What follows belongs to an exercise in optimizing a design on an open flow for small area and a short achievable clock period; a production flow would make more cautious choices. At most, simulation tests tie the RTL to the original design; equivalence was not proved. The series may have gaps, and a smaller design here may also do less where the tests do not look. No functional check of the RTL was part of runs 7, 8 and 12.

==> flow/design.v, too long to show whole: its modules and the start of the top module <==
// module DCT: 3419 lines
// module dct_fa: 6 lines
// module dct_ha: 6 lines
// module dct_ao: 5 lines
// module dct_and: 5 lines
// module dct_not: 5 lines
module DCT(clk,rst_n,ena,done,
  data_in0,data_in1,data_in2,data_in3,data_in4,data_in5,data_in6,data_in7,
  data_out0,data_out1,data_out2,data_out3,data_out4,data_out5,data_out6,data_out7);
  // ...
==> flow/flow/run.sh <==
#!/bin/bash
# The standard layout, with plain buf_1 cells as the input/output port buffers
# (the standard flow picks a larger delay-buffer cell for them).
set -euo pipefail
export BUFFER_PORTS_ARGS="-buffer_cell sky130_fd_sc_hd__buf_1"
bash standard.sh > standard.log 2>&1
==> flow/standard.sh <==
#!/bin/bash
# synth_recipe.tcl (not shown) runs the flow's synth.tcl, then flattens the netlist and writes it again
# the make line also repeats each setting of config.mk as NAME=value (left out here)
make -C /OpenROAD-flow-scripts/flow DESIGN_CONFIG=/design/flow/config.mk WORK_HOME=/design/flow/orfs CLKGATE_MAP_FILE= SYNTH_SCRIPT=/design/flow/synth_recipe.tcl "${@:-finish}"
==> flow/config.mk <==
export PLATFORM = sky130hd
export DESIGN_NAME = DCT
export DESIGN_NICKNAME = DCT
export VERILOG_FILES = /design/flow/design.v
export SDC_FILE = /design/flow/constraint.sdc
export NUM_CORES = 4
export LEC_CHECK = 0
export CAP_MARGIN = 20
export CORE_MARGIN = 2
export CORE_UTILIZATION = 60
export PLACE_DENSITY = 0.75
export SETUP_SLACK_MARGIN = 1.5
export SLEW_MARGIN = 20
export SYNTH_HIERARCHICAL = 1
export SYNTH_MINIMUM_KEEP_SIZE = 0
==> flow/constraint.sdc <==
create_clock -name core_clock -period 4.5 [get_ports {clk}]
set_input_delay 0.9000 -clock core_clock [delete_from_list [all_inputs] [get_ports {clk}]]
set_output_delay 0.9000 -clock core_clock [all_outputs]
set_load 0.01 [all_outputs]
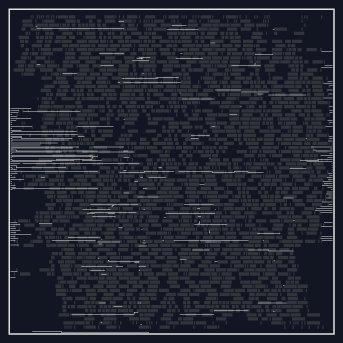
**Above:** run 1 (the metal 3 layer).
Drawn at 1.5 px/um.
- longest straight run: 77.7 um
- share of all routed wire: 5.2%
number of vias after detailed routing: 14.5k
final WL: 50.9 mm

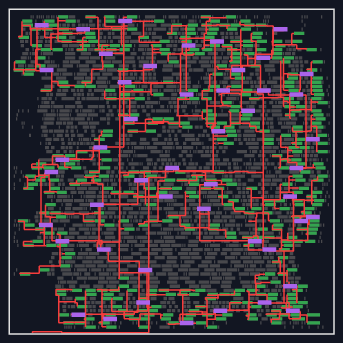
**Above:** run 1 (clock wires, drivers and flops).
Drawn at 1.5 px/um.
- red: clock wires (length 5450 um)
- green: flip-flops (count 438)
- purple: clock drivers (count 48)
- routed clock nets: 49
- flops lie: all over the die
post-route clock skew: 11.9 ps
clock network latency to the later pin of the worst-skew pair: 580 ps

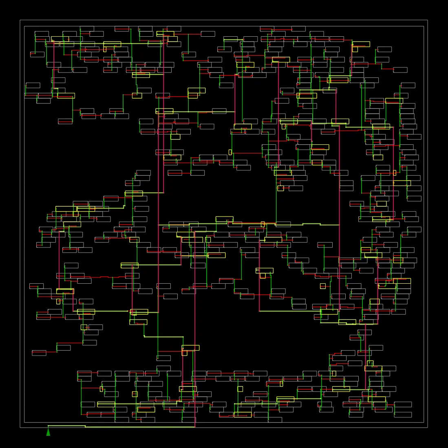
**Above:** run 1 (clock routing).
TritonCTS Buffers: 48
# clk buffers: 66
number of sequential storage elements: 438
CTS sink cnt: 438

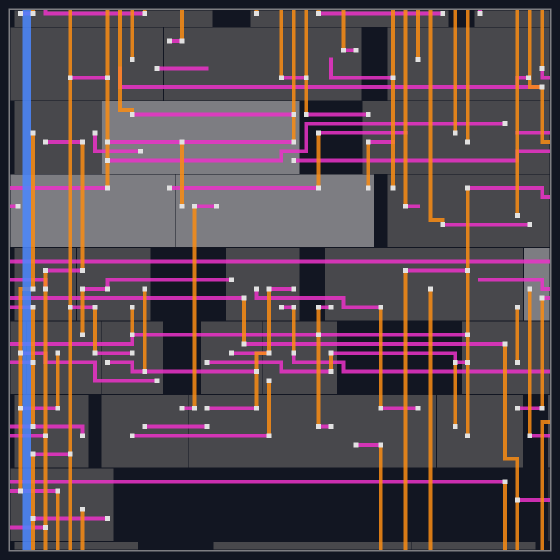
**Above:** run 1 (a small window of the routed layout).
Window x 44 to 64, y 152 to 172 um. Cells in gray, sequential cells in the stronger gray; small squares are vias.
- orange: metal 2
- magenta: metal 1
- blue: metal 4
- most frequent: fa_1 (6), a21o_1 (5)
- sequential cells in the window: 3
- cells with their middle in the window: 23

==> results.txt, run 1 <==
OUTCOME
-----------------------------------------------------------------------------
Status .........................................................  no timing/DRC/antenna violations

FLOORPLAN
-----------------------------------------------------------------------------
Die boundary width .............................................       215 um
Core Footprint .................................................  0.0442 mm^2

TIMING
-----------------------------------------------------------------------------
Count of endpoints failing hold in the final timing report .....            0
Worst Max-Slew Pin Slew ........................................       734 ps

PLACEMENT
-----------------------------------------------------------------------------
Final GP Congestion ............................................        0.857
Buffers added on ports .........................................          225

ROUTE
-----------------------------------------------------------------------------
Detailed-routed wire length on met2 ............................      24.6 mm
Top routing layer in use .......................................         met5
Metal3 WL ......................................................      2.64 mm

SYNTH
-----------------------------------------------------------------------------
Share of the synthesized area in the top cell type .............        32.5%
Mean post-synth cell area ......................................    12.6 um^2
Number of flip-flops and latches in the synthesized netlist ....          438
Largest cells by area after synthesis .......................... dfxtp_1 (32%), fa_1 (31%), ha_1 (11%), a21o_1 (7.4%), xor2_1 (5.8%)
Fraction of the yosys area taken by sequential cells ...........        32.7%

RUN
-----------------------------------------------------------------------------
Maximum Capacitance Violations .................................            0

CELLS AND AREA
-----------------------------------------------------------------------------
Final net count ................................................         3015
Proportion of layout cells with a drive suffix above 1 .........        6.02%

GLOBAL ROUTING
-----------------------------------------------------------------------------
Met2 track demand over resource in global routing ..............        38.6%
Pin count of the biggest net entering global routing ...........           15
First-pass GRT wire length .....................................      83.9 mm
Vias in the first global route .................................        16.1k

SETUP PATH
-----------------------------------------------------------------------------
Cell type of the slowest stage on the worst timing path ........         fa_1
Dominant delay contributor by cell family on the critical path .  adder cells
Kind of end point of the critical path .........................     register
Buffers and inverters on the worst path ........................            3

CLOCK NETWORK
-----------------------------------------------------------------------------
Maximum level of the CTS H-tree ................................            2
Clock Root Buffer ..............................................    clkbuf_16

WORST HOLD PATH
-----------------------------------------------------------------------------
Hold Crit Class ................................................ primary input to async pin

==> run 1: cell families (layout without fill, tap and decap cells) <==
group                    after synthesis  count (layout)  share of synthesized area, %
adder cells (fa/ha/maj)              666             666                          42.8
buffers and inverters                476             650                          8.62
flip-flops                           438             438                          32.7
AO/OA/AOI/OAI                        265             265                          7.42
XOR/XNOR                             178             178                          5.81
AND/OR/NAND/NOR                      109             109                          2.58
other                                  1               6                        0.0140
==> run 1: through the flow <==
stage	setup WS, ps	instance area (um^2)
floorplan	1350	27000
global placement	933	27600
detailed placement	882	27600
CTS	1500	29200
global route	1500	29200
finish	1590	29200
==> run 1: layout make-up <==
type | instances | share of cell area, %
Antenna cell | 4 | 0.0343
Inverter | 336 | 4.37
Timing Repair Buffer | 230 | 3.05
Sequential cell | 438 | 30.2
Clock buffer | 66 | 4.80
Tap cell | 592 | 2.54
Multi-Input combinational cell | 1220 | 54.4
Clock inverter | 18 | 0.587
**Run 1: wiring heat map**

Drawn at 1.5 px/um. The die is cut into 22 by 22 equal tiles; black is low, pale yellow is high, scaled to the fullest tile. Values are wire area over tile area, all layers added.
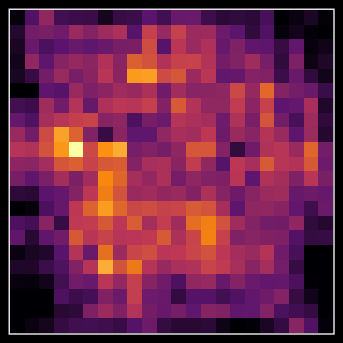

==> run 2, diff against run 1 <==
--- a/flow/config.mk
+++ b/flow/config.mk
@@ -7,8 +7,9 @@
 export LEC_CHECK = 0
 export CAP_MARGIN = 20
 export CORE_MARGIN = 2
-export CORE_UTILIZATION = 60
-export PLACE_DENSITY = 0.75
+export CORE_UTILIZATION = 40
+export CTS_CLUSTER_DIAMETER = 70
+export CTS_CLUSTER_SIZE = 30
 export SETUP_SLACK_MARGIN = 1.5
 export SLEW_MARGIN = 20
 export SYNTH_HIERARCHICAL = 1
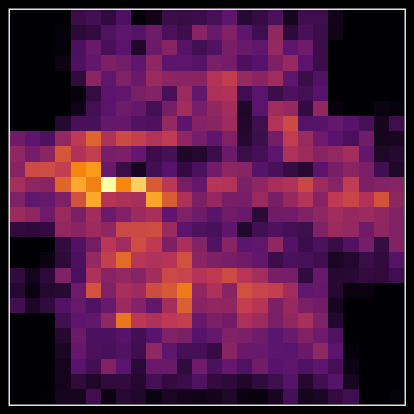
**Above:** run 2 (wiring heat map).
Drawn at 1.5 px/um. The die is cut into 26 by 26 equal tiles; black is low, pale yellow is high, scaled to the fullest tile. Values are wire area over tile area, all layers added.
- fullest tile: 0.52
- tiles over half the peak: 8.0%
- nearly empty tiles: 17%
- mean over tiles: 0.13
final WL: 54.0 mm
overall track demand over capacity in global routing: 16.4%
number of vias after detailed routing: 14.3k

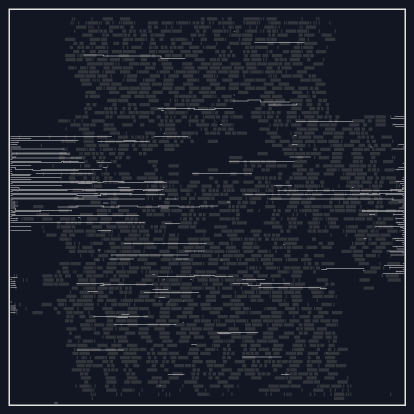
**Above:** run 2 (the metal 3 layer).
Drawn at 1.5 px/um.
- share of all routed wire: 6.5%
- longest straight run: 89.2 um
- nets with wire on the layer: 147
- main direction: horizontal
routing usage on met3: 4.78%

==> results.txt, run 2 <==
OUTCOME
-----------------------------------------------------------------------------
Status .........................................................  no timing/DRC/antenna violations

FLOORPLAN
-----------------------------------------------------------------------------
Core Footprint .................................................  0.0661 mm^2

SYNTH
-----------------------------------------------------------------------------
Largest cells by area after synthesis .......................... dfxtp_1 (32%), fa_1 (31%), ha_1 (11%), a21o_1 (7.4%), xor2_1 (5.8%)
Number of flip-flops and latches in the synthesized netlist ....          438
Adder-cell area share of the yosys netlist .....................        42.8%
Mean post-synth cell area ......................................    12.6 um^2
Mux share of post-synthesis cell area ..........................           0%
Simple-gate area share of the yosys netlist ....................        2.58%
XOR/XNOR share of the synthesized area .........................        5.81%
Combinational family with the most area after synthesis ........  adder cells
Fraction of the yosys area taken by sequential cells ...........        32.7%

SETUP PATH
-----------------------------------------------------------------------------
Buffers and inverters on the worst path ........................            1
Dominant delay contributor by cell family on the critical path .  adder cells
Kind of end point of the critical path .........................     register

CLOCK NETWORK
-----------------------------------------------------------------------------
Clock Root Buffer ..............................................    clkbuf_16
CTS sink cnt ...................................................          438
Maximum level of the CTS H-tree ................................            2
TritonCTS Buffers ..............................................           34
Clock network latency to the later pin of the worst-skew pair ..       570 ps

RUN
-----------------------------------------------------------------------------
Maximum Capacitance Violations .................................            0

GLOBAL ROUTING
-----------------------------------------------------------------------------
First-pass GRT wire length .....................................      87.9 mm
Vias in the first global route .................................        16.3k
Pin count of the biggest net entering global routing ...........           26

TIMING
-----------------------------------------------------------------------------
Count of endpoints failing hold in the final timing report .....            0
Post-route clock skew ..........................................      39.1 ps
Worst Max-Slew Pin Slew ........................................       733 ps

PLACEMENT
-----------------------------------------------------------------------------
Final GP Congestion ............................................        0.818
Buffers added on ports .........................................          225

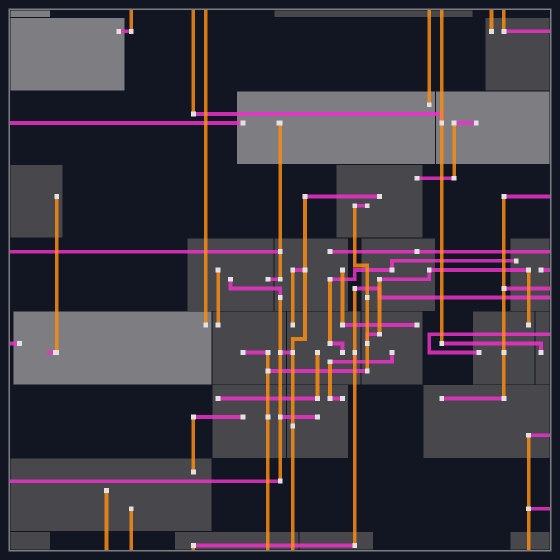
**Above:** run 2 (a small window of the routed layout).
Window x 56 to 76, y 187 to 207 um. Cells in gray, sequential cells in the stronger gray; small squares are vias.
- magenta: metal 1
- orange: metal 2
- cells with their middle in the window: 18
- most frequent: a21o_1 (6), dfxtp_1 (4)
- sequential cells in the window: 4

==> run 2: through the flow <==
stage	setup WS, ps	hold slack (ps)	area, um^2	std cells
final	1580	127	29300	3156
after detailed placement	898	314	27900	3088
after floorplan	1350	310	27000	2134
after global routing	1500	101	29200	3151
after CTS	1470	82.4	29200	3149
after global placement	962	314	27900	3088
==> run 2: area by class of cell <==
class / count / area share (%)
Sequential cell: 438 / 30.1
Inverter: 336 / 4.36
Tap cell: 864 / 3.70
Antenna cell: 7 / 0.0599
Timing Repair Buffer: 230 / 3.04
Clock buffer: 38 / 3.03
Clock inverter: 23 / 1.33
Multi-Input combinational cell: 1220 / 54.3
==> run 2: metal layers <==
| metal | GRT usage (%) | wire, um | vias up |
|---|---|---|---|
| li1 | - | - | 6765 |
| met1 | 21.4 | 23500 | 7159 |
| met2 | 26.7 | 25500 | 224 |
| met3 | 4.78 | 3510 | 96 |
| met4 | 4.43 | 1230 | 32 |
| met5 | 0 | 202 | - |
==> run 2: what timing repair did <==
action | 4_1_cts | 5_1_grt
endpoints found under the setup margin | 31 | 27
resized for setup | 18 | 15
buffers inserted | 0 | 0
**Run 2: clock routing**

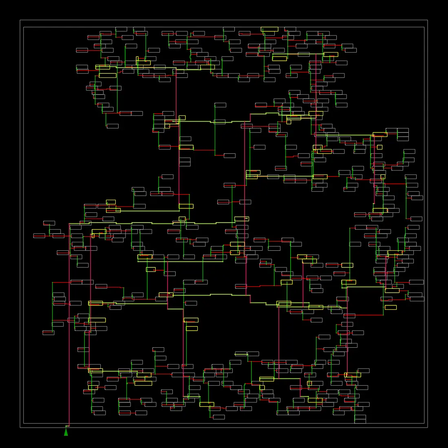

==> run 3, diff against run 2 <==
--- a/flow/config.mk
+++ b/flow/config.mk
@@ -10,7 +10,7 @@
 export CORE_UTILIZATION = 40
 export CTS_CLUSTER_DIAMETER = 70
 export CTS_CLUSTER_SIZE = 30
-export SETUP_SLACK_MARGIN = 1.5
+export SETUP_SLACK_MARGIN = 1.9
 export SLEW_MARGIN = 20
 export SYNTH_HIERARCHICAL = 1
 export SYNTH_MINIMUM_KEEP_SIZE = 0
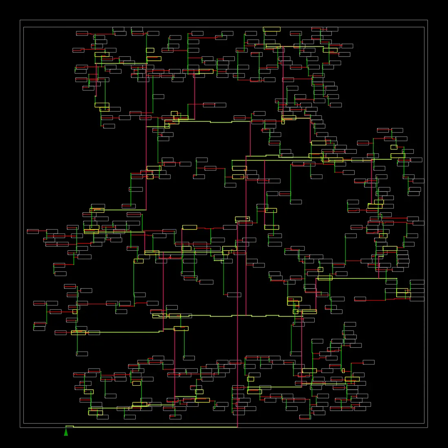
**Above:** run 3 (clock routing).
# clk buffers: 42
TritonCTS Buffers: 36
post-route clock skew: 39.8 ps

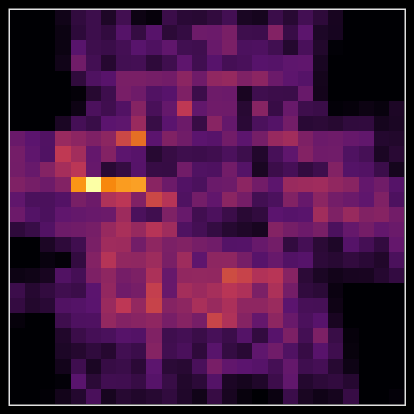
**Above:** run 3 (wiring heat map).
Drawn at 1.5 px/um. The die is cut into 26 by 26 equal tiles; black is low, pale yellow is high, scaled to the fullest tile. Values are wire area over tile area, all layers added.
- nearly empty tiles: 17%
- fullest tile: 0.64
- tiles over half the peak: 2.4%
- mean over tiles: 0.13
- densest ninth of the die: middle left
number of vias after detailed routing: 14.6k
WL per Instance: 16.8 um
final WL: 54.8 mm
overall track demand over capacity in global routing: 16.6%

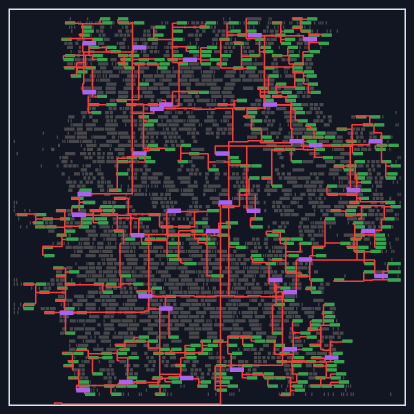
**Above:** run 3 (clock wires, drivers and flops).
Drawn at 1.5 px/um.
- purple: clock drivers (count 36)
- green: flip-flops (count 438)
- red: clock wires (length 5700 um)
- routed clock nets: 37
- flops lie: all over the die

==> results.txt, run 3 <==
SETUP PATH
--------------------------------------------------------------------------
Buffers and inverters on the worst path .....................            1
Kind of end point of the critical path ......................     register
Cell type of the slowest stage on the worst timing path .....         fa_2

ROUTE
--------------------------------------------------------------------------
DRT met1 WL .................................................      24.4 mm
Top routing layer in use ....................................         met5

WORST HOLD PATH
--------------------------------------------------------------------------
Hold Crit Class ............................................. primary input to async pin

GLOBAL ROUTING
--------------------------------------------------------------------------
First-pass GRT wire length ..................................      89.3 mm
Met1 demand-to-capacity share in global routing .............        22.0%
Pin count of the biggest net entering global routing ........           26

CELLS AND AREA
--------------------------------------------------------------------------
Antenna diodes ..............................................            4
Final net count .............................................         3102
Non-clock inverter count ....................................          336
Multi-In Gates ..............................................         1220
Number of sequential storage elements .......................          438
Proportion of cell area occupied by registers ...............        29.0%

SYNTH
--------------------------------------------------------------------------
Share of the synthesized area in the top cell type ..........        32.5%
Largest cells by area after synthesis ....................... dfxtp_1 (32%), fa_1 (31%), ha_1 (11%), a21o_1 (7.4%), xor2_1 (5.8%)

RUN
--------------------------------------------------------------------------
Maximum Capacitance Violations ..............................            0

CLOCK NETWORK
--------------------------------------------------------------------------
Post-CTS setup-driven buffer insertion count ................           75
Cells resized by post-CTS repair ............................          150

FLOORPLAN
--------------------------------------------------------------------------
Tapcell count ...............................................          864

PLACEMENT
--------------------------------------------------------------------------
Final GP Congestion .........................................        0.815

OUTCOME
--------------------------------------------------------------------------
Status ......................................................  no timing/DRC/antenna violations

## run 3: cell counts after synthesis
Identical to the previous run, type by type.
## run 3: logic make-up (layout without fill, tap and decap cells)
| logic type | count (synthesis) | in the layout | synth area share, % |
|---|---|---|---|
| simple gates | 109 | 109 | 2.58 |
| other cells | 1 | 6 | 0.0140 |
| flops | 438 | 438 | 32.7 |
| compound gates | 265 | 265 | 7.42 |
| fa+ha+maj | 666 | 666 | 42.8 |
| buf+inv | 476 | 730 | 8.62 |
| xor+xnor | 178 | 178 | 5.81 |
## run 3: per-stage QoR
step           hold WS (ps)  instance area [um^2]  instances  worst slack, ps
6_report                136                 30800       3256             1740
5_1_grt                 107                 30800       3253             1690
4_1_cts                 100                 30300       3223             1770
3_5_place_dp            314                 27900       3083              926
3_3_place_gp            315                 27900       3083              941
2_1_floorplan           310                 27000       2134             1350
**Run 3: a small window of the routed layout**

Window x 56 to 76, y 187 to 207 um. Cells in gray, sequential cells in the stronger gray; small squares are vias.
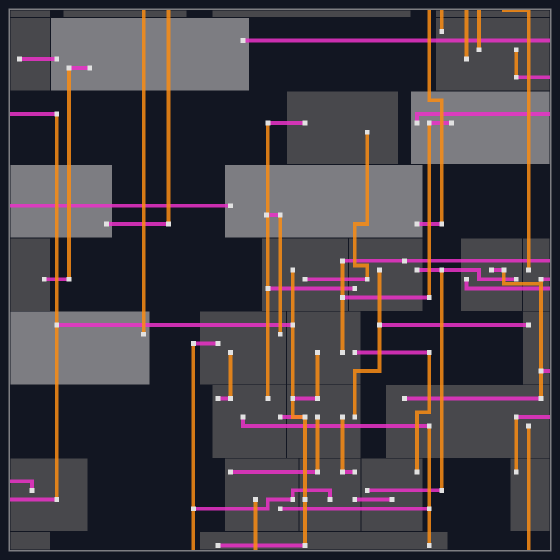

==> run 4, diff against run 3 <==
--- a/flow/config.mk
+++ b/flow/config.mk
@@ -10,7 +10,7 @@
 export CORE_UTILIZATION = 40
 export CTS_CLUSTER_DIAMETER = 70
 export CTS_CLUSTER_SIZE = 30
-export SETUP_SLACK_MARGIN = 1.9
+export SETUP_SLACK_MARGIN = 1.75
 export SLEW_MARGIN = 20
 export SYNTH_HIERARCHICAL = 1
 export SYNTH_MINIMUM_KEEP_SIZE = 0
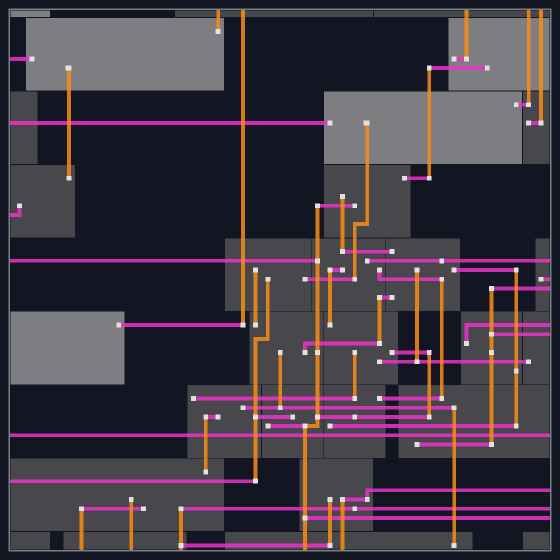
**Above:** run 4 (a small window of the routed layout).
Window x 56 to 76, y 187 to 207 um. Cells in gray, sequential cells in the stronger gray; small squares are vias.
- orange: metal 2
- magenta: metal 1
- sequential cells in the window: 4
- cells with their middle in the window: 19
- most frequent: a21o_1 (6), dfxtp_1 (4)

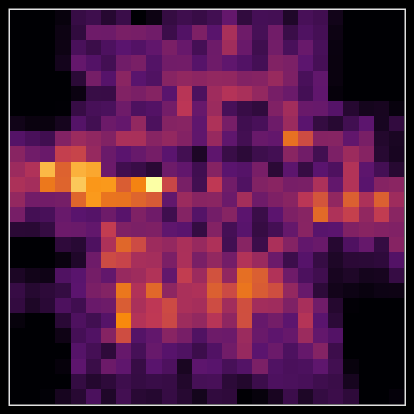
**Above:** run 4 (wiring heat map).
Drawn at 1.5 px/um. The die is cut into 26 by 26 equal tiles; black is low, pale yellow is high, scaled to the fullest tile. Values are wire area over tile area, all layers added.
- densest ninth of the die: middle left
- fullest tile: 0.52
- nearly empty tiles: 15%
- tiles over half the peak: 8.3%
final WL: 54.0 mm
number of vias after detailed routing: 14.4k
WL per Instance: 16.9 um
overall track demand over capacity in global routing: 16.3%

==> results.txt, run 4 <==
CELLS AND AREA
------------------------------------------------------------------------------
Proportion of layout cells with a drive suffix above 1 ..........        9.61%
Final net count .................................................         3045
Non-clock inverter count ........................................          336
Clock network area share ........................................        4.70%
Antenna diodes ..................................................            8
Relative area of non-clock buffer cells in the final design .....        4.33%
Final std cells w/o fill ........................................         3204
Proportion of cell area occupied by registers ...................        29.6%
Non-Filler Cell Area, Final .....................................  0.0300 mm^2
Multi-In Gates ..................................................         1220
Fraction of area in multi-input gates ...........................        53.4%
Layout buffer count excluding clock buffers .....................          272
Number of sequential storage elements ...........................          438
# clk buffers ...................................................           42

SYNTH
------------------------------------------------------------------------------
Adder-cell area share of the yosys netlist ......................        42.8%
Synthesized-area fraction occupied by ao, oa, aoi and oai cells .        7.42%
Mux share of post-synthesis cell area ...........................           0%
Combinational family with the most area after synthesis .........  adder cells
Simple-gate area share of the yosys netlist .....................        2.58%
XOR/XNOR share of the synthesized area ..........................        5.81%
Number of flip-flops and latches in the synthesized netlist .....          438
Largest cells by area after synthesis ........................... dfxtp_1 (32%), fa_1 (31%), ha_1 (11%), a21o_1 (7.4%), xor2_1 (5.8%)

GLOBAL ROUTING
------------------------------------------------------------------------------
Met1 demand-to-capacity share in global routing .................        21.0%
First-pass GRT wire length ......................................      87.3 mm
Pin count of the biggest net entering global routing ............           31
Routing usage on met3 ...........................................        4.84%

TIMING
------------------------------------------------------------------------------
Count of endpoints failing hold in the final timing report ......            0
Smallest hold slack .............................................       102 ps
Setup ws final ..................................................      1750 ps
Worst Max-Slew Pin Slew .........................................       562 ps
Slew headroom ...................................................        62.5%

CLOCK NETWORK
------------------------------------------------------------------------------
CTS sink cnt ....................................................          438
Maximum level of the CTS H-tree .................................            2
TritonCTS Buffers ...............................................           36
Clock Root Buffer ...............................................    clkbuf_16

PLACEMENT
------------------------------------------------------------------------------
Placed insts ....................................................         3087
Final GP Congestion .............................................        0.815
Setup slack at placement ........................................       896 ps
Placement Cell Area .............................................  0.0279 mm^2

FLOORPLAN
------------------------------------------------------------------------------
Core Footprint ..................................................  0.0661 mm^2
Die boundary width ..............................................       263 um
Tapcell count ...................................................          864

SETUP PATH
------------------------------------------------------------------------------
Kind of end point of the critical path ..........................     register

RUN
------------------------------------------------------------------------------
Maximum Capacitance Violations ..................................            0

OUTCOME
------------------------------------------------------------------------------
Status ..........................................................  no timing/DRC/antenna violations

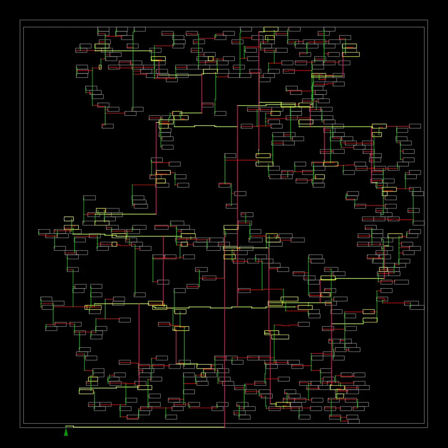
**Above:** run 4 (clock routing).
clock network latency to the later pin of the worst-skew pair: 590 ps
post-route clock skew: 42.4 ps

## run 4: kinds of logic (layout without fill, tap and decap cells)
kind of cell | count (synthesis) | after routing
adders and majority gates | 666 | 666
other | 1 | 10
DFF | 438 | 438
xor gates and xnor gates | 178 | 178
buffers and inverters | 476 | 674
and+or+nand+nor | 109 | 109
AOI/OAI and AO/OA | 265 | 265
## run 4: worst max-delay path, cell delays in order
cell	delay [ps]
buf_2	140
fa_2	580
fa_1	450
ha_4	240
and2_1	130
a21o_1	200
a21o_1	230
a21o_1	170
xor2_1	150
## run 4: what timing repair did
| item | 4_1_cts | 5_1_grt |
|---|---|---|
| gates cloned | 0 | 0 |
| setup buffers | 17 | 26 |
| endpoints found under the hold margin | 0 | 0 |
| gates resized for setup | 87 | 48 |
| pin swaps | 19 | 28 |
| endpoints found under the setup margin | 82 | 45 |
| hold buffers | 0 | 0 |
## run 4: per-layer routing
metal,routed length (um),vias to the layer above
li1,-,6855
met1,23900,7166
met2,25500,228
met3,3310,86
met4,1100,32
met5,198,-
**Run 4: clock wires, drivers and flops**

Drawn at 1.5 px/um.
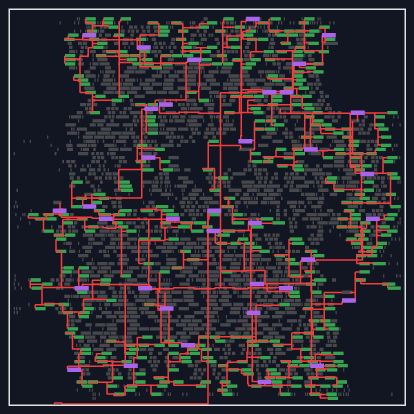

==> run 5, diff against run 4 <==
--- a/flow/config.mk
+++ b/flow/config.mk
@@ -8,8 +8,6 @@
 export CAP_MARGIN = 20
 export CORE_MARGIN = 2
 export CORE_UTILIZATION = 40
-export CTS_CLUSTER_DIAMETER = 70
-export CTS_CLUSTER_SIZE = 30
 export SETUP_SLACK_MARGIN = 1.75
 export SLEW_MARGIN = 20
 export SYNTH_HIERARCHICAL = 1
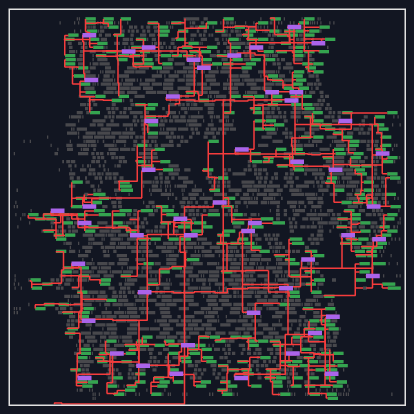
**Above:** run 5 (clock wires, drivers and flops).
Drawn at 1.5 px/um.
- green: flip-flops (count 438)
- purple: clock drivers (count 50)
- red: clock wires (length 6050 um)
- flops lie: all over the die
- routed clock nets: 51
post-route clock skew: 27.6 ps

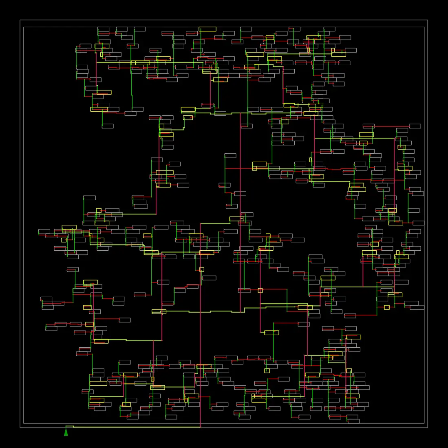
**Above:** run 5 (clock routing).
TritonCTS Buffers: 50
# clk buffers: 65

==> results.txt, run 5 <==
CELLS AND AREA
-------------------------------------------------------------------------
Non-clock inverter count ...................................          336
Final std cells w/o fill ...................................         3232
Proportion of layout cells with a drive suffix above 1 .....        10.6%
Proportion of cell area occupied by registers ..............        29.3%
Clock network area share ...................................        5.76%
Antenna diodes .............................................           12
Fraction of area in multi-input gates ......................        52.8%

GLOBAL ROUTING
-------------------------------------------------------------------------
Met1 demand-to-capacity share in global routing ............        21.0%
First-pass GRT wire length .................................      87.8 mm

RUN
-------------------------------------------------------------------------
Maximum Capacitance Violations .............................            0

PLACEMENT
-------------------------------------------------------------------------
Buffers added on ports .....................................          225
Final GP Congestion ........................................        0.815
Placement Cell Area ........................................  0.0279 mm^2

WORST HOLD PATH
-------------------------------------------------------------------------
Hold Crit Class ............................................ primary input to async pin

OUTCOME
-------------------------------------------------------------------------
Status .....................................................  no timing/DRC/antenna violations

CLOCK NETWORK
-------------------------------------------------------------------------
CTS sink cnt ...............................................          438
Number of hold-repair buffers added at the cts stage .......            0

FLOORPLAN
-------------------------------------------------------------------------
Core Footprint .............................................  0.0661 mm^2

SYNTH
-------------------------------------------------------------------------
Mean post-synth cell area ..................................    12.6 um^2
Fraction of the yosys area taken by sequential cells .......        32.7%

ROUTE
-------------------------------------------------------------------------
Top routing layer in use ...................................         met5
Metal3 WL ..................................................      3.83 mm

TIMING
-------------------------------------------------------------------------
Count of endpoints failing hold in the final timing report .            0
Worst Max-Slew Pin Slew ....................................       548 ps

SETUP PATH
-------------------------------------------------------------------------
Critical path cell sequence ................................ buf_6 > fa_1 > fa_1 > ha_4 > and2_4 > a21o_4 > a21o_1 > a21o_1 > xor2_1
Slowest stage delay, CP ....................................       560 ps

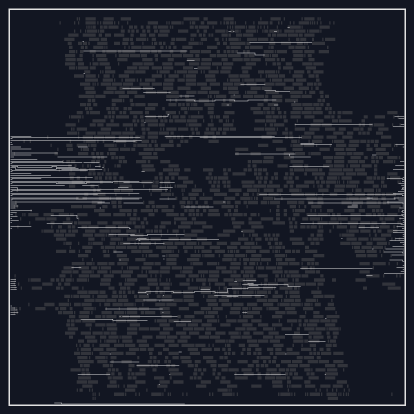
**Above:** run 5 (the metal 3 layer).
Drawn at 1.5 px/um.
- main direction: horizontal
- wire length on this layer: 3830 um
- longest straight run: 100 um
- nets with wire on the layer: 151
- share of all routed wire: 7.0%
final WL: 54.4 mm
number of vias after detailed routing: 14.5k
routing usage on met3: 4.98%

run 5: cell counts after synthesis:
No cell type changed its count.
run 5: worst max-delay path, delay by kind of cell:
family | cells | cell delay, ps
AO/OA/AOI/OAI | 3 | 620
XOR/XNOR | 1 | 150
adder cells (fa/ha/maj) | 3 | 1290
buffers and inverters | 1 | 100
AND/OR/NAND/NOR | 1 | 150
run 5: logic make-up (layout without fill, tap and decap cells):
family                   count (synthesis)  count (layout)  share of synthesized area (%)
flip-flops                             438             438                           32.7
XOR/XNOR                               178             178                           5.81
AO/OA/AOI/OAI                          265             265                           7.42
AND/OR/NAND/NOR                        109             109                           2.58
buffers and inverters                  476             698                           8.62
adder cells (fa/ha/maj)                666             666                           42.8
other                                    1              14                         0.0140
run 5: what timing repair did:
| item | in CTS | in global routing |
|---|---|---|
| gates resized for setup | 87 | 53 |
| endpoints found under the setup margin | 81 | 39 |
| pin swaps | 14 | 32 |
| setup buffers | 16 | 26 |
==> run 6, diff against run 5 <==
--- a/flow/config.mk
+++ b/flow/config.mk
@@ -5,10 +5,12 @@
 export SDC_FILE = /design/flow/constraint.sdc
 export NUM_CORES = 4
 export LEC_CHECK = 0
-export CAP_MARGIN = 20
+export CAP_MARGIN = 10
 export CORE_MARGIN = 2
 export CORE_UTILIZATION = 40
+export CTS_CLUSTER_DIAMETER = 70
+export CTS_CLUSTER_SIZE = 30
 export SETUP_SLACK_MARGIN = 1.75
-export SLEW_MARGIN = 20
+export SLEW_MARGIN = 10
 export SYNTH_HIERARCHICAL = 1
 export SYNTH_MINIMUM_KEEP_SIZE = 0
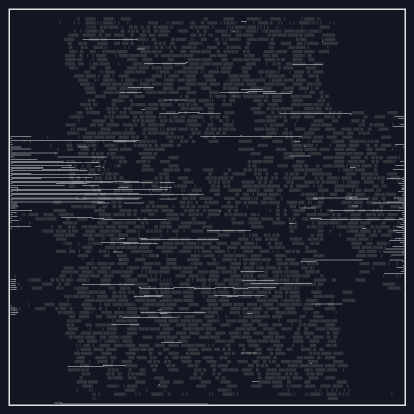
**Above:** run 6 (the metal 3 layer).
Drawn at 1.5 px/um.
- wire length on this layer: 3310 um
- share of all routed wire: 6.1%
- longest straight run: 100 um
final WL: 54.0 mm
number of vias after detailed routing: 14.4k

==> results.txt, run 6 <==
SYNTH
----------------------------------------------------------------------------
Mean post-synth cell area .....................................    12.6 um^2
Largest cells by area after synthesis ......................... dfxtp_1 (32%), fa_1 (31%), ha_1 (11%), a21o_1 (7.4%), xor2_1 (5.8%)
Share of the synthesized area in the top cell type ............        32.5%
Fraction of the yosys area taken by sequential cells ..........        32.7%

WORST HOLD PATH
----------------------------------------------------------------------------
Hold Crit Class ............................................... primary input to async pin

GLOBAL ROUTING
----------------------------------------------------------------------------
Met1 demand-to-capacity share in global routing ...............        21.0%
Met2 track demand over resource in global routing .............        26.9%
GR peak layer .................................................         met2
First-pass GRT wire length ....................................      87.3 mm
Vias in the first global route ................................        16.2k

FLOORPLAN
----------------------------------------------------------------------------
Die area ......................................................  0.0692 mm^2
Row Count .....................................................           94
Core Footprint ................................................  0.0661 mm^2

PLACEMENT
----------------------------------------------------------------------------
Placement Cell Area ...........................................  0.0279 mm^2
Final GP Congestion ...........................................        0.815
Buffers added on ports ........................................          225
Placed insts ..................................................         3087

CLOCK NETWORK
----------------------------------------------------------------------------
TritonCTS Buffers .............................................           36
Cells resized by post-CTS repair ..............................           87
Clock network latency to the later pin of the worst-skew pair .       590 ps
Post-CTS setup-driven buffer insertion count ..................           17
Maximum level of the CTS H-tree ...............................            2
Clock Root Buffer .............................................    clkbuf_16

CELLS AND AREA
----------------------------------------------------------------------------
Final std cells w/o fill ......................................         3204
Proportion of layout cells with a drive suffix above 1 ........        9.61%
Non-Filler Cell Area, Final ...................................  0.0300 mm^2

TIMING
----------------------------------------------------------------------------
Smallest hold slack ...........................................       102 ps
Worst Max-Slew Pin Slew .......................................       562 ps
Post-route clock skew .........................................      42.4 ps
Setup ws final ................................................      1750 ps

ROUTE
----------------------------------------------------------------------------
WL per Instance ...............................................      16.9 um
Metal3 WL .....................................................      3.31 mm
Top routing layer in use ......................................         met5
Detailed-routed wire length on met2 ...........................      25.5 mm
DRT met1 WL ...................................................      23.9 mm

OUTCOME
----------------------------------------------------------------------------
Status ........................................................  no timing/DRC/antenna violations

RUN
----------------------------------------------------------------------------
Maximum Capacitance Violations ................................            0

==> run 6: cell count changes in the layout (fill, tap and decap cells not counted), sizes merged <==
cell | before | now
clkbuf | 79 | 54
bufinv | 6 | 0
clkinvlp | 11 | 6
inv | 337 | 347
diode | 12 | 8
clkinv | 8 | 7
buf | 257 | 260
==> run 6: cell type report <==
type	count	share of cell area [%]
clock buffer	42	3.28
multi-input combinational	1220	53.4
inverter	336	4.31
clock inverter	24	1.41
antenna	8	0.0667
tap	864	3.60
sequential	438	29.6
timing repair buffer	272	4.33
==> run 6: worst max-delay path, stage by stage <==
cell	delay (ps)
buf_2	140
fa_2	580
fa_1	450
ha_4	240
and2_1	130
a21o_1	200
a21o_1	230
a21o_1	170
xor2_1	150
==> run 6: kinds of logic (layout without fill, tap and decap cells) <==
kind of cell | Yosys count | after routing | synth area share, %
AO/OA/AOI/OAI | 265 | 265 | 7.42
XOR/XNOR | 178 | 178 | 5.81
adder cells (fa/ha/maj) | 666 | 666 | 42.8
buffers and inverters | 476 | 674 | 8.62
flip-flops | 438 | 438 | 32.7
other | 1 | 10 | 0.0140
AND/OR/NAND/NOR | 109 | 109 | 2.58
==> run 7, diff against run 6 <==
--- a/flow/design.v
+++ b/flow/design.v
@@ -5,13 +5,12 @@
 input signed [8:0] data_in0,data_in1,data_in2,data_in3,data_in4,data_in5,data_in6,data_in7;
 output signed [18:0] data_out0,data_out1,data_out2,data_out3,data_out4,data_out5,data_out6,data_out7;
 output done;
-reg [2:0] vld;
+reg [3:0] vld;
 always @(posedge clk or negedge rst_n)
   if (!rst_n) vld <= 0;
-  else vld <= {vld[1:0], ena};
-assign done = vld[2];
-wire [8:0] x0 = data_in0, x1 = data_in1, x2 = data_in2, x3 = data_in3;
-wire [8:0] x4 = data_in4, x5 = data_in5, x6 = data_in6, x7 = data_in7;
+  else vld <= {vld[2:0], ena};
+assign done = vld[3];
+reg [8:0] x0, x1, x2, x3, x4, x5, x6, x7;
 wire s1, c2;
 dct_fa us1 (.a(x0[0]), .b(x7[0]), .c(x3[0]), .s(s1), .co(c2));
 wire s3, c4;
@@ -3367,6 +3366,8 @@
 reg [14:0] ry6;
 reg [15:0] ry7;
 always @(posedge clk) begin
+  x0 <= data_in0; x1 <= data_in1; x2 <= data_in2; x3 <= data_in3;
+  x4 <= data_in4; x5 <= data_in5; x6 <= data_in6; x7 <= data_in7;
   ra_p03 <= {p03_g75, p03_q93, p03_q92, p03_q91, p03_q90, p03_q89, p03_q88, p03_q87, p03_q86, p03_q85, s36};
   ra_p12 <= {p12_g168, p12_q186, p12_q185, p12_q184, p12_q183, p12_q182, p12_q181, p12_q180, p12_q179, p12_q178, s129};
   ra_m03 <= {m03_g282, m03_q300, m03_q299, m03_q298, m03_q297, m03_q296, m03_q295, m03_q294, m03_q293, m03_q292, s239};
--- a/flow/config.mk
+++ b/flow/config.mk
@@ -5,12 +5,12 @@
 export SDC_FILE = /design/flow/constraint.sdc
 export NUM_CORES = 4
 export LEC_CHECK = 0
-export CAP_MARGIN = 10
+export CAP_MARGIN = 20
 export CORE_MARGIN = 2
 export CORE_UTILIZATION = 40
 export CTS_CLUSTER_DIAMETER = 70
 export CTS_CLUSTER_SIZE = 30
 export SETUP_SLACK_MARGIN = 1.75
-export SLEW_MARGIN = 10
+export SLEW_MARGIN = 20
 export SYNTH_HIERARCHICAL = 1
 export SYNTH_MINIMUM_KEEP_SIZE = 0
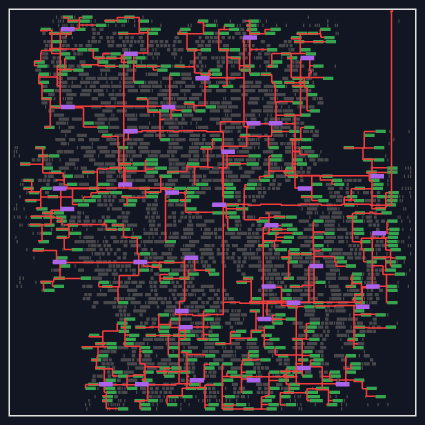
**Above:** run 7 (clock wires, drivers and flops).
Drawn at 1.5 px/um.
- purple: clock drivers (count 37)
- green: flip-flops (count 511)
- red: clock wires (length 6340 um)
- routed clock nets: 38
post-route clock skew: 40.4 ps

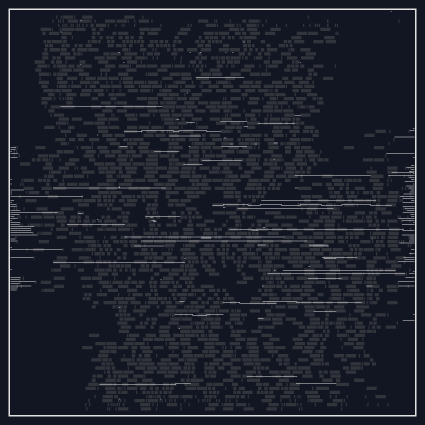
**Above:** run 7 (the metal 3 layer).
Drawn at 1.5 px/um.
- main direction: horizontal
- share of all routed wire: 4.3%
final WL: 56.4 mm
routing usage on met3: 2.65%
number of vias after detailed routing: 14.7k

==> results.txt, run 7 <==
SETUP PATH
-----------------------------------------------------------------------------
Slowest stage delay, CP ........................................       580 ps
Crit path depth ................................................            9
Critical path cell sequence .................................... buf_4 > fa_1 > fa_1 > ha_4 > and2_4 > a21o_4 > a21o_4 > a21o_1 > xor2_1
Kind of end point of the critical path .........................     register
Cell type of the slowest stage on the worst timing path ........         fa_1
Dominant delay contributor by cell family on the critical path .  adder cells

ROUTE
-----------------------------------------------------------------------------
Detailed-routed wire length on met2 ............................      27.6 mm
Metal3 WL ......................................................      2.42 mm
Top routing layer in use .......................................         met5
DRT met1 WL ....................................................      24.9 mm

FLOORPLAN
-----------------------------------------------------------------------------
Row Count ......................................................           97
Die area .......................................................  0.0729 mm^2
Core Footprint .................................................  0.0700 mm^2

SYNTH
-----------------------------------------------------------------------------
Fraction of the yosys area taken by sequential cells ...........        36.2%
Number of flip-flops and latches in the synthesized netlist ....          511
Largest cells by area after synthesis .......................... dfxtp_1 (36%), fa_1 (30%), ha_1 (11%), a21o_1 (7.0%), xor2_1 (5.5%)
Mean post-synth cell area ......................................    12.8 um^2

GLOBAL ROUTING
-----------------------------------------------------------------------------
Overall track demand over capacity in global routing ...........        16.2%
First-pass GRT wire length .....................................      91.7 mm
Pin count of the biggest net entering global routing ...........           25
Met1 demand-to-capacity share in global routing ................        21.2%
Vias in the first global route .................................        16.7k

PLACEMENT
-----------------------------------------------------------------------------
Placed insts ...................................................         3232
Final GP Congestion ............................................        0.817
Buffers added on ports .........................................          225
Setup slack at placement .......................................      1370 ps

OUTCOME
-----------------------------------------------------------------------------
Status .........................................................  no timing/DRC/antenna violations

CLOCK NETWORK
-----------------------------------------------------------------------------
Maximum level of the CTS H-tree ................................            2
Clock Root Buffer ..............................................    clkbuf_16
Post-CTS setup-driven buffer insertion count ...................            9
Cells resized by post-CTS repair ...............................           82
Clock network latency to the later pin of the worst-skew pair ..       590 ps
Number of hold-repair buffers added at the cts stage ...........            0
TritonCTS Buffers ..............................................           37

TIMING
-----------------------------------------------------------------------------
Count of endpoints failing hold in the final timing report .....            0
Smallest hold slack ............................................       116 ps
Slew headroom ..................................................        59.7%
Worst Max-Slew Pin Slew ........................................       604 ps
Setup ws final .................................................      1740 ps

WORST HOLD PATH
-----------------------------------------------------------------------------
Hold Crit Class ................................................ primary input to async pin

CELLS AND AREA
-----------------------------------------------------------------------------
Non-Filler Cell Area, Final ....................................  0.0313 mm^2
Final std cells w/o fill .......................................         3345

RUN
-----------------------------------------------------------------------------
Maximum Capacitance Violations .................................            0

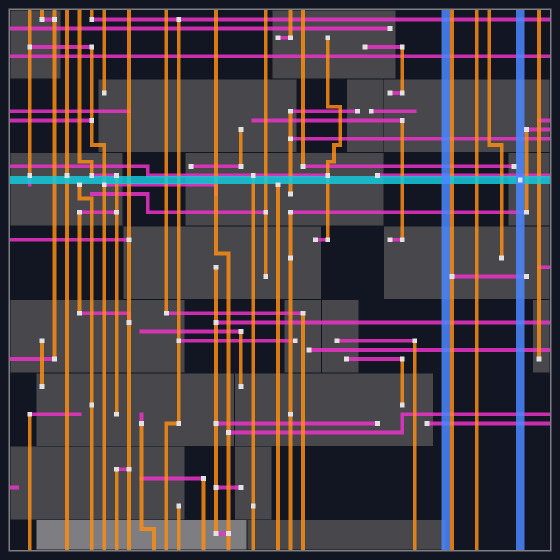
**Above:** run 7 (a small window of the routed layout).
Window x 57 to 77, y 192 to 212 um. Cells in gray, sequential cells in the stronger gray; small squares are vias.
- cyan: metal 3
- magenta: metal 1
- blue: metal 4
- orange: metal 2
- sequential cells in the window: 0
- most frequent: fa_1 (10), inv_1 (3)
- cells with their middle in the window: 15

## run 7: changes by cell type after synthesis, sizes merged
cell and change:
dfxtp +72, dfrtp +1
## run 7: area by class of cell
class                           instances  area [um^2]  share of cell area (%)
Multi-Input combinational cell       1220        16000                    50.9
Sequential cell                       511        10400                    33.3
Inverter                              336         1270                    4.06
Timing Repair Buffer                  269         1190                    3.80
Tap cell                              940         1180                    3.75
Clock buffer                           41          951                    3.03
Clock inverter                         27          365                    1.17
Antenna cell                            1         2.50                 0.00798
## run 7: cell families after synthesis
| logic type | count (synthesis) | share of synthesized area (%) |
|---|---|---|
| other | 1 | 0.0133 |
| AOI/OAI and AO/OA | 265 | 7.03 |
| buffers and inverters | 476 | 8.17 |
| DFF | 511 | 36.2 |
| adders and majority gates | 666 | 40.6 |
| xor gates and xnor gates | 178 | 5.51 |
| and+or+nand+nor | 109 | 2.45 |
## run 7: worst register-to-register path: stages (launching register included)
cell     delay [ps]
dfxtp_2         330
buf_4           140
fa_1            470
fa_1            580
ha_4            220
and2_4          130
a21o_4          210
a21o_4          230
a21o_1          190
xor2_1          150
**Run 7: wiring heat map**

Drawn at 1.5 px/um. The die is cut into 27 by 27 equal tiles; black is low, pale yellow is high, scaled to the fullest tile. Values are wire area over tile area, all layers added.
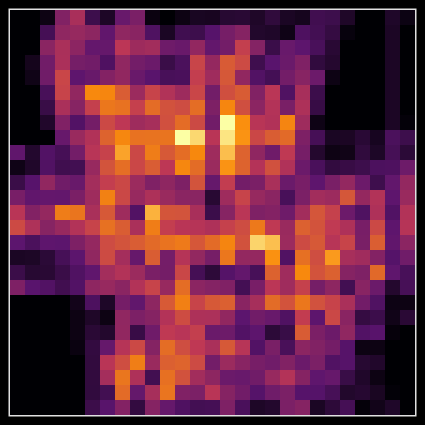

--- run 8: outline of the changes from run 7 ---
flow/design.v: 3447 -> 3614 lines; modules unchanged: 5
  DCT: edited, 3420 -> 3587 lines
--- a/flow/config.mk
+++ b/flow/config.mk
@@ -9,7 +9,5 @@
 export CORE_MARGIN = 2
 export CORE_UTILIZATION = 40
-export CTS_CLUSTER_DIAMETER = 70
-export CTS_CLUSTER_SIZE = 30
-export SETUP_SLACK_MARGIN = 1.75
+export SETUP_SLACK_MARGIN = 1.5
 export SLEW_MARGIN = 20
 export SYNTH_HIERARCHICAL = 1
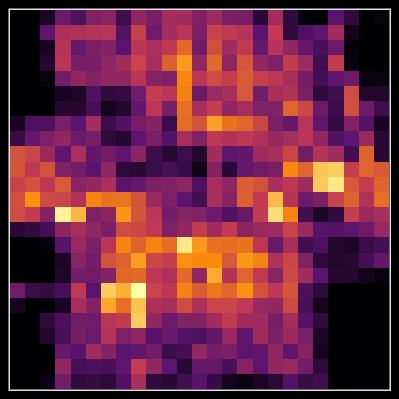
**Above:** run 8 (wiring heat map).
Drawn at 1.5 px/um. The die is cut into 25 by 25 equal tiles; black is low, pale yellow is high, scaled to the fullest tile. Values are wire area over tile area, all layers added.
- emptiest ninth of the die: lower right
- tiles over half the peak: 23%
- mean over tiles: 0.14
- nearly empty tiles: 12%
final WL: 55.2 mm
WL per Instance: 17.9 um
overall track demand over capacity in global routing: 17.7%
number of vias after detailed routing: 14.3k

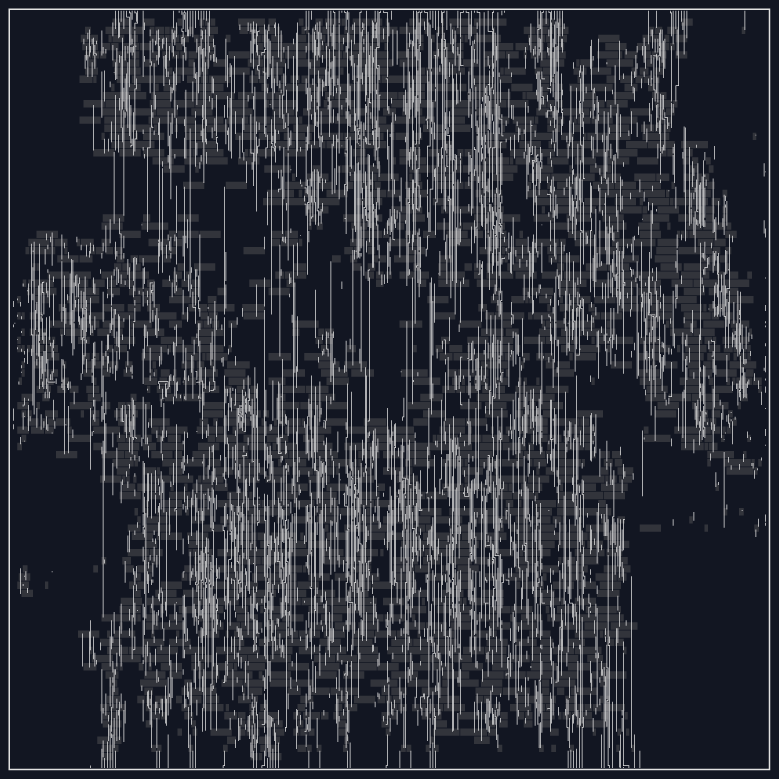
**Above:** run 8 (M2 wires).
Drawn at 3 px/um.
- nets with wire on the layer: 2647
- main direction: vertical
- longest straight run: 80.2 um
- wire length on this layer: 27.4 mm
met2 track demand over resource in global routing: 30.2%

==> results.txt, run 8 <==
TIMING
-----------------------------------------------------------------------------
Setup ws final .................................................      1170 ps
Worst Max-Slew Pin Slew ........................................       716 ps
Smallest hold slack ............................................       121 ps

CLOCK NETWORK
-----------------------------------------------------------------------------
Clock Root Buffer ..............................................    clkbuf_16
Maximum level of the CTS H-tree ................................            2
Number of hold-repair buffers added at the cts stage ...........            0

CELLS AND AREA
-----------------------------------------------------------------------------
Multi-In Gates .................................................         1294
Area of the multi-input gates ..................................  0.0174 mm^2
Non-clock inverter count .......................................          336
Antenna diodes .................................................            4
Proportion of cell area occupied by registers ..................        21.8%
Proportion of layout cells with a drive suffix above 1 .........        19.8%
Final net count ................................................         3006
Fraction of area in multi-input gates ..........................        60.1%
Non-Filler Cell Area, Final ....................................  0.0290 mm^2
Max-area cell class ............................................ multi-input gates
Clock network area share .......................................        4.37%
Layout buffer count excluding clock buffers ....................          284
Relative area of non-clock buffer cells in the final design ....        5.87%
Storage element area ........................................... 0.00631 mm^2

GLOBAL ROUTING
-----------------------------------------------------------------------------
Pin count of the biggest net entering global routing ...........           16
Vias in the first global route .................................        15.9k
First-pass GRT wire length .....................................      86.2 mm

SYNTH
-----------------------------------------------------------------------------
Number of flip-flops and latches in the synthesized netlist ....          311
Fraction of the yosys area taken by sequential cells ...........        25.2%
Largest cells by area after synthesis .......................... fa_1 (34%), dfxtp_1 (25%), ha_1 (12%), a21o_1 (9.1%), xor2_1 (6.3%)
Share of the synthesized area in the top cell type .............        33.9%

FLOORPLAN
-----------------------------------------------------------------------------
Core Footprint .................................................  0.0615 mm^2
Row Count ......................................................           91
Die area .......................................................  0.0640 mm^2

PLACEMENT
-----------------------------------------------------------------------------
Final GP Congestion ............................................        0.815
Buffers added on ports .........................................          225
Placement Cell Area ............................................  0.0258 mm^2
Setup slack at placement .......................................       858 ps

SETUP PATH
-----------------------------------------------------------------------------
Buffers and inverters on the worst path ........................            2
Data required time at the worst endpoint .......................      3600 ps
Crit path depth ................................................            8
Most prevalent standard cell on the critical path ..............       a21o_1
Dominant delay contributor by cell family on the critical path . compound AO/OA/AOI/OAI gates
Slowest stage delay, CP ........................................       320 ps
Cell type of the slowest stage on the worst timing path ........      dfxtp_2
Kind of end point of the critical path ......................... primary output

OUTCOME
-----------------------------------------------------------------------------
Status .........................................................  no timing/DRC/antenna violations

WORST HOLD PATH
-----------------------------------------------------------------------------
Hold Crit Class ................................................ primary input to async pin

RUN
-----------------------------------------------------------------------------
Maximum Capacitance Violations .................................            0

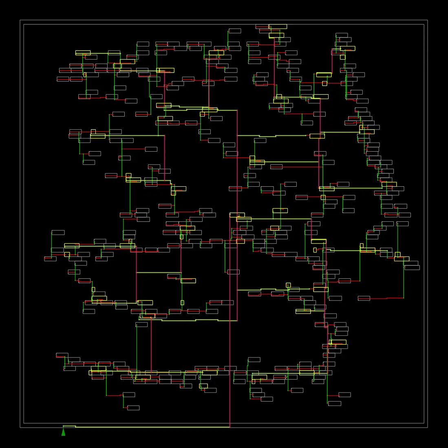
**Above:** run 8 (clock routing).
CTS sink cnt: 311
post-route clock skew: 17.7 ps
number of sequential storage elements: 311
# clk buffers: 47
clock network latency to the later pin of the worst-skew pair: 560 ps

-- run 8: layer usage --
layer,GRT usage [%],vias up,part of all wire [%]
li1,-,6717,-
met1,23.1,7266,44
met2,30.2,238,50
met3,3.69,64,4.4
met4,3.87,10,1.7
met5,0,-,0.12
-- run 8: cells by family after synthesis --
family	synth area share [%]
AND/OR/NAND/NOR	3.73
AO/OA/AOI/OAI	9.15
flip-flops	25.2
adder cells (fa/ha/maj)	46.3
buffers and inverters	9.33
XOR/XNOR	6.29
other	0.0151
-- run 8: what timing repair did --
item | in CTS | in global routing
endpoints found under the setup margin | 140 | 134
pin swaps | 79 | 72
buffers inserted | 36 | 19
gates resized for setup | 269 | 103
gates cloned | 0 | 0
-- run 8: stage by stage --
| step | utilization [%] | instances |
|---|---|---|
| floorplan | - | 2081 |
| global placement | 41.9 | 2960 |
| detailed placement | 41.9 | 2960 |
| CTS | 46.1 | 3066 |
| global route | 47.1 | 3086 |
| finish | 47.2 | 3089 |
**Run 8: the metal 3 layer**

Drawn at 1.5 px/um.
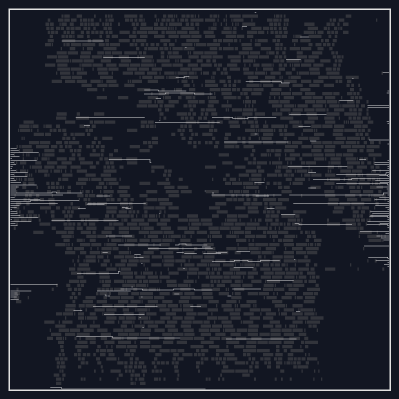

==> run 9: too many edits to list; what changed since run 8 <==
flow/design.v: 3614 -> 3625 lines; modules unchanged: 5
  DCT: edited, 3587 -> 3598 lines
--- a/flow/config.mk
+++ b/flow/config.mk
@@ -9,4 +9,6 @@
 export CORE_MARGIN = 2
 export CORE_UTILIZATION = 40
+export CTS_CLUSTER_DIAMETER = 70
+export CTS_CLUSTER_SIZE = 30
 export SETUP_SLACK_MARGIN = 1.5
 export SLEW_MARGIN = 20
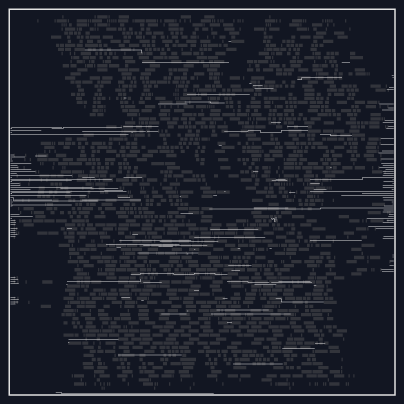
**Above:** run 9 (the metal 3 layer).
Drawn at 1.5 px/um.
- nets with wire on the layer: 142
- main direction: horizontal
- longest straight run: 101 um
- wire length on this layer: 3060 um
number of vias after detailed routing: 14.2k
final WL: 51.8 mm
routing usage on met3: 4.59%

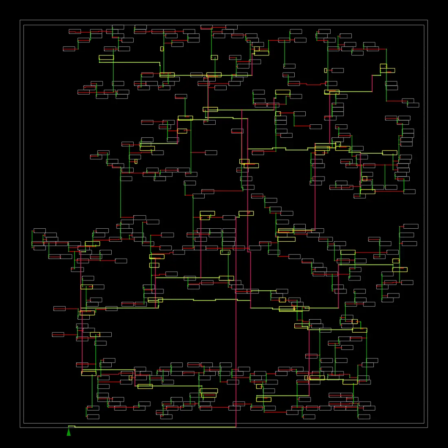
**Above:** run 9 (clock routing).
CTS sink cnt: 376
post-route clock skew: 40.7 ps
# clk buffers: 37
number of sequential storage elements: 376

==> results.txt, run 9 <==
OUTCOME
--------------------------------------------------------------------------
Status ......................................................  no timing/DRC/antenna violations

FLOORPLAN
--------------------------------------------------------------------------
Row Count ...................................................           92
Die area ....................................................  0.0656 mm^2

WORST HOLD PATH
--------------------------------------------------------------------------
Hold Crit Class ............................................. primary input to async pin

RUN
--------------------------------------------------------------------------
Maximum Capacitance Violations ..............................            0

SYNTH
--------------------------------------------------------------------------
Largest cells by area after synthesis ....................... dfxtp_1 (29%), fa_1 (27%), ha_1 (14%), a21o_1 (9.4%), xor2_1 (7.5%)
Number of flip-flops and latches in the synthesized netlist .          376
Share of the synthesized area in the top cell type ..........        29.4%

GLOBAL ROUTING
--------------------------------------------------------------------------
First-pass GRT wire length ..................................      85.3 mm
Pin count of the biggest net entering global routing ........           26
Overall track demand over capacity in global routing ........        16.6%
Vias in the first global route ..............................        15.9k

PLACEMENT
--------------------------------------------------------------------------
Setup slack at placement ....................................       910 ps
Buffers added on ports ......................................          225
Final GP Congestion .........................................        0.839

TIMING
--------------------------------------------------------------------------
Count of endpoints failing hold in the final timing report ..            0
Setup ws final ..............................................      1580 ps
Worst Max-Slew Pin Slew .....................................       724 ps
Smallest hold slack .........................................       152 ps

CLOCK NETWORK
--------------------------------------------------------------------------
Clock Root Buffer ...........................................    clkbuf_16
Number of hold-repair buffers added at the cts stage ........            0

CELLS AND AREA
--------------------------------------------------------------------------
Utilization after layout ....................................        44.1%

SETUP PATH
--------------------------------------------------------------------------
Kind of end point of the critical path ......................     register

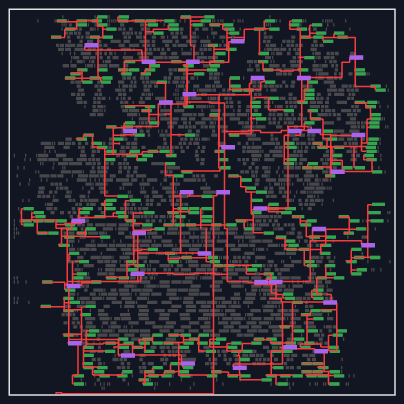
**Above:** run 9 (clock wires, drivers and flops).
Drawn at 1.5 px/um.
- green: flip-flops (count 376)
- red: clock wires (length 5160 um)
- purple: clock drivers (count 34)
- flops lie: all over the die
- routed clock nets: 35
clock network latency to the later pin of the worst-skew pair: 570 ps

-- run 9: cells by family after synthesis --
family	count (synthesis)	synth area share (%)
adders and majority gates	631	41.3
buffers and inverters	454	8.75
DFF	376	29.7
AOI/OAI and AO/OA	319	9.42
xor gates and xnor gates	219	7.54
and+or+nand+nor	131	3.28
other	1	0.0147
-- run 9: per-layer routing --
layer	vias to the layer above	share of wire [%]	track usage [%]
met5	-	0.22	0
met4	22	1.7	3.44
met3	76	5.9	4.59
met2	228	47	27.2
met1	6956	45	22.0
li1	6868	-	-
-- run 9: critical path, cell delays in order --
cell	delay (ps)
buf_1	140
inv_1	90
fa_1	570
fa_1	450
ha_4	240
a21o_1	170
a21o_1	220
a21o_1	240
a21o_1	170
xor2_1	150
-- run 9: area by class of cell --
cell class	instances	area [um^2]	share of cell area, %
clock inverters	23	305	1.10
well taps	846	1060	3.81
clock buffers	37	883	3.18
multi-input cells	1302	15800	57.0
diodes	8	20.0	0.0721
inverters	315	1200	4.33
repair buffers	231	895	3.22
flip-flops and latches	376	7580	27.3
-- run 9: what timing repair did --
action | CTS | global route
buffers inserted | 0 | 2
endpoints found under the setup margin | 41 | 17
resized for setup | 24 | 14
gates cloned | 0 | 0
**Run 9: wiring heat map**

Drawn at 1.5 px/um. The die is cut into 26 by 26 equal tiles; black is low, pale yellow is high, scaled to the fullest tile. Values are wire area over tile area, all layers added.
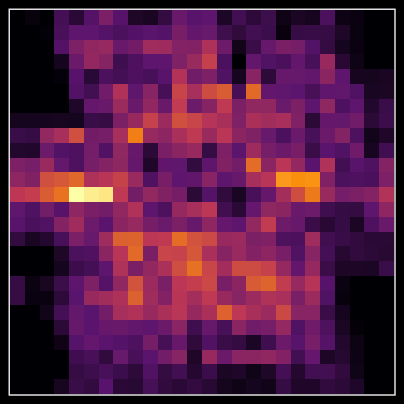

==> run 10, diff against run 9 <==
--- a/flow/config.mk
+++ b/flow/config.mk
@@ -10,7 +10,7 @@
 export CORE_UTILIZATION = 40
 export CTS_CLUSTER_DIAMETER = 70
 export CTS_CLUSTER_SIZE = 30
-export SETUP_SLACK_MARGIN = 1.5
+export SETUP_SLACK_MARGIN = 2.0
 export SLEW_MARGIN = 20
 export SYNTH_HIERARCHICAL = 1
 export SYNTH_MINIMUM_KEEP_SIZE = 0
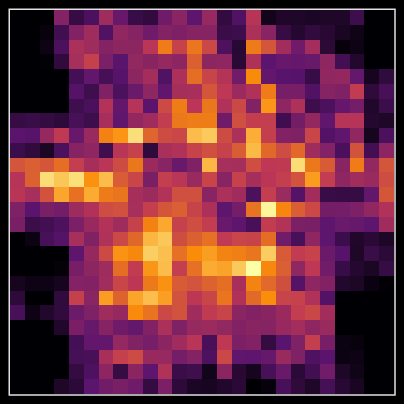
**Above:** run 10 (wiring heat map).
Drawn at 1.5 px/um. The die is cut into 26 by 26 equal tiles; black is low, pale yellow is high, scaled to the fullest tile. Values are wire area over tile area, all layers added.
- tiles over half the peak: 27%
- fullest tile: 0.38
- nearly empty tiles: 13%
- densest ninth of the die: center
final WL: 54.3 mm
WL per Instance: 16.7 um
overall track demand over capacity in global routing: 16.9%
number of vias after detailed routing: 14.6k

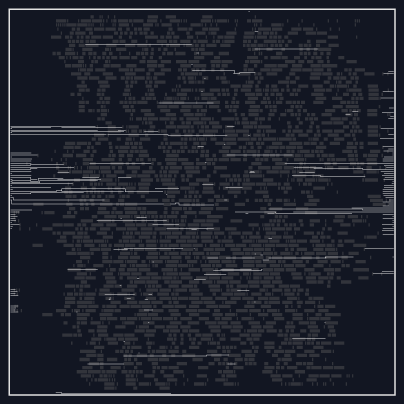
**Above:** run 10 (the metal 3 layer).
Drawn at 1.5 px/um.
- longest straight run: 101 um
- nets with wire on the layer: 140
- share of all routed wire: 5.6%
- wire length on this layer: 3020 um
- main direction: horizontal
routing usage on met3: 3.94%

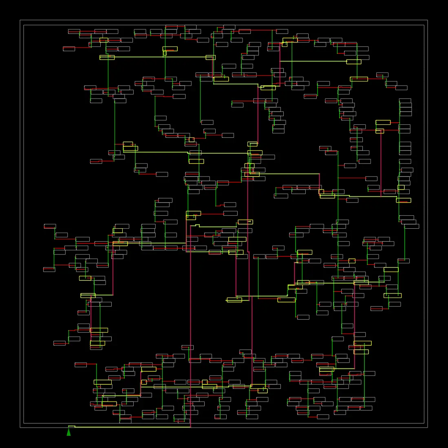
**Above:** run 10 (clock routing).
clock network latency to the later pin of the worst-skew pair: 630 ps
TritonCTS Buffers: 30
post-route clock skew: 48.7 ps

==> results.txt, run 10 <==
GLOBAL ROUTING
-----------------------------------------------------------------------------
GR peak layer ..................................................         met2
Pin count of the biggest net entering global routing ...........           31
First-pass GRT wire length .....................................      87.6 mm
Met2 track demand over resource in global routing ..............        29.1%
Vias in the first global route .................................        16.3k
Met1 demand-to-capacity share in global routing ................        21.6%

TIMING
-----------------------------------------------------------------------------
Count of endpoints failing hold in the final timing report .....            0
Smallest hold slack ............................................      71.1 ps

SETUP PATH
-----------------------------------------------------------------------------
Slowest stage delay, CP ........................................       520 ps
Dominant delay contributor by cell family on the critical path .  adder cells
Cell type of the slowest stage on the worst timing path ........         fa_1
Kind of end point of the critical path .........................     register
Buffers and inverters on the worst path ........................            4
Critical path cell sequence .................................... buf_12 > inv_8 > fa_1 > inv_1 > fa_1 > inv_2 > ha_4 > and2_4 > a21o_4 > a21o_1 > a21o_1 > xor2_1
Crit path depth ................................................           12

CELLS AND AREA
-----------------------------------------------------------------------------
Area of the multi-input gates ..................................  0.0164 mm^2
Multi-In Gates .................................................         1302
Fraction of area in multi-input gates ..........................        55.1%
Antenna diodes .................................................            5
Layout buffer count excluding clock buffers ....................          346
Max-area cell class ............................................ multi-input gates
Relative area of non-clock buffer cells in the final design ....        7.10%
Proportion of cell area occupied by registers ..................        26.0%
Non-clock inverter count .......................................          315
Storage element area ........................................... 0.00772 mm^2
Clock network area share .......................................        4.08%
Proportion of layout cells with a drive suffix above 1 .........        19.0%
# clk buffers ..................................................           32

CLOCK NETWORK
-----------------------------------------------------------------------------
Number of hold-repair buffers added at the cts stage ...........            0
Clock Root Buffer ..............................................    clkbuf_16
Maximum level of the CTS H-tree ................................            1

PLACEMENT
-----------------------------------------------------------------------------
Final GP Congestion ............................................        0.823
Buffers added on ports .........................................          225

ROUTE
-----------------------------------------------------------------------------
DRT met1 WL ....................................................      23.5 mm
Detailed-routed wire length on met2 ............................      26.6 mm
Top routing layer in use .......................................         met5

SYNTH
-----------------------------------------------------------------------------
Share of the synthesized area in the top cell type .............        29.4%
Fraction of the yosys area taken by sequential cells ...........        29.7%
Number of flip-flops and latches in the synthesized netlist ....          376
Largest cells by area after synthesis .......................... dfxtp_1 (29%), fa_1 (27%), ha_1 (14%), a21o_1 (9.4%), xor2_1 (7.5%)
Yosys synthesis warning count ..................................            7

FLOORPLAN
-----------------------------------------------------------------------------
Tapcell count ..................................................          846
Row Count ......................................................           92
Die boundary width .............................................       256 um
Core Footprint .................................................  0.0630 mm^2
Die area .......................................................  0.0656 mm^2

OUTCOME
-----------------------------------------------------------------------------
Status .........................................................  no timing/DRC/antenna violations

WORST HOLD PATH
-----------------------------------------------------------------------------
Hold Crit Class ................................................ primary input to async pin

run 10: cell count changes in the layout (fill, tap and decap cells not counted), moves of 17 or more:
cell	change
fa_1	-95
ha_1	-20
inv_2	+17
inv_1	-27
buf_1	-35
buf_6	+24
ha_4	+19
buf_4	+84
fa_2	+95
dfxtp_1	-31
dfxtp_4	+41
run 10: metrics by stage:
step / util (%) / cell area [um^2] / setup WS [ps] / std cells
3_5_place_dp: 42.2 / 26600 / 879 / 3064
4_1_cts: 46.3 / 29100 / 1810 / 3208
2_1_floorplan: - / 25700 / 1350 / 2132
3_3_place_gp: 42.2 / 26600 / 927 / 3064
6_report: 47.2 / 29700 / 1770 / 3246
5_1_grt: 47.2 / 29700 / 1720 / 3242
run 10: kinds of logic after synthesis:
logic type,after synthesis,share of synthesized area (%)
simple gates,131,3.28
other cells,1,0.0147
buf+inv,454,8.75
flops,376,29.7
xor+xnor,219,7.54
compound gates,319,9.42
fa+ha+maj,631,41.3
run 10: what timing repair did:
item,in CTS,in global routing
resized for setup,185,111
setup endpoints to repair,97,84
setup buffers,88,33
pin swaps,75,70
**Run 10: clock wires, drivers and flops**

Drawn at 1.5 px/um.
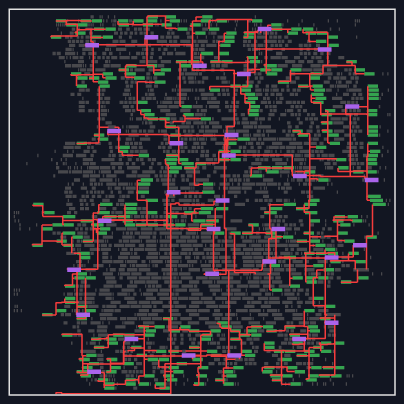

==> run 11, diff against run 10 <==
--- a/flow/config.mk
+++ b/flow/config.mk
@@ -10,7 +10,7 @@
 export CORE_UTILIZATION = 40
 export CTS_CLUSTER_DIAMETER = 70
 export CTS_CLUSTER_SIZE = 30
-export SETUP_SLACK_MARGIN = 2.0
+export SETUP_SLACK_MARGIN = 1.75
 export SLEW_MARGIN = 20
 export SYNTH_HIERARCHICAL = 1
 export SYNTH_MINIMUM_KEEP_SIZE = 0
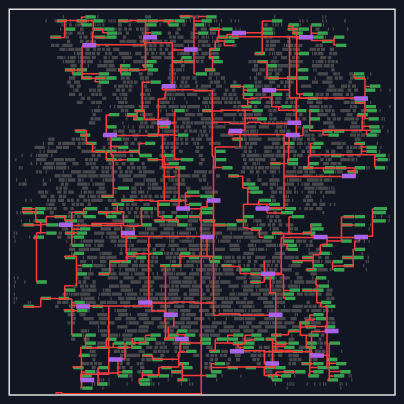
**Above:** run 11 (clock wires, drivers and flops).
Drawn at 1.5 px/um.
- green: flip-flops (count 376)
- red: clock wires (length 5180 um)
- purple: clock drivers (count 34)
- routed clock nets: 35
- flops lie: all over the die
clock network latency to the later pin of the worst-skew pair: 570 ps
post-route clock skew: 25.5 ps

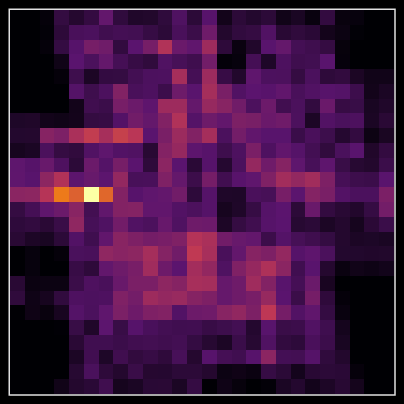
**Above:** run 11 (wiring heat map).
Drawn at 1.5 px/um. The die is cut into 26 by 26 equal tiles; black is low, pale yellow is high, scaled to the fullest tile. Values are wire area over tile area, all layers added.
- nearly empty tiles: 14%
- fullest tile: 0.69
- tiles over half the peak: 1.2%
- mean over tiles: 0.13
overall track demand over capacity in global routing: 16.8%
final WL: 52.8 mm
number of vias after detailed routing: 14.4k

==> results.txt, run 11 <==
CLOCK NETWORK
-----------------------------------------------------------------------------
TritonCTS clock tree ...........................................         done
Cells resized by post-CTS repair ...............................           92
Number of hold-repair buffers added at the cts stage ...........            0
CTS sink cnt ...................................................          376
Post-CTS setup-driven buffer insertion count ...................           18

FLOORPLAN
-----------------------------------------------------------------------------
Core Footprint .................................................  0.0630 mm^2
Die area .......................................................  0.0656 mm^2
Die boundary width .............................................       256 um
Row Count ......................................................           92

SETUP PATH
-----------------------------------------------------------------------------
Buffers and inverters on the worst path ........................            4
Critical path cell sequence .................................... buf_12 > inv_8 > fa_1 > inv_1 > fa_1 > inv_2 > ha_4 > and2_4 > a21o_1 > a21o_1 > a21o_1 > xor2_1
Most prevalent standard cell on the critical path ..............       a21o_1
Cell type of the slowest stage on the worst timing path ........         fa_1
Kind of end point of the critical path .........................     register
Slowest stage delay, CP ........................................       530 ps
Dominant delay contributor by cell family on the critical path .  adder cells

GLOBAL ROUTING
-----------------------------------------------------------------------------
Routing usage on met3 ..........................................        3.91%
Pin count of the biggest net entering global routing ...........           21
GR peak layer ..................................................         met2
Met1 demand-to-capacity share in global routing ................        22.5%
Met2 track demand over resource in global routing ..............        27.6%
First-pass GRT wire length .....................................      86.2 mm
Vias in the first global route .................................        16.0k

TIMING
-----------------------------------------------------------------------------
Count of endpoints failing hold in the final timing report .....            0
Setup ws final .................................................      1720 ps
Smallest hold slack ............................................       148 ps

PLACEMENT
-----------------------------------------------------------------------------
Final GP Congestion ............................................        0.834
Setup slack at placement .......................................       907 ps
Placement Cell Area ............................................  0.0265 mm^2
Buffers added on ports .........................................          225

SYNTH
-----------------------------------------------------------------------------
Yosys synthesis warning count ..................................            7
Share of the synthesized area in the top cell type .............        29.4%
Fraction of the yosys area taken by sequential cells ...........        29.7%
Largest cells by area after synthesis .......................... dfxtp_1 (29%), fa_1 (27%), ha_1 (14%), a21o_1 (9.4%), xor2_1 (7.5%)
Mean post-synth cell area ......................................    11.9 um^2
Number of flip-flops and latches in the synthesized netlist ....          376
Cell variety after synth .......................................           12

CELLS AND AREA
-----------------------------------------------------------------------------
Final net count ................................................         3027
Non-Filler Cell Area, Final ....................................  0.0287 mm^2
Proportion of layout cells with a drive suffix above 1 .........        11.1%
Utilization after layout .......................................        45.6%
Final std cells w/o fill .......................................         3192

ROUTE
-----------------------------------------------------------------------------
WL per Instance ................................................      16.5 um
Metal3 WL ......................................................      2.81 mm
DRT met1 WL ....................................................      24.0 mm
Detailed-routed wire length on met2 ............................      25.0 mm

WORST HOLD PATH
-----------------------------------------------------------------------------
Hold Crit Class ................................................ primary input to async pin

RUN
-----------------------------------------------------------------------------
Maximum Capacitance Violations .................................            0

OUTCOME
-----------------------------------------------------------------------------
Status .........................................................  no timing/DRC/antenna violations

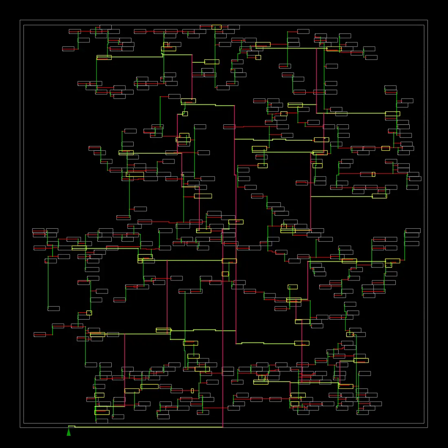
**Above:** run 11 (clock routing).
TritonCTS Buffers: 34
# clk buffers: 38

[run 11: cell counts after synthesis]
No cell type changed its count.
[run 11: kinds of logic (layout without fill, tap and decap cells)]
kind of cell | count (synthesis) | after routing | synth area share [%]
compound gates | 319 | 319 | 9.42
xor+xnor | 219 | 219 | 7.54
fa+ha+maj | 631 | 631 | 41.3
buf+inv | 454 | 667 | 8.75
flops | 376 | 376 | 29.7
other cells | 1 | 3 | 0.0147
simple gates | 131 | 131 | 3.28
[run 11: layout make-up]
cell class                 count  area, um^2
antenna                        1        2.50
clock buffer                  38         907
clock inverter                22         319
fill                        5791       34300
inverter                     315        1220
multi-input combinational   1302       16000
sequential                   376        7670
tap                          846        1060
timing repair buffer         292        1510
**Run 11: a small window of the routed layout**

Window x 54 to 74, y 182 to 202 um. Cells in gray, sequential cells in the stronger gray; small squares are vias.
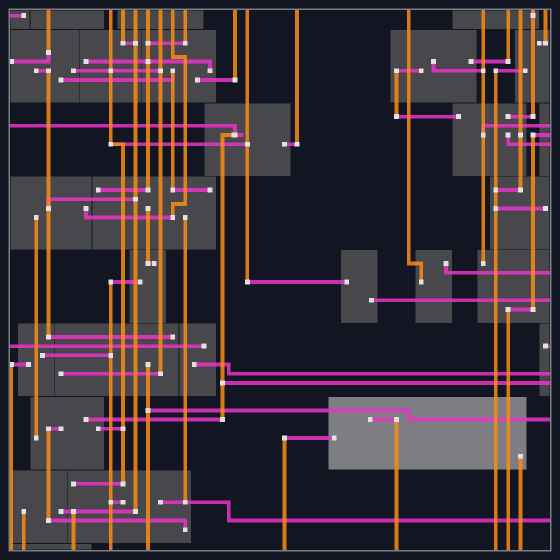

## Run 12: large edit since run 11, in outline
flow/design.v: 3625 -> 3784 lines; modules unchanged: 5
  DCT: edited, 3598 -> 3757 lines
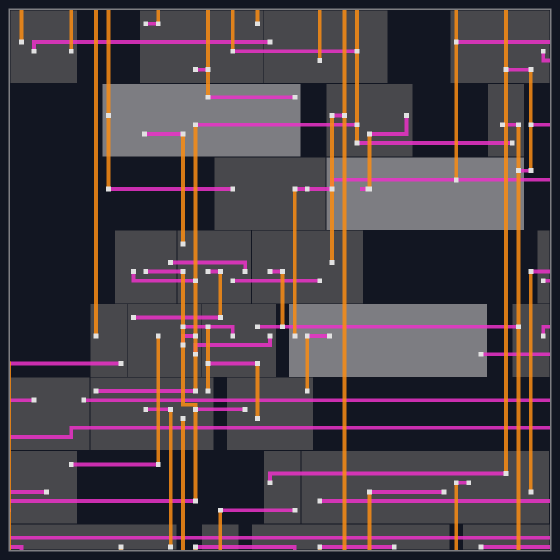
**Above:** run 12 (a small window of the routed layout).
Window x 55 to 75, y 184 to 204 um. Cells in gray, sequential cells in the stronger gray; small squares are vias.
- magenta: metal 1
- orange: metal 2
- sequential cells in the window: 3
- most frequent: ha_1 (5), a21o_1 (4)
- cells with their middle in the window: 22

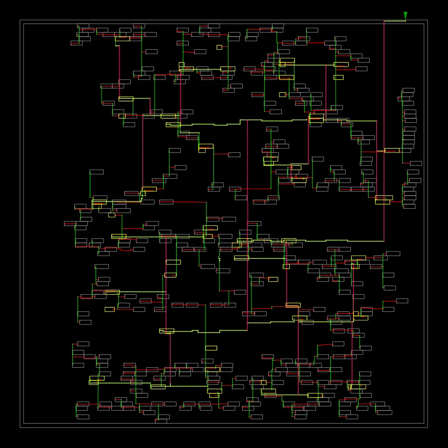
**Above:** run 12 (clock routing).
# clk buffers: 39
TritonCTS Buffers: 35
post-route clock skew: 26.9 ps

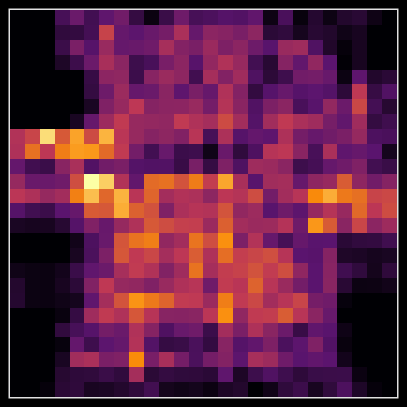
**Above:** run 12 (wiring heat map).
Drawn at 1.5 px/um. The die is cut into 26 by 26 equal tiles; black is low, pale yellow is high, scaled to the fullest tile. Values are wire area over tile area, all layers added.
- mean over tiles: 0.13
- nearly empty tiles: 13%
- fullest tile: 0.46
number of vias after detailed routing: 14.9k
final WL: 53.3 mm
WL per Instance: 16.3 um
overall track demand over capacity in global routing: 16.7%

==> results.txt, run 12 <==
SYNTH
--------------------------------------------------------------------------
Fraction of the yosys area taken by sequential cells ........        29.2%
Cell variety after synth ....................................           12
Yosys synthesis warning count ...............................            7
Number of flip-flops and latches in the synthesized netlist .          376
Mean post-synth cell area ...................................    11.8 um^2
Share of the synthesized area in the top cell type ..........        28.9%

SETUP PATH
--------------------------------------------------------------------------
Critical path cell sequence ................................. buf_12 > inv_8 > fa_1 > inv_1 > fa_1 > inv_2 > ha_4 > and2_4 > a21o_1 > a21o_1 > a21o_1 > xor2_1
Most prevalent standard cell on the critical path ...........       a21o_1
Buffers and inverters on the worst path .....................            4
Crit path depth .............................................           12
Cell type of the slowest stage on the worst timing path .....         fa_1
Data required time at the worst endpoint ....................      4930 ps
Kind of end point of the critical path ......................     register

CELLS AND AREA
--------------------------------------------------------------------------
Area of the multi-input gates ...............................  0.0165 mm^2
Storage element area ........................................ 0.00766 mm^2
Filler instances ............................................         5891
Final net count .............................................         3084
Proportion of layout cells with a drive suffix above 1 ......        9.73%

FLOORPLAN
--------------------------------------------------------------------------
Die area ....................................................  0.0666 mm^2
Row Count ...................................................           93
Die boundary width ..........................................       258 um
Core Footprint ..............................................  0.0641 mm^2

GLOBAL ROUTING
--------------------------------------------------------------------------
Routing usage on met3 .......................................        4.82%
First-pass GRT wire length ..................................      86.7 mm
Vias in the first global route ..............................        16.3k
Met1 demand-to-capacity share in global routing .............        21.8%

RUN
--------------------------------------------------------------------------
Maximum Capacitance Violations ..............................            0

CLOCK NETWORK
--------------------------------------------------------------------------
Maximum level of the CTS H-tree .............................            2
Clock Root Buffer ...........................................    clkbuf_16
TritonCTS clock tree ........................................         done
Number of hold-repair buffers added at the cts stage ........            0

ROUTE
--------------------------------------------------------------------------
Metal3 WL ...................................................      3.43 mm
Detailed-routed wire length on met2 .........................      24.7 mm
DRT met1 WL .................................................      23.5 mm

TIMING
--------------------------------------------------------------------------
Count of endpoints failing hold in the final timing report ..            0

PLACEMENT
--------------------------------------------------------------------------
Buffers added on ports ......................................          225

OUTCOME
--------------------------------------------------------------------------
Status ......................................................  no timing/DRC/antenna violations

WORST HOLD PATH
--------------------------------------------------------------------------
Hold Crit Class ............................................. primary input to async pin

==> run 12: cells by family (layout without fill, tap and decap cells) <==
kind of cell    after synthesis  after routing  synth area share, %
fa+ha+maj                   631            631                 40.7
flops                       376            376                 29.2
buf+inv                     446            658                 8.32
simple gates                164            164                 4.04
other cells                   1              7               0.0145
compound gates              354            354                 10.3
xor+xnor                    219            219                 7.43
==> run 12: metrics by stage <==
stage	util, %	hold WS, ps	instance area, um^2	worst slack, ps
2_1_floorplan	-	310	26000	1350
5_1_grt	45.3	113	29100	1630
3_3_place_gp	42.1	316	27000	909
6_report	45.3	127	29100	1670
3_5_place_dp	42.1	315	27000	884
4_1_cts	44.7	97.0	28600	1730
==> run 12: final cells by class <==
class,count,area share [%]
Sequential cell,376,26.4
Antenna cell,5,0.0430
Clock inverter,24,1.18
Inverter,320,4.24
Timing Repair Buffer,275,4.66
Clock buffer,39,3.25
Multi-Input combinational cell,1370,56.6
Tap cell,855,3.68
==> run 12: what timing repair did <==
item / CTS / global route
setup endpoints to repair: 82 / 43
pin swaps: 20 / 18
gates cloned: 0 / 0
setup buffers: 20 / 26
gates resized for setup: 88 / 59
**Run 12: the metal 3 layer**

Drawn at 1.5 px/um.
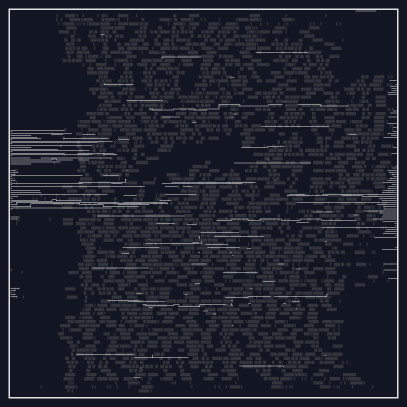

--- run 13: outline of the changes from run 12 ---
flow/design.v: 3784 -> 3582 lines; modules unchanged: 5
  DCT: edited, 3757 -> 3555 lines
--- a/flow/config.mk
+++ b/flow/config.mk
@@ -11,5 +11,5 @@
 export CTS_CLUSTER_DIAMETER = 70
 export CTS_CLUSTER_SIZE = 30
-export SETUP_SLACK_MARGIN = 1.75
+export SETUP_SLACK_MARGIN = 1.5
 export SLEW_MARGIN = 20
 export SYNTH_HIERARCHICAL = 1
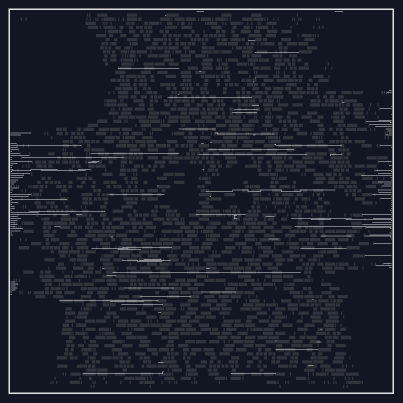
**Above:** run 13 (the metal 3 layer).
Drawn at 1.5 px/um.
- wire length on this layer: 2390 um
- longest straight run: 125 um
- nets with wire on the layer: 145
- share of all routed wire: 4.7%
- main direction: horizontal
number of vias after detailed routing: 14.1k
final WL: 51.3 mm
routing usage on met3: 2.34%

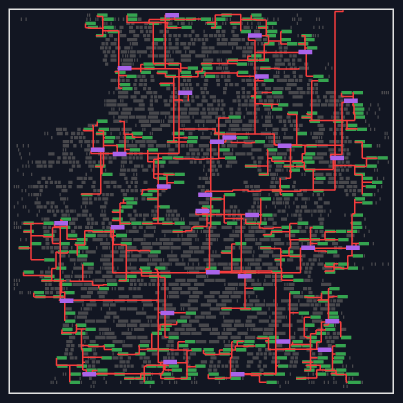
**Above:** run 13 (clock wires, drivers and flops).
Drawn at 1.5 px/um.
- green: flip-flops (count 372)
- purple: clock drivers (count 31)
- red: clock wires (length 5000 um)
- routed clock nets: 32
- flops lie: all over the die
post-route clock skew: 51.3 ps
clock network latency to the later pin of the worst-skew pair: 630 ps

==> results.txt, run 13 <==
OUTCOME
------------------------------------------------------------------------------
Status ..........................................................  no timing/DRC/antenna violations

CELLS AND AREA
------------------------------------------------------------------------------
Proportion of layout cells with a drive suffix above 1 ..........        4.93%
Antenna diodes ..................................................            3
Filler instances ................................................         5917
Proportion of cell area occupied by registers ...................        27.3%
Clock network area share ........................................        4.22%
Relative area of non-clock buffer cells in the final design .....        3.21%
Multi-In Gates ..................................................         1294

SYNTH
------------------------------------------------------------------------------
Synthesized-area fraction occupied by ao, oa, aoi and oai cells .        9.41%
Number of flip-flops and latches in the synthesized netlist .....          372
Yosys synthesis warning count ...................................            7
Cell variety after synth ........................................           12
XOR/XNOR share of the synthesized area ..........................        7.47%
Mean post-synth cell area .......................................    12.0 um^2

GLOBAL ROUTING
------------------------------------------------------------------------------
Vias in the first global route ..................................        15.5k
First-pass GRT wire length ......................................      83.5 mm
Met1 demand-to-capacity share in global routing .................        23.8%
Overall track demand over capacity in global routing ............        16.6%

ROUTE
------------------------------------------------------------------------------
Metal3 WL .......................................................      2.39 mm
Top routing layer in use ........................................         met5

SETUP PATH
------------------------------------------------------------------------------
Critical path cell sequence ..................................... inv_1 > fa_1 > inv_1 > fa_1 > inv_1 > ha_1 > and2_1 > a21o_1 > a21o_1 > a21o_1 > xor2_1
Kind of end point of the critical path ..........................     register

WORST HOLD PATH
------------------------------------------------------------------------------
Hold Crit Class ................................................. primary input to async pin

PLACEMENT
------------------------------------------------------------------------------
Final GP Congestion .............................................        0.816
Placement Cell Area .............................................  0.0263 mm^2

FLOORPLAN
------------------------------------------------------------------------------
Die boundary width ..............................................       255 um

CLOCK NETWORK
------------------------------------------------------------------------------
TritonCTS Buffers ...............................................           31

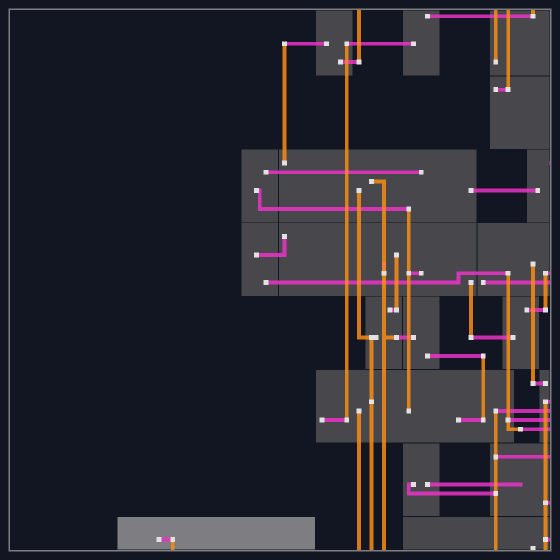
**Above:** run 13 (a small window of the routed layout).
Window x 54 to 74, y 181 to 201 um. Cells in gray, sequential cells in the stronger gray; small squares are vias.
- magenta: metal 1
- orange: metal 2
- sequential cells in the window: 0
- cells with their middle in the window: 12
- most frequent: inv_1 (9), fa_1 (3)

-- run 13: cell types whose count changed after synthesis, sizes merged --
cell	delta
xor2	-5
xnor2	+1
dfxtp	-4
a21o	-38
inv	-1
and2	-39
fa	+7
buf	-10
ha	-2
-- run 13: worst register-to-register path, stage by stage, from the launching register on --
cell and delay, ps:
dfxtp_4 380, inv_1 60, fa_1 540, inv_1 60
fa_1 480, inv_1 50, ha_1 300, and2_1 150
a21o_1 200, a21o_1 230, a21o_1 200, xor2_1 160
-- run 13: metrics by stage --
| stage | hold slack, ps | worst slack [ps] | util, % | instances |
|---|---|---|---|---|
| after floorplan | 310 | 1680 | - | 2101 |
| after global placement | 316 | 1430 | 41.9 | 3057 |
| after detailed placement | 315 | 1380 | 41.9 | 3057 |
| after CTS | 24.3 | 1500 | 43.7 | 3115 |
| after global routing | 30.3 | 1500 | 43.9 | 3121 |
| final | 58.1 | 1610 | 43.9 | 3122 |
**Run 13: clock routing**

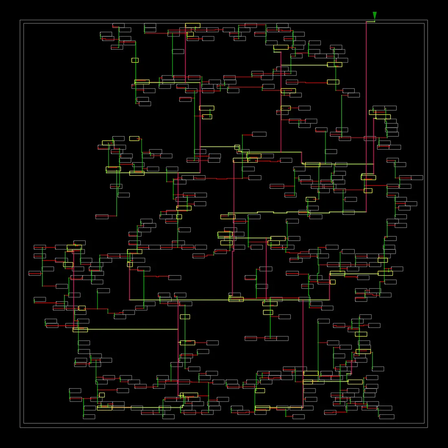

==> run 14, diff against run 13 <==
--- a/flow/config.mk
+++ b/flow/config.mk
@@ -10,7 +10,7 @@
 export CORE_UTILIZATION = 40
 export CTS_CLUSTER_DIAMETER = 70
 export CTS_CLUSTER_SIZE = 30
-export SETUP_SLACK_MARGIN = 1.5
+export SETUP_SLACK_MARGIN = 1.9
 export SLEW_MARGIN = 20
 export SYNTH_HIERARCHICAL = 1
 export SYNTH_MINIMUM_KEEP_SIZE = 0
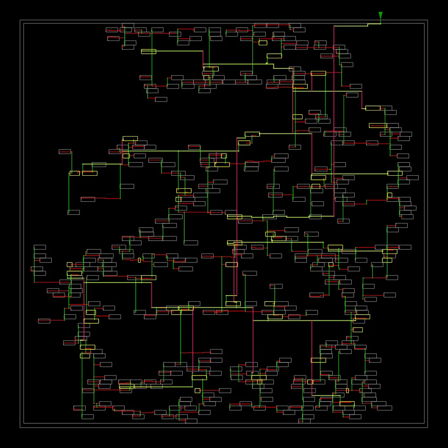
**Above:** run 14 (clock routing).
# clk buffers: 35
CTS sink cnt: 372
TritonCTS Buffers: 31

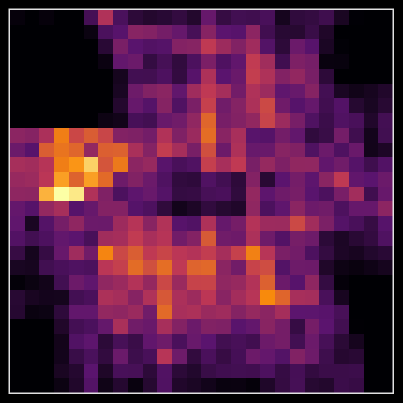
**Above:** run 14 (wiring heat map).
Drawn at 1.5 px/um. The die is cut into 26 by 26 equal tiles; black is low, pale yellow is high, scaled to the fullest tile. Values are wire area over tile area, all layers added.
- fullest tile: 0.54
- mean over tiles: 0.13
- emptiest ninth of the die: upper left
- tiles over half the peak: 9.3%
- nearly empty tiles: 16%
WL per Instance: 16.5 um
overall track demand over capacity in global routing: 16.9%
final WL: 53.5 mm
number of vias after detailed routing: 14.6k

==> results.txt, run 14 <==
OUTCOME
-----------------------------------------------------------------------------
Status .........................................................  no timing/DRC/antenna violations

SYNTH
-----------------------------------------------------------------------------
Fraction of the yosys area taken by sequential cells ...........        29.6%
Yosys synthesis warning count ..................................            7
Share of the synthesized area in the top cell type .............        29.3%
Largest cells by area after synthesis .......................... dfxtp_1 (29%), fa_1 (28%), ha_1 (14%), a21o_1 (9.4%), xor2_1 (7.4%)
Cell variety after synth .......................................           12
Number of flip-flops and latches in the synthesized netlist ....          372

PLACEMENT
-----------------------------------------------------------------------------
Placed insts ...................................................         3056
Setup slack at placement .......................................      1530 ps
Buffers added on ports .........................................          225
Final GP Congestion ............................................        0.816

FLOORPLAN
-----------------------------------------------------------------------------
Core Footprint .................................................  0.0627 mm^2
Die boundary width .............................................       255 um
Die area .......................................................  0.0651 mm^2

SETUP PATH
-----------------------------------------------------------------------------
Cell type of the slowest stage on the worst timing path ........         fa_1
Data required time at the worst endpoint .......................      5010 ps
Dominant delay contributor by cell family on the critical path .  adder cells
Most prevalent standard cell on the critical path ..............       a21o_1
Crit path depth ................................................           10
Kind of end point of the critical path .........................     register
Buffers and inverters on the worst path ........................            2
Critical path cell sequence .................................... fa_1 > inv_2 > fa_1 > inv_2 > ha_4 > and2_4 > a21o_4 > a21o_1 > a21o_1 > a21o_1

TIMING
-----------------------------------------------------------------------------
Setup ws final .................................................      1680 ps
Smallest hold slack ............................................      58.3 ps
Count of endpoints failing hold in the final timing report .....            0
Minimum clock period after layout ..............................      2820 ps

GLOBAL ROUTING
-----------------------------------------------------------------------------
First-pass GRT wire length .....................................      84.8 mm
Met2 track demand over resource in global routing ..............        27.5%
Pin count of the biggest net entering global routing ...........           24
GR peak layer ..................................................         met2
Vias in the first global route .................................        15.9k
Met1 demand-to-capacity share in global routing ................        23.0%

ROUTE
-----------------------------------------------------------------------------
Detailed-routed wire length on met2 ............................      24.8 mm
Metal3 WL ......................................................      3.04 mm
Top routing layer in use .......................................         met5
Vias per cell ..................................................         4.50
DRT met1 WL ....................................................      24.4 mm

CELLS AND AREA
-----------------------------------------------------------------------------
Utilization after layout .......................................        46.5%
Final net count ................................................         3071
Filler instances ...............................................         5684
Area growth syn-to-layout ......................................        15.7%
Non-Filler Cell Area, Final ....................................  0.0292 mm^2
Final std cells w/o fill .......................................         3236
Proportion of layout cells with a drive suffix above 1 .........        15.3%

CLOCK NETWORK
-----------------------------------------------------------------------------
Clock Tree Buf Depth ...........................................            3
Clock Root Buffer ..............................................    clkbuf_16
Clock network latency to the later pin of the worst-skew pair ..       630 ps
Maximum level of the CTS H-tree ................................            1
TritonCTS clock tree ...........................................         done

RUN
-----------------------------------------------------------------------------
Maximum Capacitance Violations .................................            0

WORST HOLD PATH
-----------------------------------------------------------------------------
Hold Crit Class ................................................ primary input to async pin

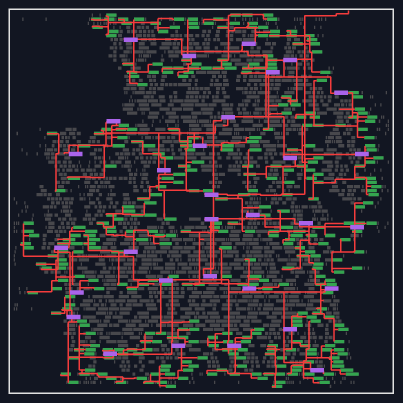
**Above:** run 14 (clock wires, drivers and flops).
Drawn at 1.5 px/um.
- red: clock wires (length 5060 um)
- green: flip-flops (count 372)
- purple: clock drivers (count 31)
- flops lie: all over the die
post-route clock skew: 31.1 ps

==> run 14: what timing repair did <==
action,in CTS,in global routing
setup buffers,71,46
hold buffers,0,0
pin swaps,47,83
endpoints found under the setup margin,89,68
gates cloned,0,0
gates resized for setup,109,90
==> run 14: cells by family after synthesis <==
logic type                 count (synthesis)  synth area share [%]
and+or+nand+nor                          125                  3.17
DFF                                      372                  29.6
xor gates and xnor gates                 215                  7.47
buffers and inverters                    435                  8.20
AOI/OAI and AO/OA                        316                  9.41
adders and majority gates                636                  42.1
other                                      1                0.0149
==> run 14: area by class of cell <==
class,instances,area [um^2],share of cell area (%)
Antenna cell,6,15.0,0.0515
Clock inverter,22,303,1.04
Inverter,319,1220,4.18
Multi-Input combinational cell,1294,16200,55.5
Timing Repair Buffer,342,1870,6.42
Sequential cell,372,7700,26.4
Tap cell,846,1060,3.63
Clock buffer,35,811,2.78
**Run 14: the metal 3 layer**

Drawn at 1.5 px/um.
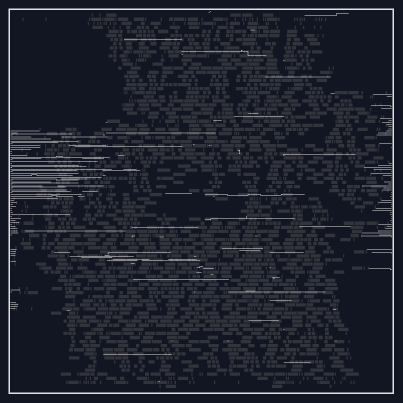

==> run 15, diff against run 14 <==
--- a/flow/config.mk
+++ b/flow/config.mk
@@ -10,7 +10,8 @@
 export CORE_UTILIZATION = 40
 export CTS_CLUSTER_DIAMETER = 70
 export CTS_CLUSTER_SIZE = 30
-export SETUP_SLACK_MARGIN = 1.9
+export PLACE_DENSITY = 0.7
+export SETUP_SLACK_MARGIN = 1.75
 export SLEW_MARGIN = 20
 export SYNTH_HIERARCHICAL = 1
 export SYNTH_MINIMUM_KEEP_SIZE = 0
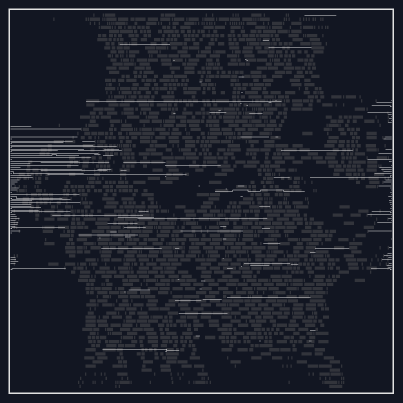
**Above:** run 15 (the metal 3 layer).
Drawn at 1.5 px/um.
- share of all routed wire: 5.5%
- main direction: horizontal
- nets with wire on the layer: 146
- longest straight run: 130 um
final WL: 51.9 mm
number of vias after detailed routing: 14.3k
routing usage on met3: 3.56%

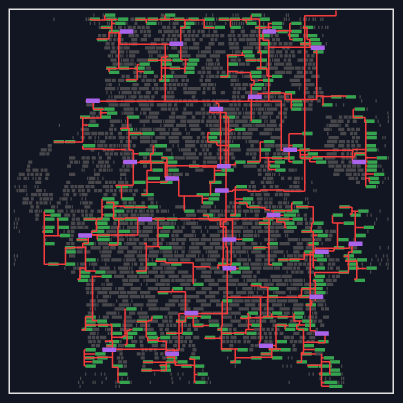
**Above:** run 15 (clock wires, drivers and flops).
Drawn at 1.5 px/um.
- green: flip-flops (count 372)
- red: clock wires (length 4610 um)
- purple: clock drivers (count 26)
- routed clock nets: 27
clock network latency to the later pin of the worst-skew pair: 600 ps
post-route clock skew: 32.9 ps

==> results.txt, run 15 <==
GLOBAL ROUTING
--------------------------------------------------------------------------
Met1 demand-to-capacity share in global routing .............        21.5%
GR peak layer ...............................................         met2
Pin count of the biggest net entering global routing ........           31
Vias in the first global route ..............................        15.8k
Overall track demand over capacity in global routing ........        16.4%
First-pass GRT wire length ..................................      82.7 mm

FLOORPLAN
--------------------------------------------------------------------------
Die area ....................................................  0.0651 mm^2
Die boundary width ..........................................       255 um
Core Footprint ..............................................  0.0627 mm^2
Row Count ...................................................           92

CELLS AND AREA
--------------------------------------------------------------------------
Utilization after layout ....................................        44.8%
Non-Filler Cell Area, Final .................................  0.0281 mm^2
Final std cells w/o fill ....................................         3159
Area growth syn-to-layout ...................................        11.4%
Filler instances ............................................         5716
Final net count .............................................         2998

PLACEMENT
--------------------------------------------------------------------------
Placement Cell Area .........................................  0.0263 mm^2
Placed insts ................................................         3056
Buffers added on ports ......................................          225
Final GP Congestion .........................................        0.861

SETUP PATH
--------------------------------------------------------------------------
Slowest stage delay, CP .....................................       610 ps
Crit path depth .............................................            9
Cell type of the slowest stage on the worst timing path .....         fa_2
Buffers and inverters on the worst path .....................            1
Critical path cell sequence ................................. inv_4 > fa_1 > fa_2 > ha_4 > a21o_1 > a21o_1 > a21o_1 > a21o_1 > a21o_1

TIMING
--------------------------------------------------------------------------
Worst Max-Slew Pin Slew .....................................       540 ps
Smallest hold slack .........................................      98.0 ps
Count of endpoints failing hold in the final timing report ..            0
Minimum clock period after layout ...........................      2840 ps

SYNTH
--------------------------------------------------------------------------
Yosys synthesis warning count ...............................            7
Cell variety after synth ....................................           12
Number of flip-flops and latches in the synthesized netlist .          372
Fraction of the yosys area taken by sequential cells ........        29.6%
Mean post-synth cell area ...................................    12.0 um^2
Share of the synthesized area in the top cell type ..........        29.3%

CLOCK NETWORK
--------------------------------------------------------------------------
CTS sink cnt ................................................          372
Maximum level of the CTS H-tree .............................            1
Cells resized by post-CTS repair ............................           97
TritonCTS Buffers ...........................................           26
Clock Tree Buf Depth ........................................            3
Clock Root Buffer ...........................................    clkbuf_16
Number of hold-repair buffers added at the cts stage ........            0

OUTCOME
--------------------------------------------------------------------------
Status ......................................................  no timing/DRC/antenna violations

ROUTE
--------------------------------------------------------------------------
Vias per cell ...............................................         4.52
WL per Instance .............................................      16.4 um

RUN
--------------------------------------------------------------------------
Maximum Capacitance Violations ..............................            0

WORST HOLD PATH
--------------------------------------------------------------------------
Hold Crit Class ............................................. primary input to async pin

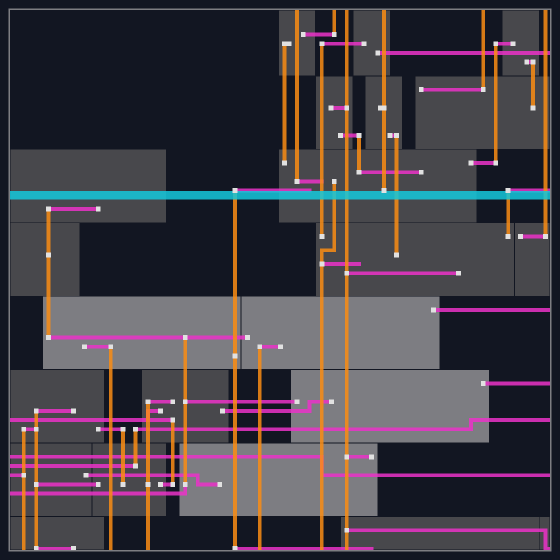
**Above:** run 15 (a small window of the routed layout).
Window x 54 to 74, y 181 to 201 um. Cells in gray, sequential cells in the stronger gray; small squares are vias.
- orange: metal 2
- cyan: metal 3
- magenta: metal 1
- most frequent: inv_1 (5), dfxtp_1 (4), fa_1 (3)
- sequential cells in the window: 4
- cells with their middle in the window: 17

[run 15: cell counts after synthesis]
Identical to the previous run, type by type.
[run 15: cell type report]
cell class	instances	area (um^2)	area share, %
sequential	372	7660	27.3
clock inverter	19	305	1.09
antenna	6	15.0	0.0535
tap	846	1060	3.77
multi-input combinational	1294	15900	56.6
inverter	319	1210	4.33
timing repair buffer	274	1220	4.36
clock buffer	29	703	2.50
[run 15: per-layer routing]
layer	vias to the layer above	share of wire (%)
met1	7089	44
met2	209	48
met4	16	2.3
met3	77	5.5
li1	6893	-
met5	-	0.20
[run 15: cells by family (layout without fill, tap and decap cells)]
kind of cell / count (synthesis) / count (layout) / synth area share, %
other: 1 / 8 / 0.0149
AO/OA/AOI/OAI: 316 / 316 / 9.41
AND/OR/NAND/NOR: 125 / 125 / 3.17
XOR/XNOR: 215 / 215 / 7.47
buffers and inverters: 435 / 641 / 8.20
adder cells (fa/ha/maj): 636 / 636 / 42.1
flip-flops: 372 / 372 / 29.6
**Run 15: wiring heat map**

Drawn at 1.5 px/um. The die is cut into 26 by 26 equal tiles; black is low, pale yellow is high, scaled to the fullest tile. Values are wire area over tile area, all layers added.
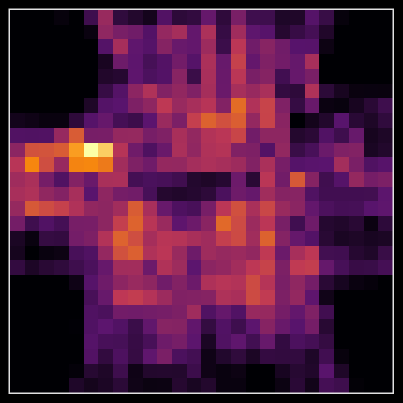

==> run 16, diff against run 15 <==
--- a/flow/config.mk
+++ b/flow/config.mk
@@ -10,7 +10,7 @@
 export CORE_UTILIZATION = 40
 export CTS_CLUSTER_DIAMETER = 70
 export CTS_CLUSTER_SIZE = 30
-export PLACE_DENSITY = 0.7
+export GPL_ROUTABILITY_DRIVEN = 0
 export SETUP_SLACK_MARGIN = 1.75
 export SLEW_MARGIN = 20
 export SYNTH_HIERARCHICAL = 1
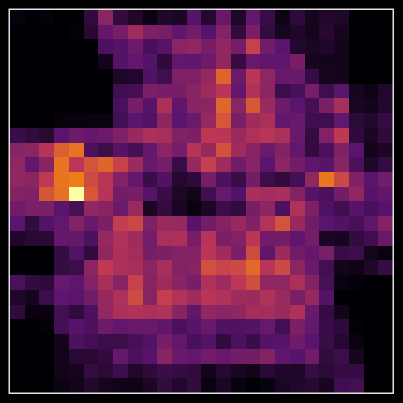
**Above:** run 16 (wiring heat map).
Drawn at 1.5 px/um. The die is cut into 26 by 26 equal tiles; black is low, pale yellow is high, scaled to the fullest tile. Values are wire area over tile area, all layers added.
- tiles over half the peak: 5.6%
- densest ninth of the die: middle left
- mean over tiles: 0.13
final WL: 51.9 mm
WL per Instance: 16.5 um
overall track demand over capacity in global routing: 16.6%
number of vias after detailed routing: 14.3k

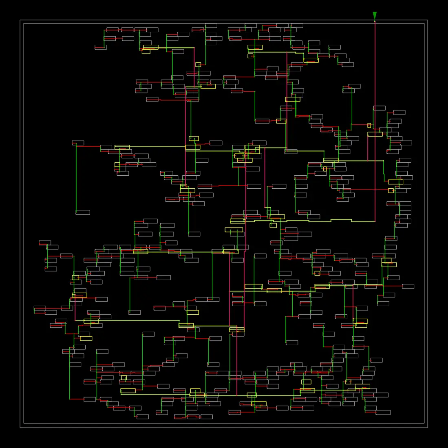
**Above:** run 16 (clock routing).
# clk buffers: 32
TritonCTS Buffers: 30
number of sequential storage elements: 372

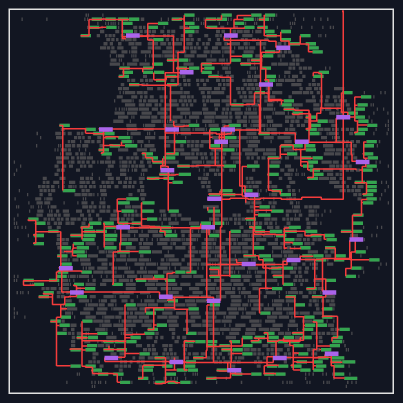
**Above:** run 16 (clock wires, drivers and flops).
Drawn at 1.5 px/um.
- red: clock wires (length 5040 um)
- purple: clock drivers (count 30)
- green: flip-flops (count 372)
- routed clock nets: 31
clock network latency to the later pin of the worst-skew pair: 620 ps
post-route clock skew: 36.5 ps

==> results.txt, run 16 <==
GLOBAL ROUTING
------------------------------------------------------------------------------
First-pass GRT wire length ......................................      83.6 mm
Vias in the first global route ..................................        15.7k
Pin count of the biggest net entering global routing ............           29

CLOCK NETWORK
------------------------------------------------------------------------------
Clock Tree Buf Depth ............................................            3
Maximum level of the CTS H-tree .................................            1

PLACEMENT
------------------------------------------------------------------------------
Setup slack at placement ........................................      1380 ps

RUN
------------------------------------------------------------------------------
Maximum Capacitance Violations ..................................            0

SYNTH
------------------------------------------------------------------------------
Number of flip-flops and latches in the synthesized netlist .....          372
Synthesized-area fraction occupied by ao, oa, aoi and oai cells .        9.41%
Largest cells by area after synthesis ........................... dfxtp_1 (29%), fa_1 (28%), ha_1 (14%), a21o_1 (9.4%), xor2_1 (7.4%)
Fraction of the yosys area taken by sequential cells ............        29.6%
XOR/XNOR share of the synthesized area ..........................        7.47%
Simple-gate area share of the yosys netlist .....................        3.17%
Yosys synthesis warning count ...................................            7

CELLS AND AREA
------------------------------------------------------------------------------
Area growth syn-to-layout .......................................        11.7%
Filler instances ................................................         5861
Final std cells w/o fill ........................................         3155
Non-Filler Cell Area, Final .....................................  0.0282 mm^2
Final net count .................................................         2991

FLOORPLAN
------------------------------------------------------------------------------
Die boundary width ..............................................       255 um

SETUP PATH
------------------------------------------------------------------------------
Most prevalent standard cell on the critical path ...............       a21o_1
Cell type of the slowest stage on the worst timing path .........         fa_1
Buffers and inverters on the worst path .........................            1
Crit path depth .................................................            9

TIMING
------------------------------------------------------------------------------
Count of endpoints failing hold in the final timing report ......            0

OUTCOME
------------------------------------------------------------------------------
Status ..........................................................  no timing/DRC/antenna violations

WORST HOLD PATH
------------------------------------------------------------------------------
Hold Crit Class ................................................. primary input to async pin

## run 16: cell counts after synthesis
No cell type changed its count.
## run 16: per-layer routing
metal,global-route usage [%],vias to the layer above,part of all wire [%],wire (um)
met5,0,-,0.22,114
met4,4.48,18,2.3,1190
met3,3.05,71,5.0,2600
met2,27.2,230,46,24000
met1,22.7,7067,46,24000
li1,-,6892,-,-
## run 16: cell type report
class | instances | area [um^2] | area share [%]
Antenna cell | 5 | 12.5 | 0.0444
Inverter | 319 | 1210 | 4.30
Clock buffer | 32 | 790 | 2.80
Multi-Input combinational cell | 1294 | 16000 | 56.6
Tap cell | 846 | 1060 | 3.76
Timing Repair Buffer | 263 | 1140 | 4.05
Sequential cell | 372 | 7660 | 27.2
Clock inverter | 24 | 339 | 1.20
## run 16: timing repair
action	in CTS	in global routing
setup buffers	13	25
hold buffers	0	0
cloned	0	0
setup endpoints to repair	84	48
pin swaps	23	26
resized for setup	99	47
endpoints found under the hold margin	0	0
**Run 16: the metal 3 layer**

Drawn at 1.5 px/um.
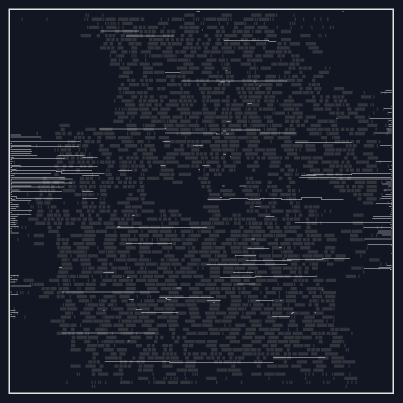

==> run 17, diff against run 16 <==
--- a/flow/config.mk
+++ b/flow/config.mk
@@ -10,8 +10,8 @@
 export CORE_UTILIZATION = 40
 export CTS_CLUSTER_DIAMETER = 70
 export CTS_CLUSTER_SIZE = 30
-export GPL_ROUTABILITY_DRIVEN = 0
 export SETUP_SLACK_MARGIN = 1.75
 export SLEW_MARGIN = 20
 export SYNTH_HIERARCHICAL = 1
 export SYNTH_MINIMUM_KEEP_SIZE = 0
+export TNS_END_PERCENT = 10
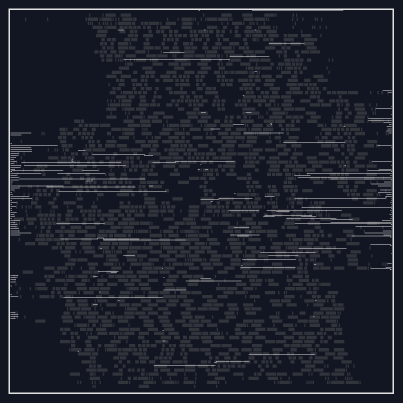
**Above:** run 17 (the metal 3 layer).
Drawn at 1.5 px/um.
- longest straight run: 83.3 um
- wire length on this layer: 2690 um
- nets with wire on the layer: 152
- share of all routed wire: 5.2%
final WL: 52.0 mm
number of vias after detailed routing: 14.1k
routing usage on met3: 2.72%

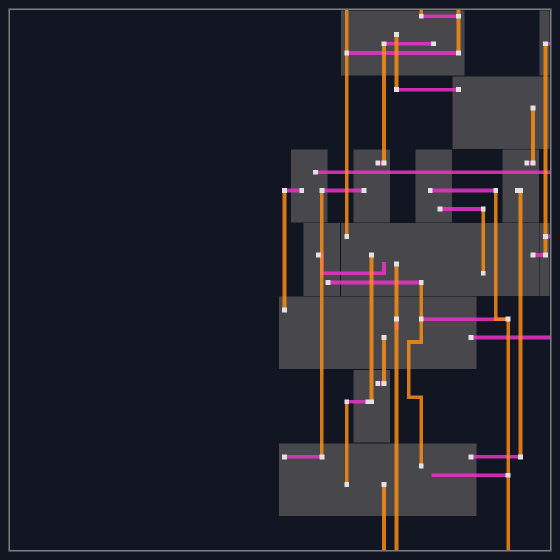
**Above:** run 17 (a small window of the routed layout).
Window x 54 to 74, y 181 to 201 um. Cells in gray, sequential cells in the stronger gray; small squares are vias.
- orange: metal 2
- magenta: metal 1
- sequential cells in the window: 0
- most frequent: inv_1 (6), fa_1 (3), ha_1 (1)
- cells with their middle in the window: 10

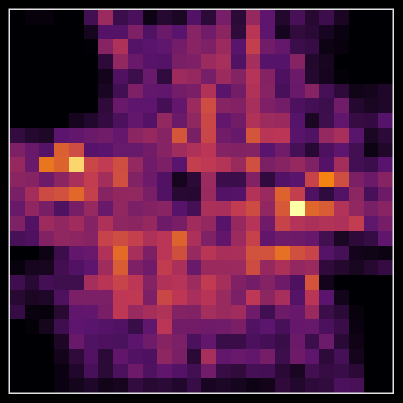
**Above:** run 17 (wiring heat map).
Drawn at 1.5 px/um. The die is cut into 26 by 26 equal tiles; black is low, pale yellow is high, scaled to the fullest tile. Values are wire area over tile area, all layers added.
- tiles over half the peak: 8.6%
- nearly empty tiles: 14%
- mean over tiles: 0.13
- fullest tile: 0.51
- emptiest ninth of the die: upper left
WL per Instance: 16.6 um
overall track demand over capacity in global routing: 16.6%

==> results.txt, run 17 <==
CLOCK NETWORK
-----------------------------------------------------------------------------
Number of hold-repair buffers added at the cts stage ...........            0
Post-CTS setup-driven buffer insertion count ...................            6
Clock Root Buffer ..............................................    clkbuf_16
Clock network latency to the later pin of the worst-skew pair ..       620 ps
TritonCTS Buffers ..............................................           31
Cells resized by post-CTS repair ...............................           56
Clock Tree Buf Depth ...........................................            3

PLACEMENT
-----------------------------------------------------------------------------
Setup slack at placement .......................................      1320 ps
Buffers added on ports .........................................          225
Placed insts ...................................................         3057

SETUP PATH
-----------------------------------------------------------------------------
Data required time at the worst endpoint .......................      4960 ps
Crit path depth ................................................            8
Most prevalent standard cell on the critical path ..............       a21o_1
Cell type of the slowest stage on the worst timing path ........         fa_1
Dominant delay contributor by cell family on the critical path .  adder cells
Buffers and inverters on the worst path ........................            0
Kind of end point of the critical path .........................     register

ROUTE
-----------------------------------------------------------------------------
Top routing layer in use .......................................         met5
DRT met1 WL ....................................................      24.1 mm
Metal3 WL ......................................................      2.69 mm
Detailed-routed wire length on met2 ............................      24.2 mm

CELLS AND AREA
-----------------------------------------------------------------------------
Final std cells w/o fill .......................................         3129
Proportion of layout cells with a drive suffix above 1 .........        6.54%
Utilization after layout .......................................        44.1%

SYNTH
-----------------------------------------------------------------------------
Cell variety after synth .......................................           12
Number of flip-flops and latches in the synthesized netlist ....          372
Yosys synthesis warning count ..................................            7
Largest cells by area after synthesis .......................... dfxtp_1 (29%), fa_1 (28%), ha_1 (14%), a21o_1 (9.4%), xor2_1 (7.4%)

TIMING
-----------------------------------------------------------------------------
Smallest hold slack ............................................      68.6 ps
Minimum clock period after layout ..............................      2890 ps
Worst Max-Slew Pin Slew ........................................       715 ps
Slew headroom ..................................................        52.2%
Post-route clock skew ..........................................      39.5 ps
Setup ws final .................................................      1610 ps
Count of endpoints failing hold in the final timing report .....            0

FLOORPLAN
-----------------------------------------------------------------------------
Core Footprint .................................................  0.0627 mm^2
Die area .......................................................  0.0651 mm^2
Row Count ......................................................           92

GLOBAL ROUTING
-----------------------------------------------------------------------------
Vias in the first global route .................................        15.5k
Met1 demand-to-capacity share in global routing ................        23.1%
Pin count of the biggest net entering global routing ...........           27
GR peak layer ..................................................         met2
Met2 track demand over resource in global routing ..............        27.2%

OUTCOME
-----------------------------------------------------------------------------
Status .........................................................  no timing/DRC/antenna violations

WORST HOLD PATH
-----------------------------------------------------------------------------
Hold Crit Class ................................................ primary input to async pin

[run 17: cell counts after synthesis]
No cell type changed its count.
[run 17: cells by family after synthesis]
family	Yosys count	synth area share, %
AOI/OAI and AO/OA	316	9.41
DFF	372	29.6
and+or+nand+nor	125	3.17
buffers and inverters	435	8.20
other	1	0.0149
adders and majority gates	636	42.1
xor gates and xnor gates	215	7.47
[run 17: layout make-up]
type / count / area (um^2)
antenna: 5 / 12.5
clock buffer: 33 / 793
clock inverter: 23 / 300
fill: 5850 / 35000
inverter: 319 / 1200
multi-input combinational: 1294 / 15800
sequential: 372 / 7600
tap: 846 / 1060
timing repair buffer: 237 / 935
[run 17: metrics by stage]
| step | cell area (um^2) |
|---|---|
| global route | 27700 |
| finish | 27700 |
| detailed placement | 26300 |
| CTS | 27500 |
| floorplan | 25200 |
| global placement | 26300 |
**Run 17: clock wires, drivers and flops**

Drawn at 1.5 px/um.
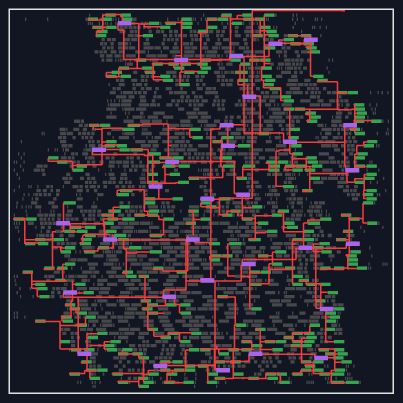

==> run 18, diff against run 17 <==
--- a/flow/config.mk
+++ b/flow/config.mk
@@ -14,4 +14,4 @@
 export SLEW_MARGIN = 20
 export SYNTH_HIERARCHICAL = 1
 export SYNTH_MINIMUM_KEEP_SIZE = 0
-export TNS_END_PERCENT = 10
+export TNS_END_PERCENT = 50
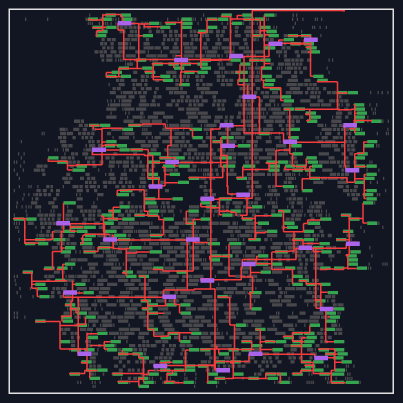
**Above:** run 18 (clock wires, drivers and flops).
Drawn at 1.5 px/um.
- green: flip-flops (count 372)
- red: clock wires (length 5020 um)
- purple: clock drivers (count 31)
- flops lie: all over the die
post-route clock skew: 35.4 ps
clock network latency to the later pin of the worst-skew pair: 610 ps

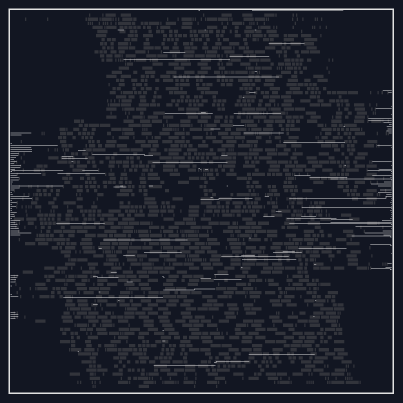
**Above:** run 18 (the metal 3 layer).
Drawn at 1.5 px/um.
- wire length on this layer: 2250 um
- longest straight run: 70.6 um
routing usage on met3: 2.64%
final WL: 52.5 mm

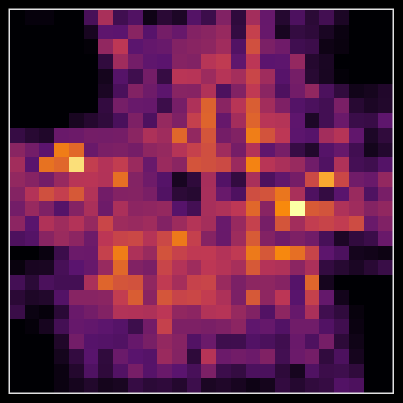
**Above:** run 18 (wiring heat map).
Drawn at 1.5 px/um. The die is cut into 26 by 26 equal tiles; black is low, pale yellow is high, scaled to the fullest tile. Values are wire area over tile area, all layers added.
- tiles over half the peak: 13%
- fullest tile: 0.47
- nearly empty tiles: 14%
overall track demand over capacity in global routing: 16.7%
WL per Instance: 16.7 um
number of vias after detailed routing: 14.3k

==> results.txt, run 18 <==
CLOCK NETWORK
--------------------------------------------------------------------------
Clock Tree Buf Depth ........................................            3
TritonCTS clock tree ........................................         done
CTS sink cnt ................................................          372

CELLS AND AREA
--------------------------------------------------------------------------
Proportion of layout cells with a drive suffix above 1 ......        8.34%
Non-Filler Cell Area, Final .................................  0.0280 mm^2
Filler instances ............................................         5826
Layout buffer count excluding clock buffers .................          260
Relative area of non-clock buffer cells in the final design .        3.96%
Final std cells w/o fill ....................................         3149
Utilization after layout ....................................        44.7%
Area of the multi-input gates ...............................  0.0159 mm^2
Area growth syn-to-layout ...................................        11.2%

FLOORPLAN
--------------------------------------------------------------------------
Core Footprint ..............................................  0.0627 mm^2
Row Count ...................................................           92
Die boundary width ..........................................       255 um
Tapcell count ...............................................          846

ROUTE
--------------------------------------------------------------------------
Top routing layer in use ....................................         met5
Detailed-routed wire length on met2 .........................      24.4 mm
Vias per cell ...............................................         4.54
Metal3 WL ...................................................      2.25 mm

GLOBAL ROUTING
--------------------------------------------------------------------------
Pin count of the biggest net entering global routing ........           27
Met1 demand-to-capacity share in global routing .............        23.2%
Met2 track demand over resource in global routing ...........        27.2%
GR peak layer ...............................................         met2

SETUP PATH
--------------------------------------------------------------------------
Buffers and inverters on the worst path .....................            1
Slowest stage delay, CP .....................................       600 ps
Critical path cell sequence ................................. inv_1 > fa_1 > fa_1 > ha_4 > a21o_1 > a21o_1 > a21o_1 > a21o_1 > a21o_1
Kind of end point of the critical path ......................     register
Most prevalent standard cell on the critical path ...........       a21o_1

TIMING
--------------------------------------------------------------------------
Setup ws final ..............................................      1700 ps

OUTCOME
--------------------------------------------------------------------------
Status ......................................................  no timing/DRC/antenna violations

WORST HOLD PATH
--------------------------------------------------------------------------
Hold Crit Class ............................................. primary input to async pin

SYNTH
--------------------------------------------------------------------------
Cell variety after synth ....................................           12

-- run 18: cell count changes in the layout (fill, tap and decap cells not counted), moves of 3 or more --
cell,delta
and2_4,+3
ha_4,+7
inv_1,-3
clkinvlp_4,+3
diode_2,-3
ha_1,-7
dfxtp_4,+19
and2_1,-3
dfxtp_2,-16
buf_4,+22
dfxtp_1,-3
-- run 18: cells by family after synthesis --
kind of cell | count (synthesis) | share of synthesized area [%]
XOR/XNOR | 215 | 7.47
AO/OA/AOI/OAI | 316 | 9.41
AND/OR/NAND/NOR | 125 | 3.17
buffers and inverters | 435 | 8.20
flip-flops | 372 | 29.6
other | 1 | 0.0149
adder cells (fa/ha/maj) | 636 | 42.1
-- run 18: timing repair --
item,CTS,global route
gates resized for setup,106,34
gates cloned,0,0
setup buffers,20,14
endpoints found under the setup margin,90,48
pin swaps,17,27

## afterwards: timing with drivers on the ports
Ports are ideal in the flow. The routed layouts listed here were re-timed in OpenROAD.
Step 1 assumes that a clkbuf_16 drives the clock port and a buf_2 every other input.
Step 2 times the ports against the registers' clock, not the clock port: input delays grow and output delays shrink by t, the midpoint of the rising clock arrivals with the driver on.
Slacks: ideal / step 1 / step 2; pairs: ideal / step 1.
run	shift t [ns]	slack for setup (ns)	worst slew at a driven data input, ns	pins driven straight from the clock port
run 1	0.624	1.587 / 1.552 / 0.928	0.11	1
run 2	0.613	1.581 / 1.553 / 0.940	0.13	1
run 3	0.619	1.738 / 1.705 / 1.086	0.12	1
run 4	0.625	1.746 / 1.692 / 1.067	0.13	1
run 5	0.640	1.733 / 1.702 / 1.062	0.13	1
run 6	0.625	1.746 / 1.692 / 1.067	0.13	1
run 7	0.627	1.745 / 1.745 / 1.745	0.06	1
run 8	0.613	1.167 / 1.110 / 0.900	0.10	1
run 9	0.605	1.582 / 1.538 / 0.933	0.14	1
run 10	0.665	1.768 / 1.696 / 1.031	0.15	1
run 11	0.607	1.716 / 1.612 / 1.004	0.16	1
run 12	0.617	1.667 / 1.656 / 1.039	0.14	1
run 13	0.659	1.605 / 1.605 / 1.534	0.11	1
run 14	0.669	1.682 / 1.682 / 1.576	0.12	1
run 15	0.639	1.660 / 1.660 / 1.555	0.11	1
run 16	0.656	1.701 / 1.701 / 1.564	0.11	1
run 17	0.652	1.611 / 1.611 / 1.611	0.12	1
run 18	0.649	1.701 / 1.701 / 1.601	0.12	1
After both steps every run listed still meets setup and hold. The setup slack of run 10, which loses most, moves by -0.072 ns with the drivers and by -0.737 ns with both steps.
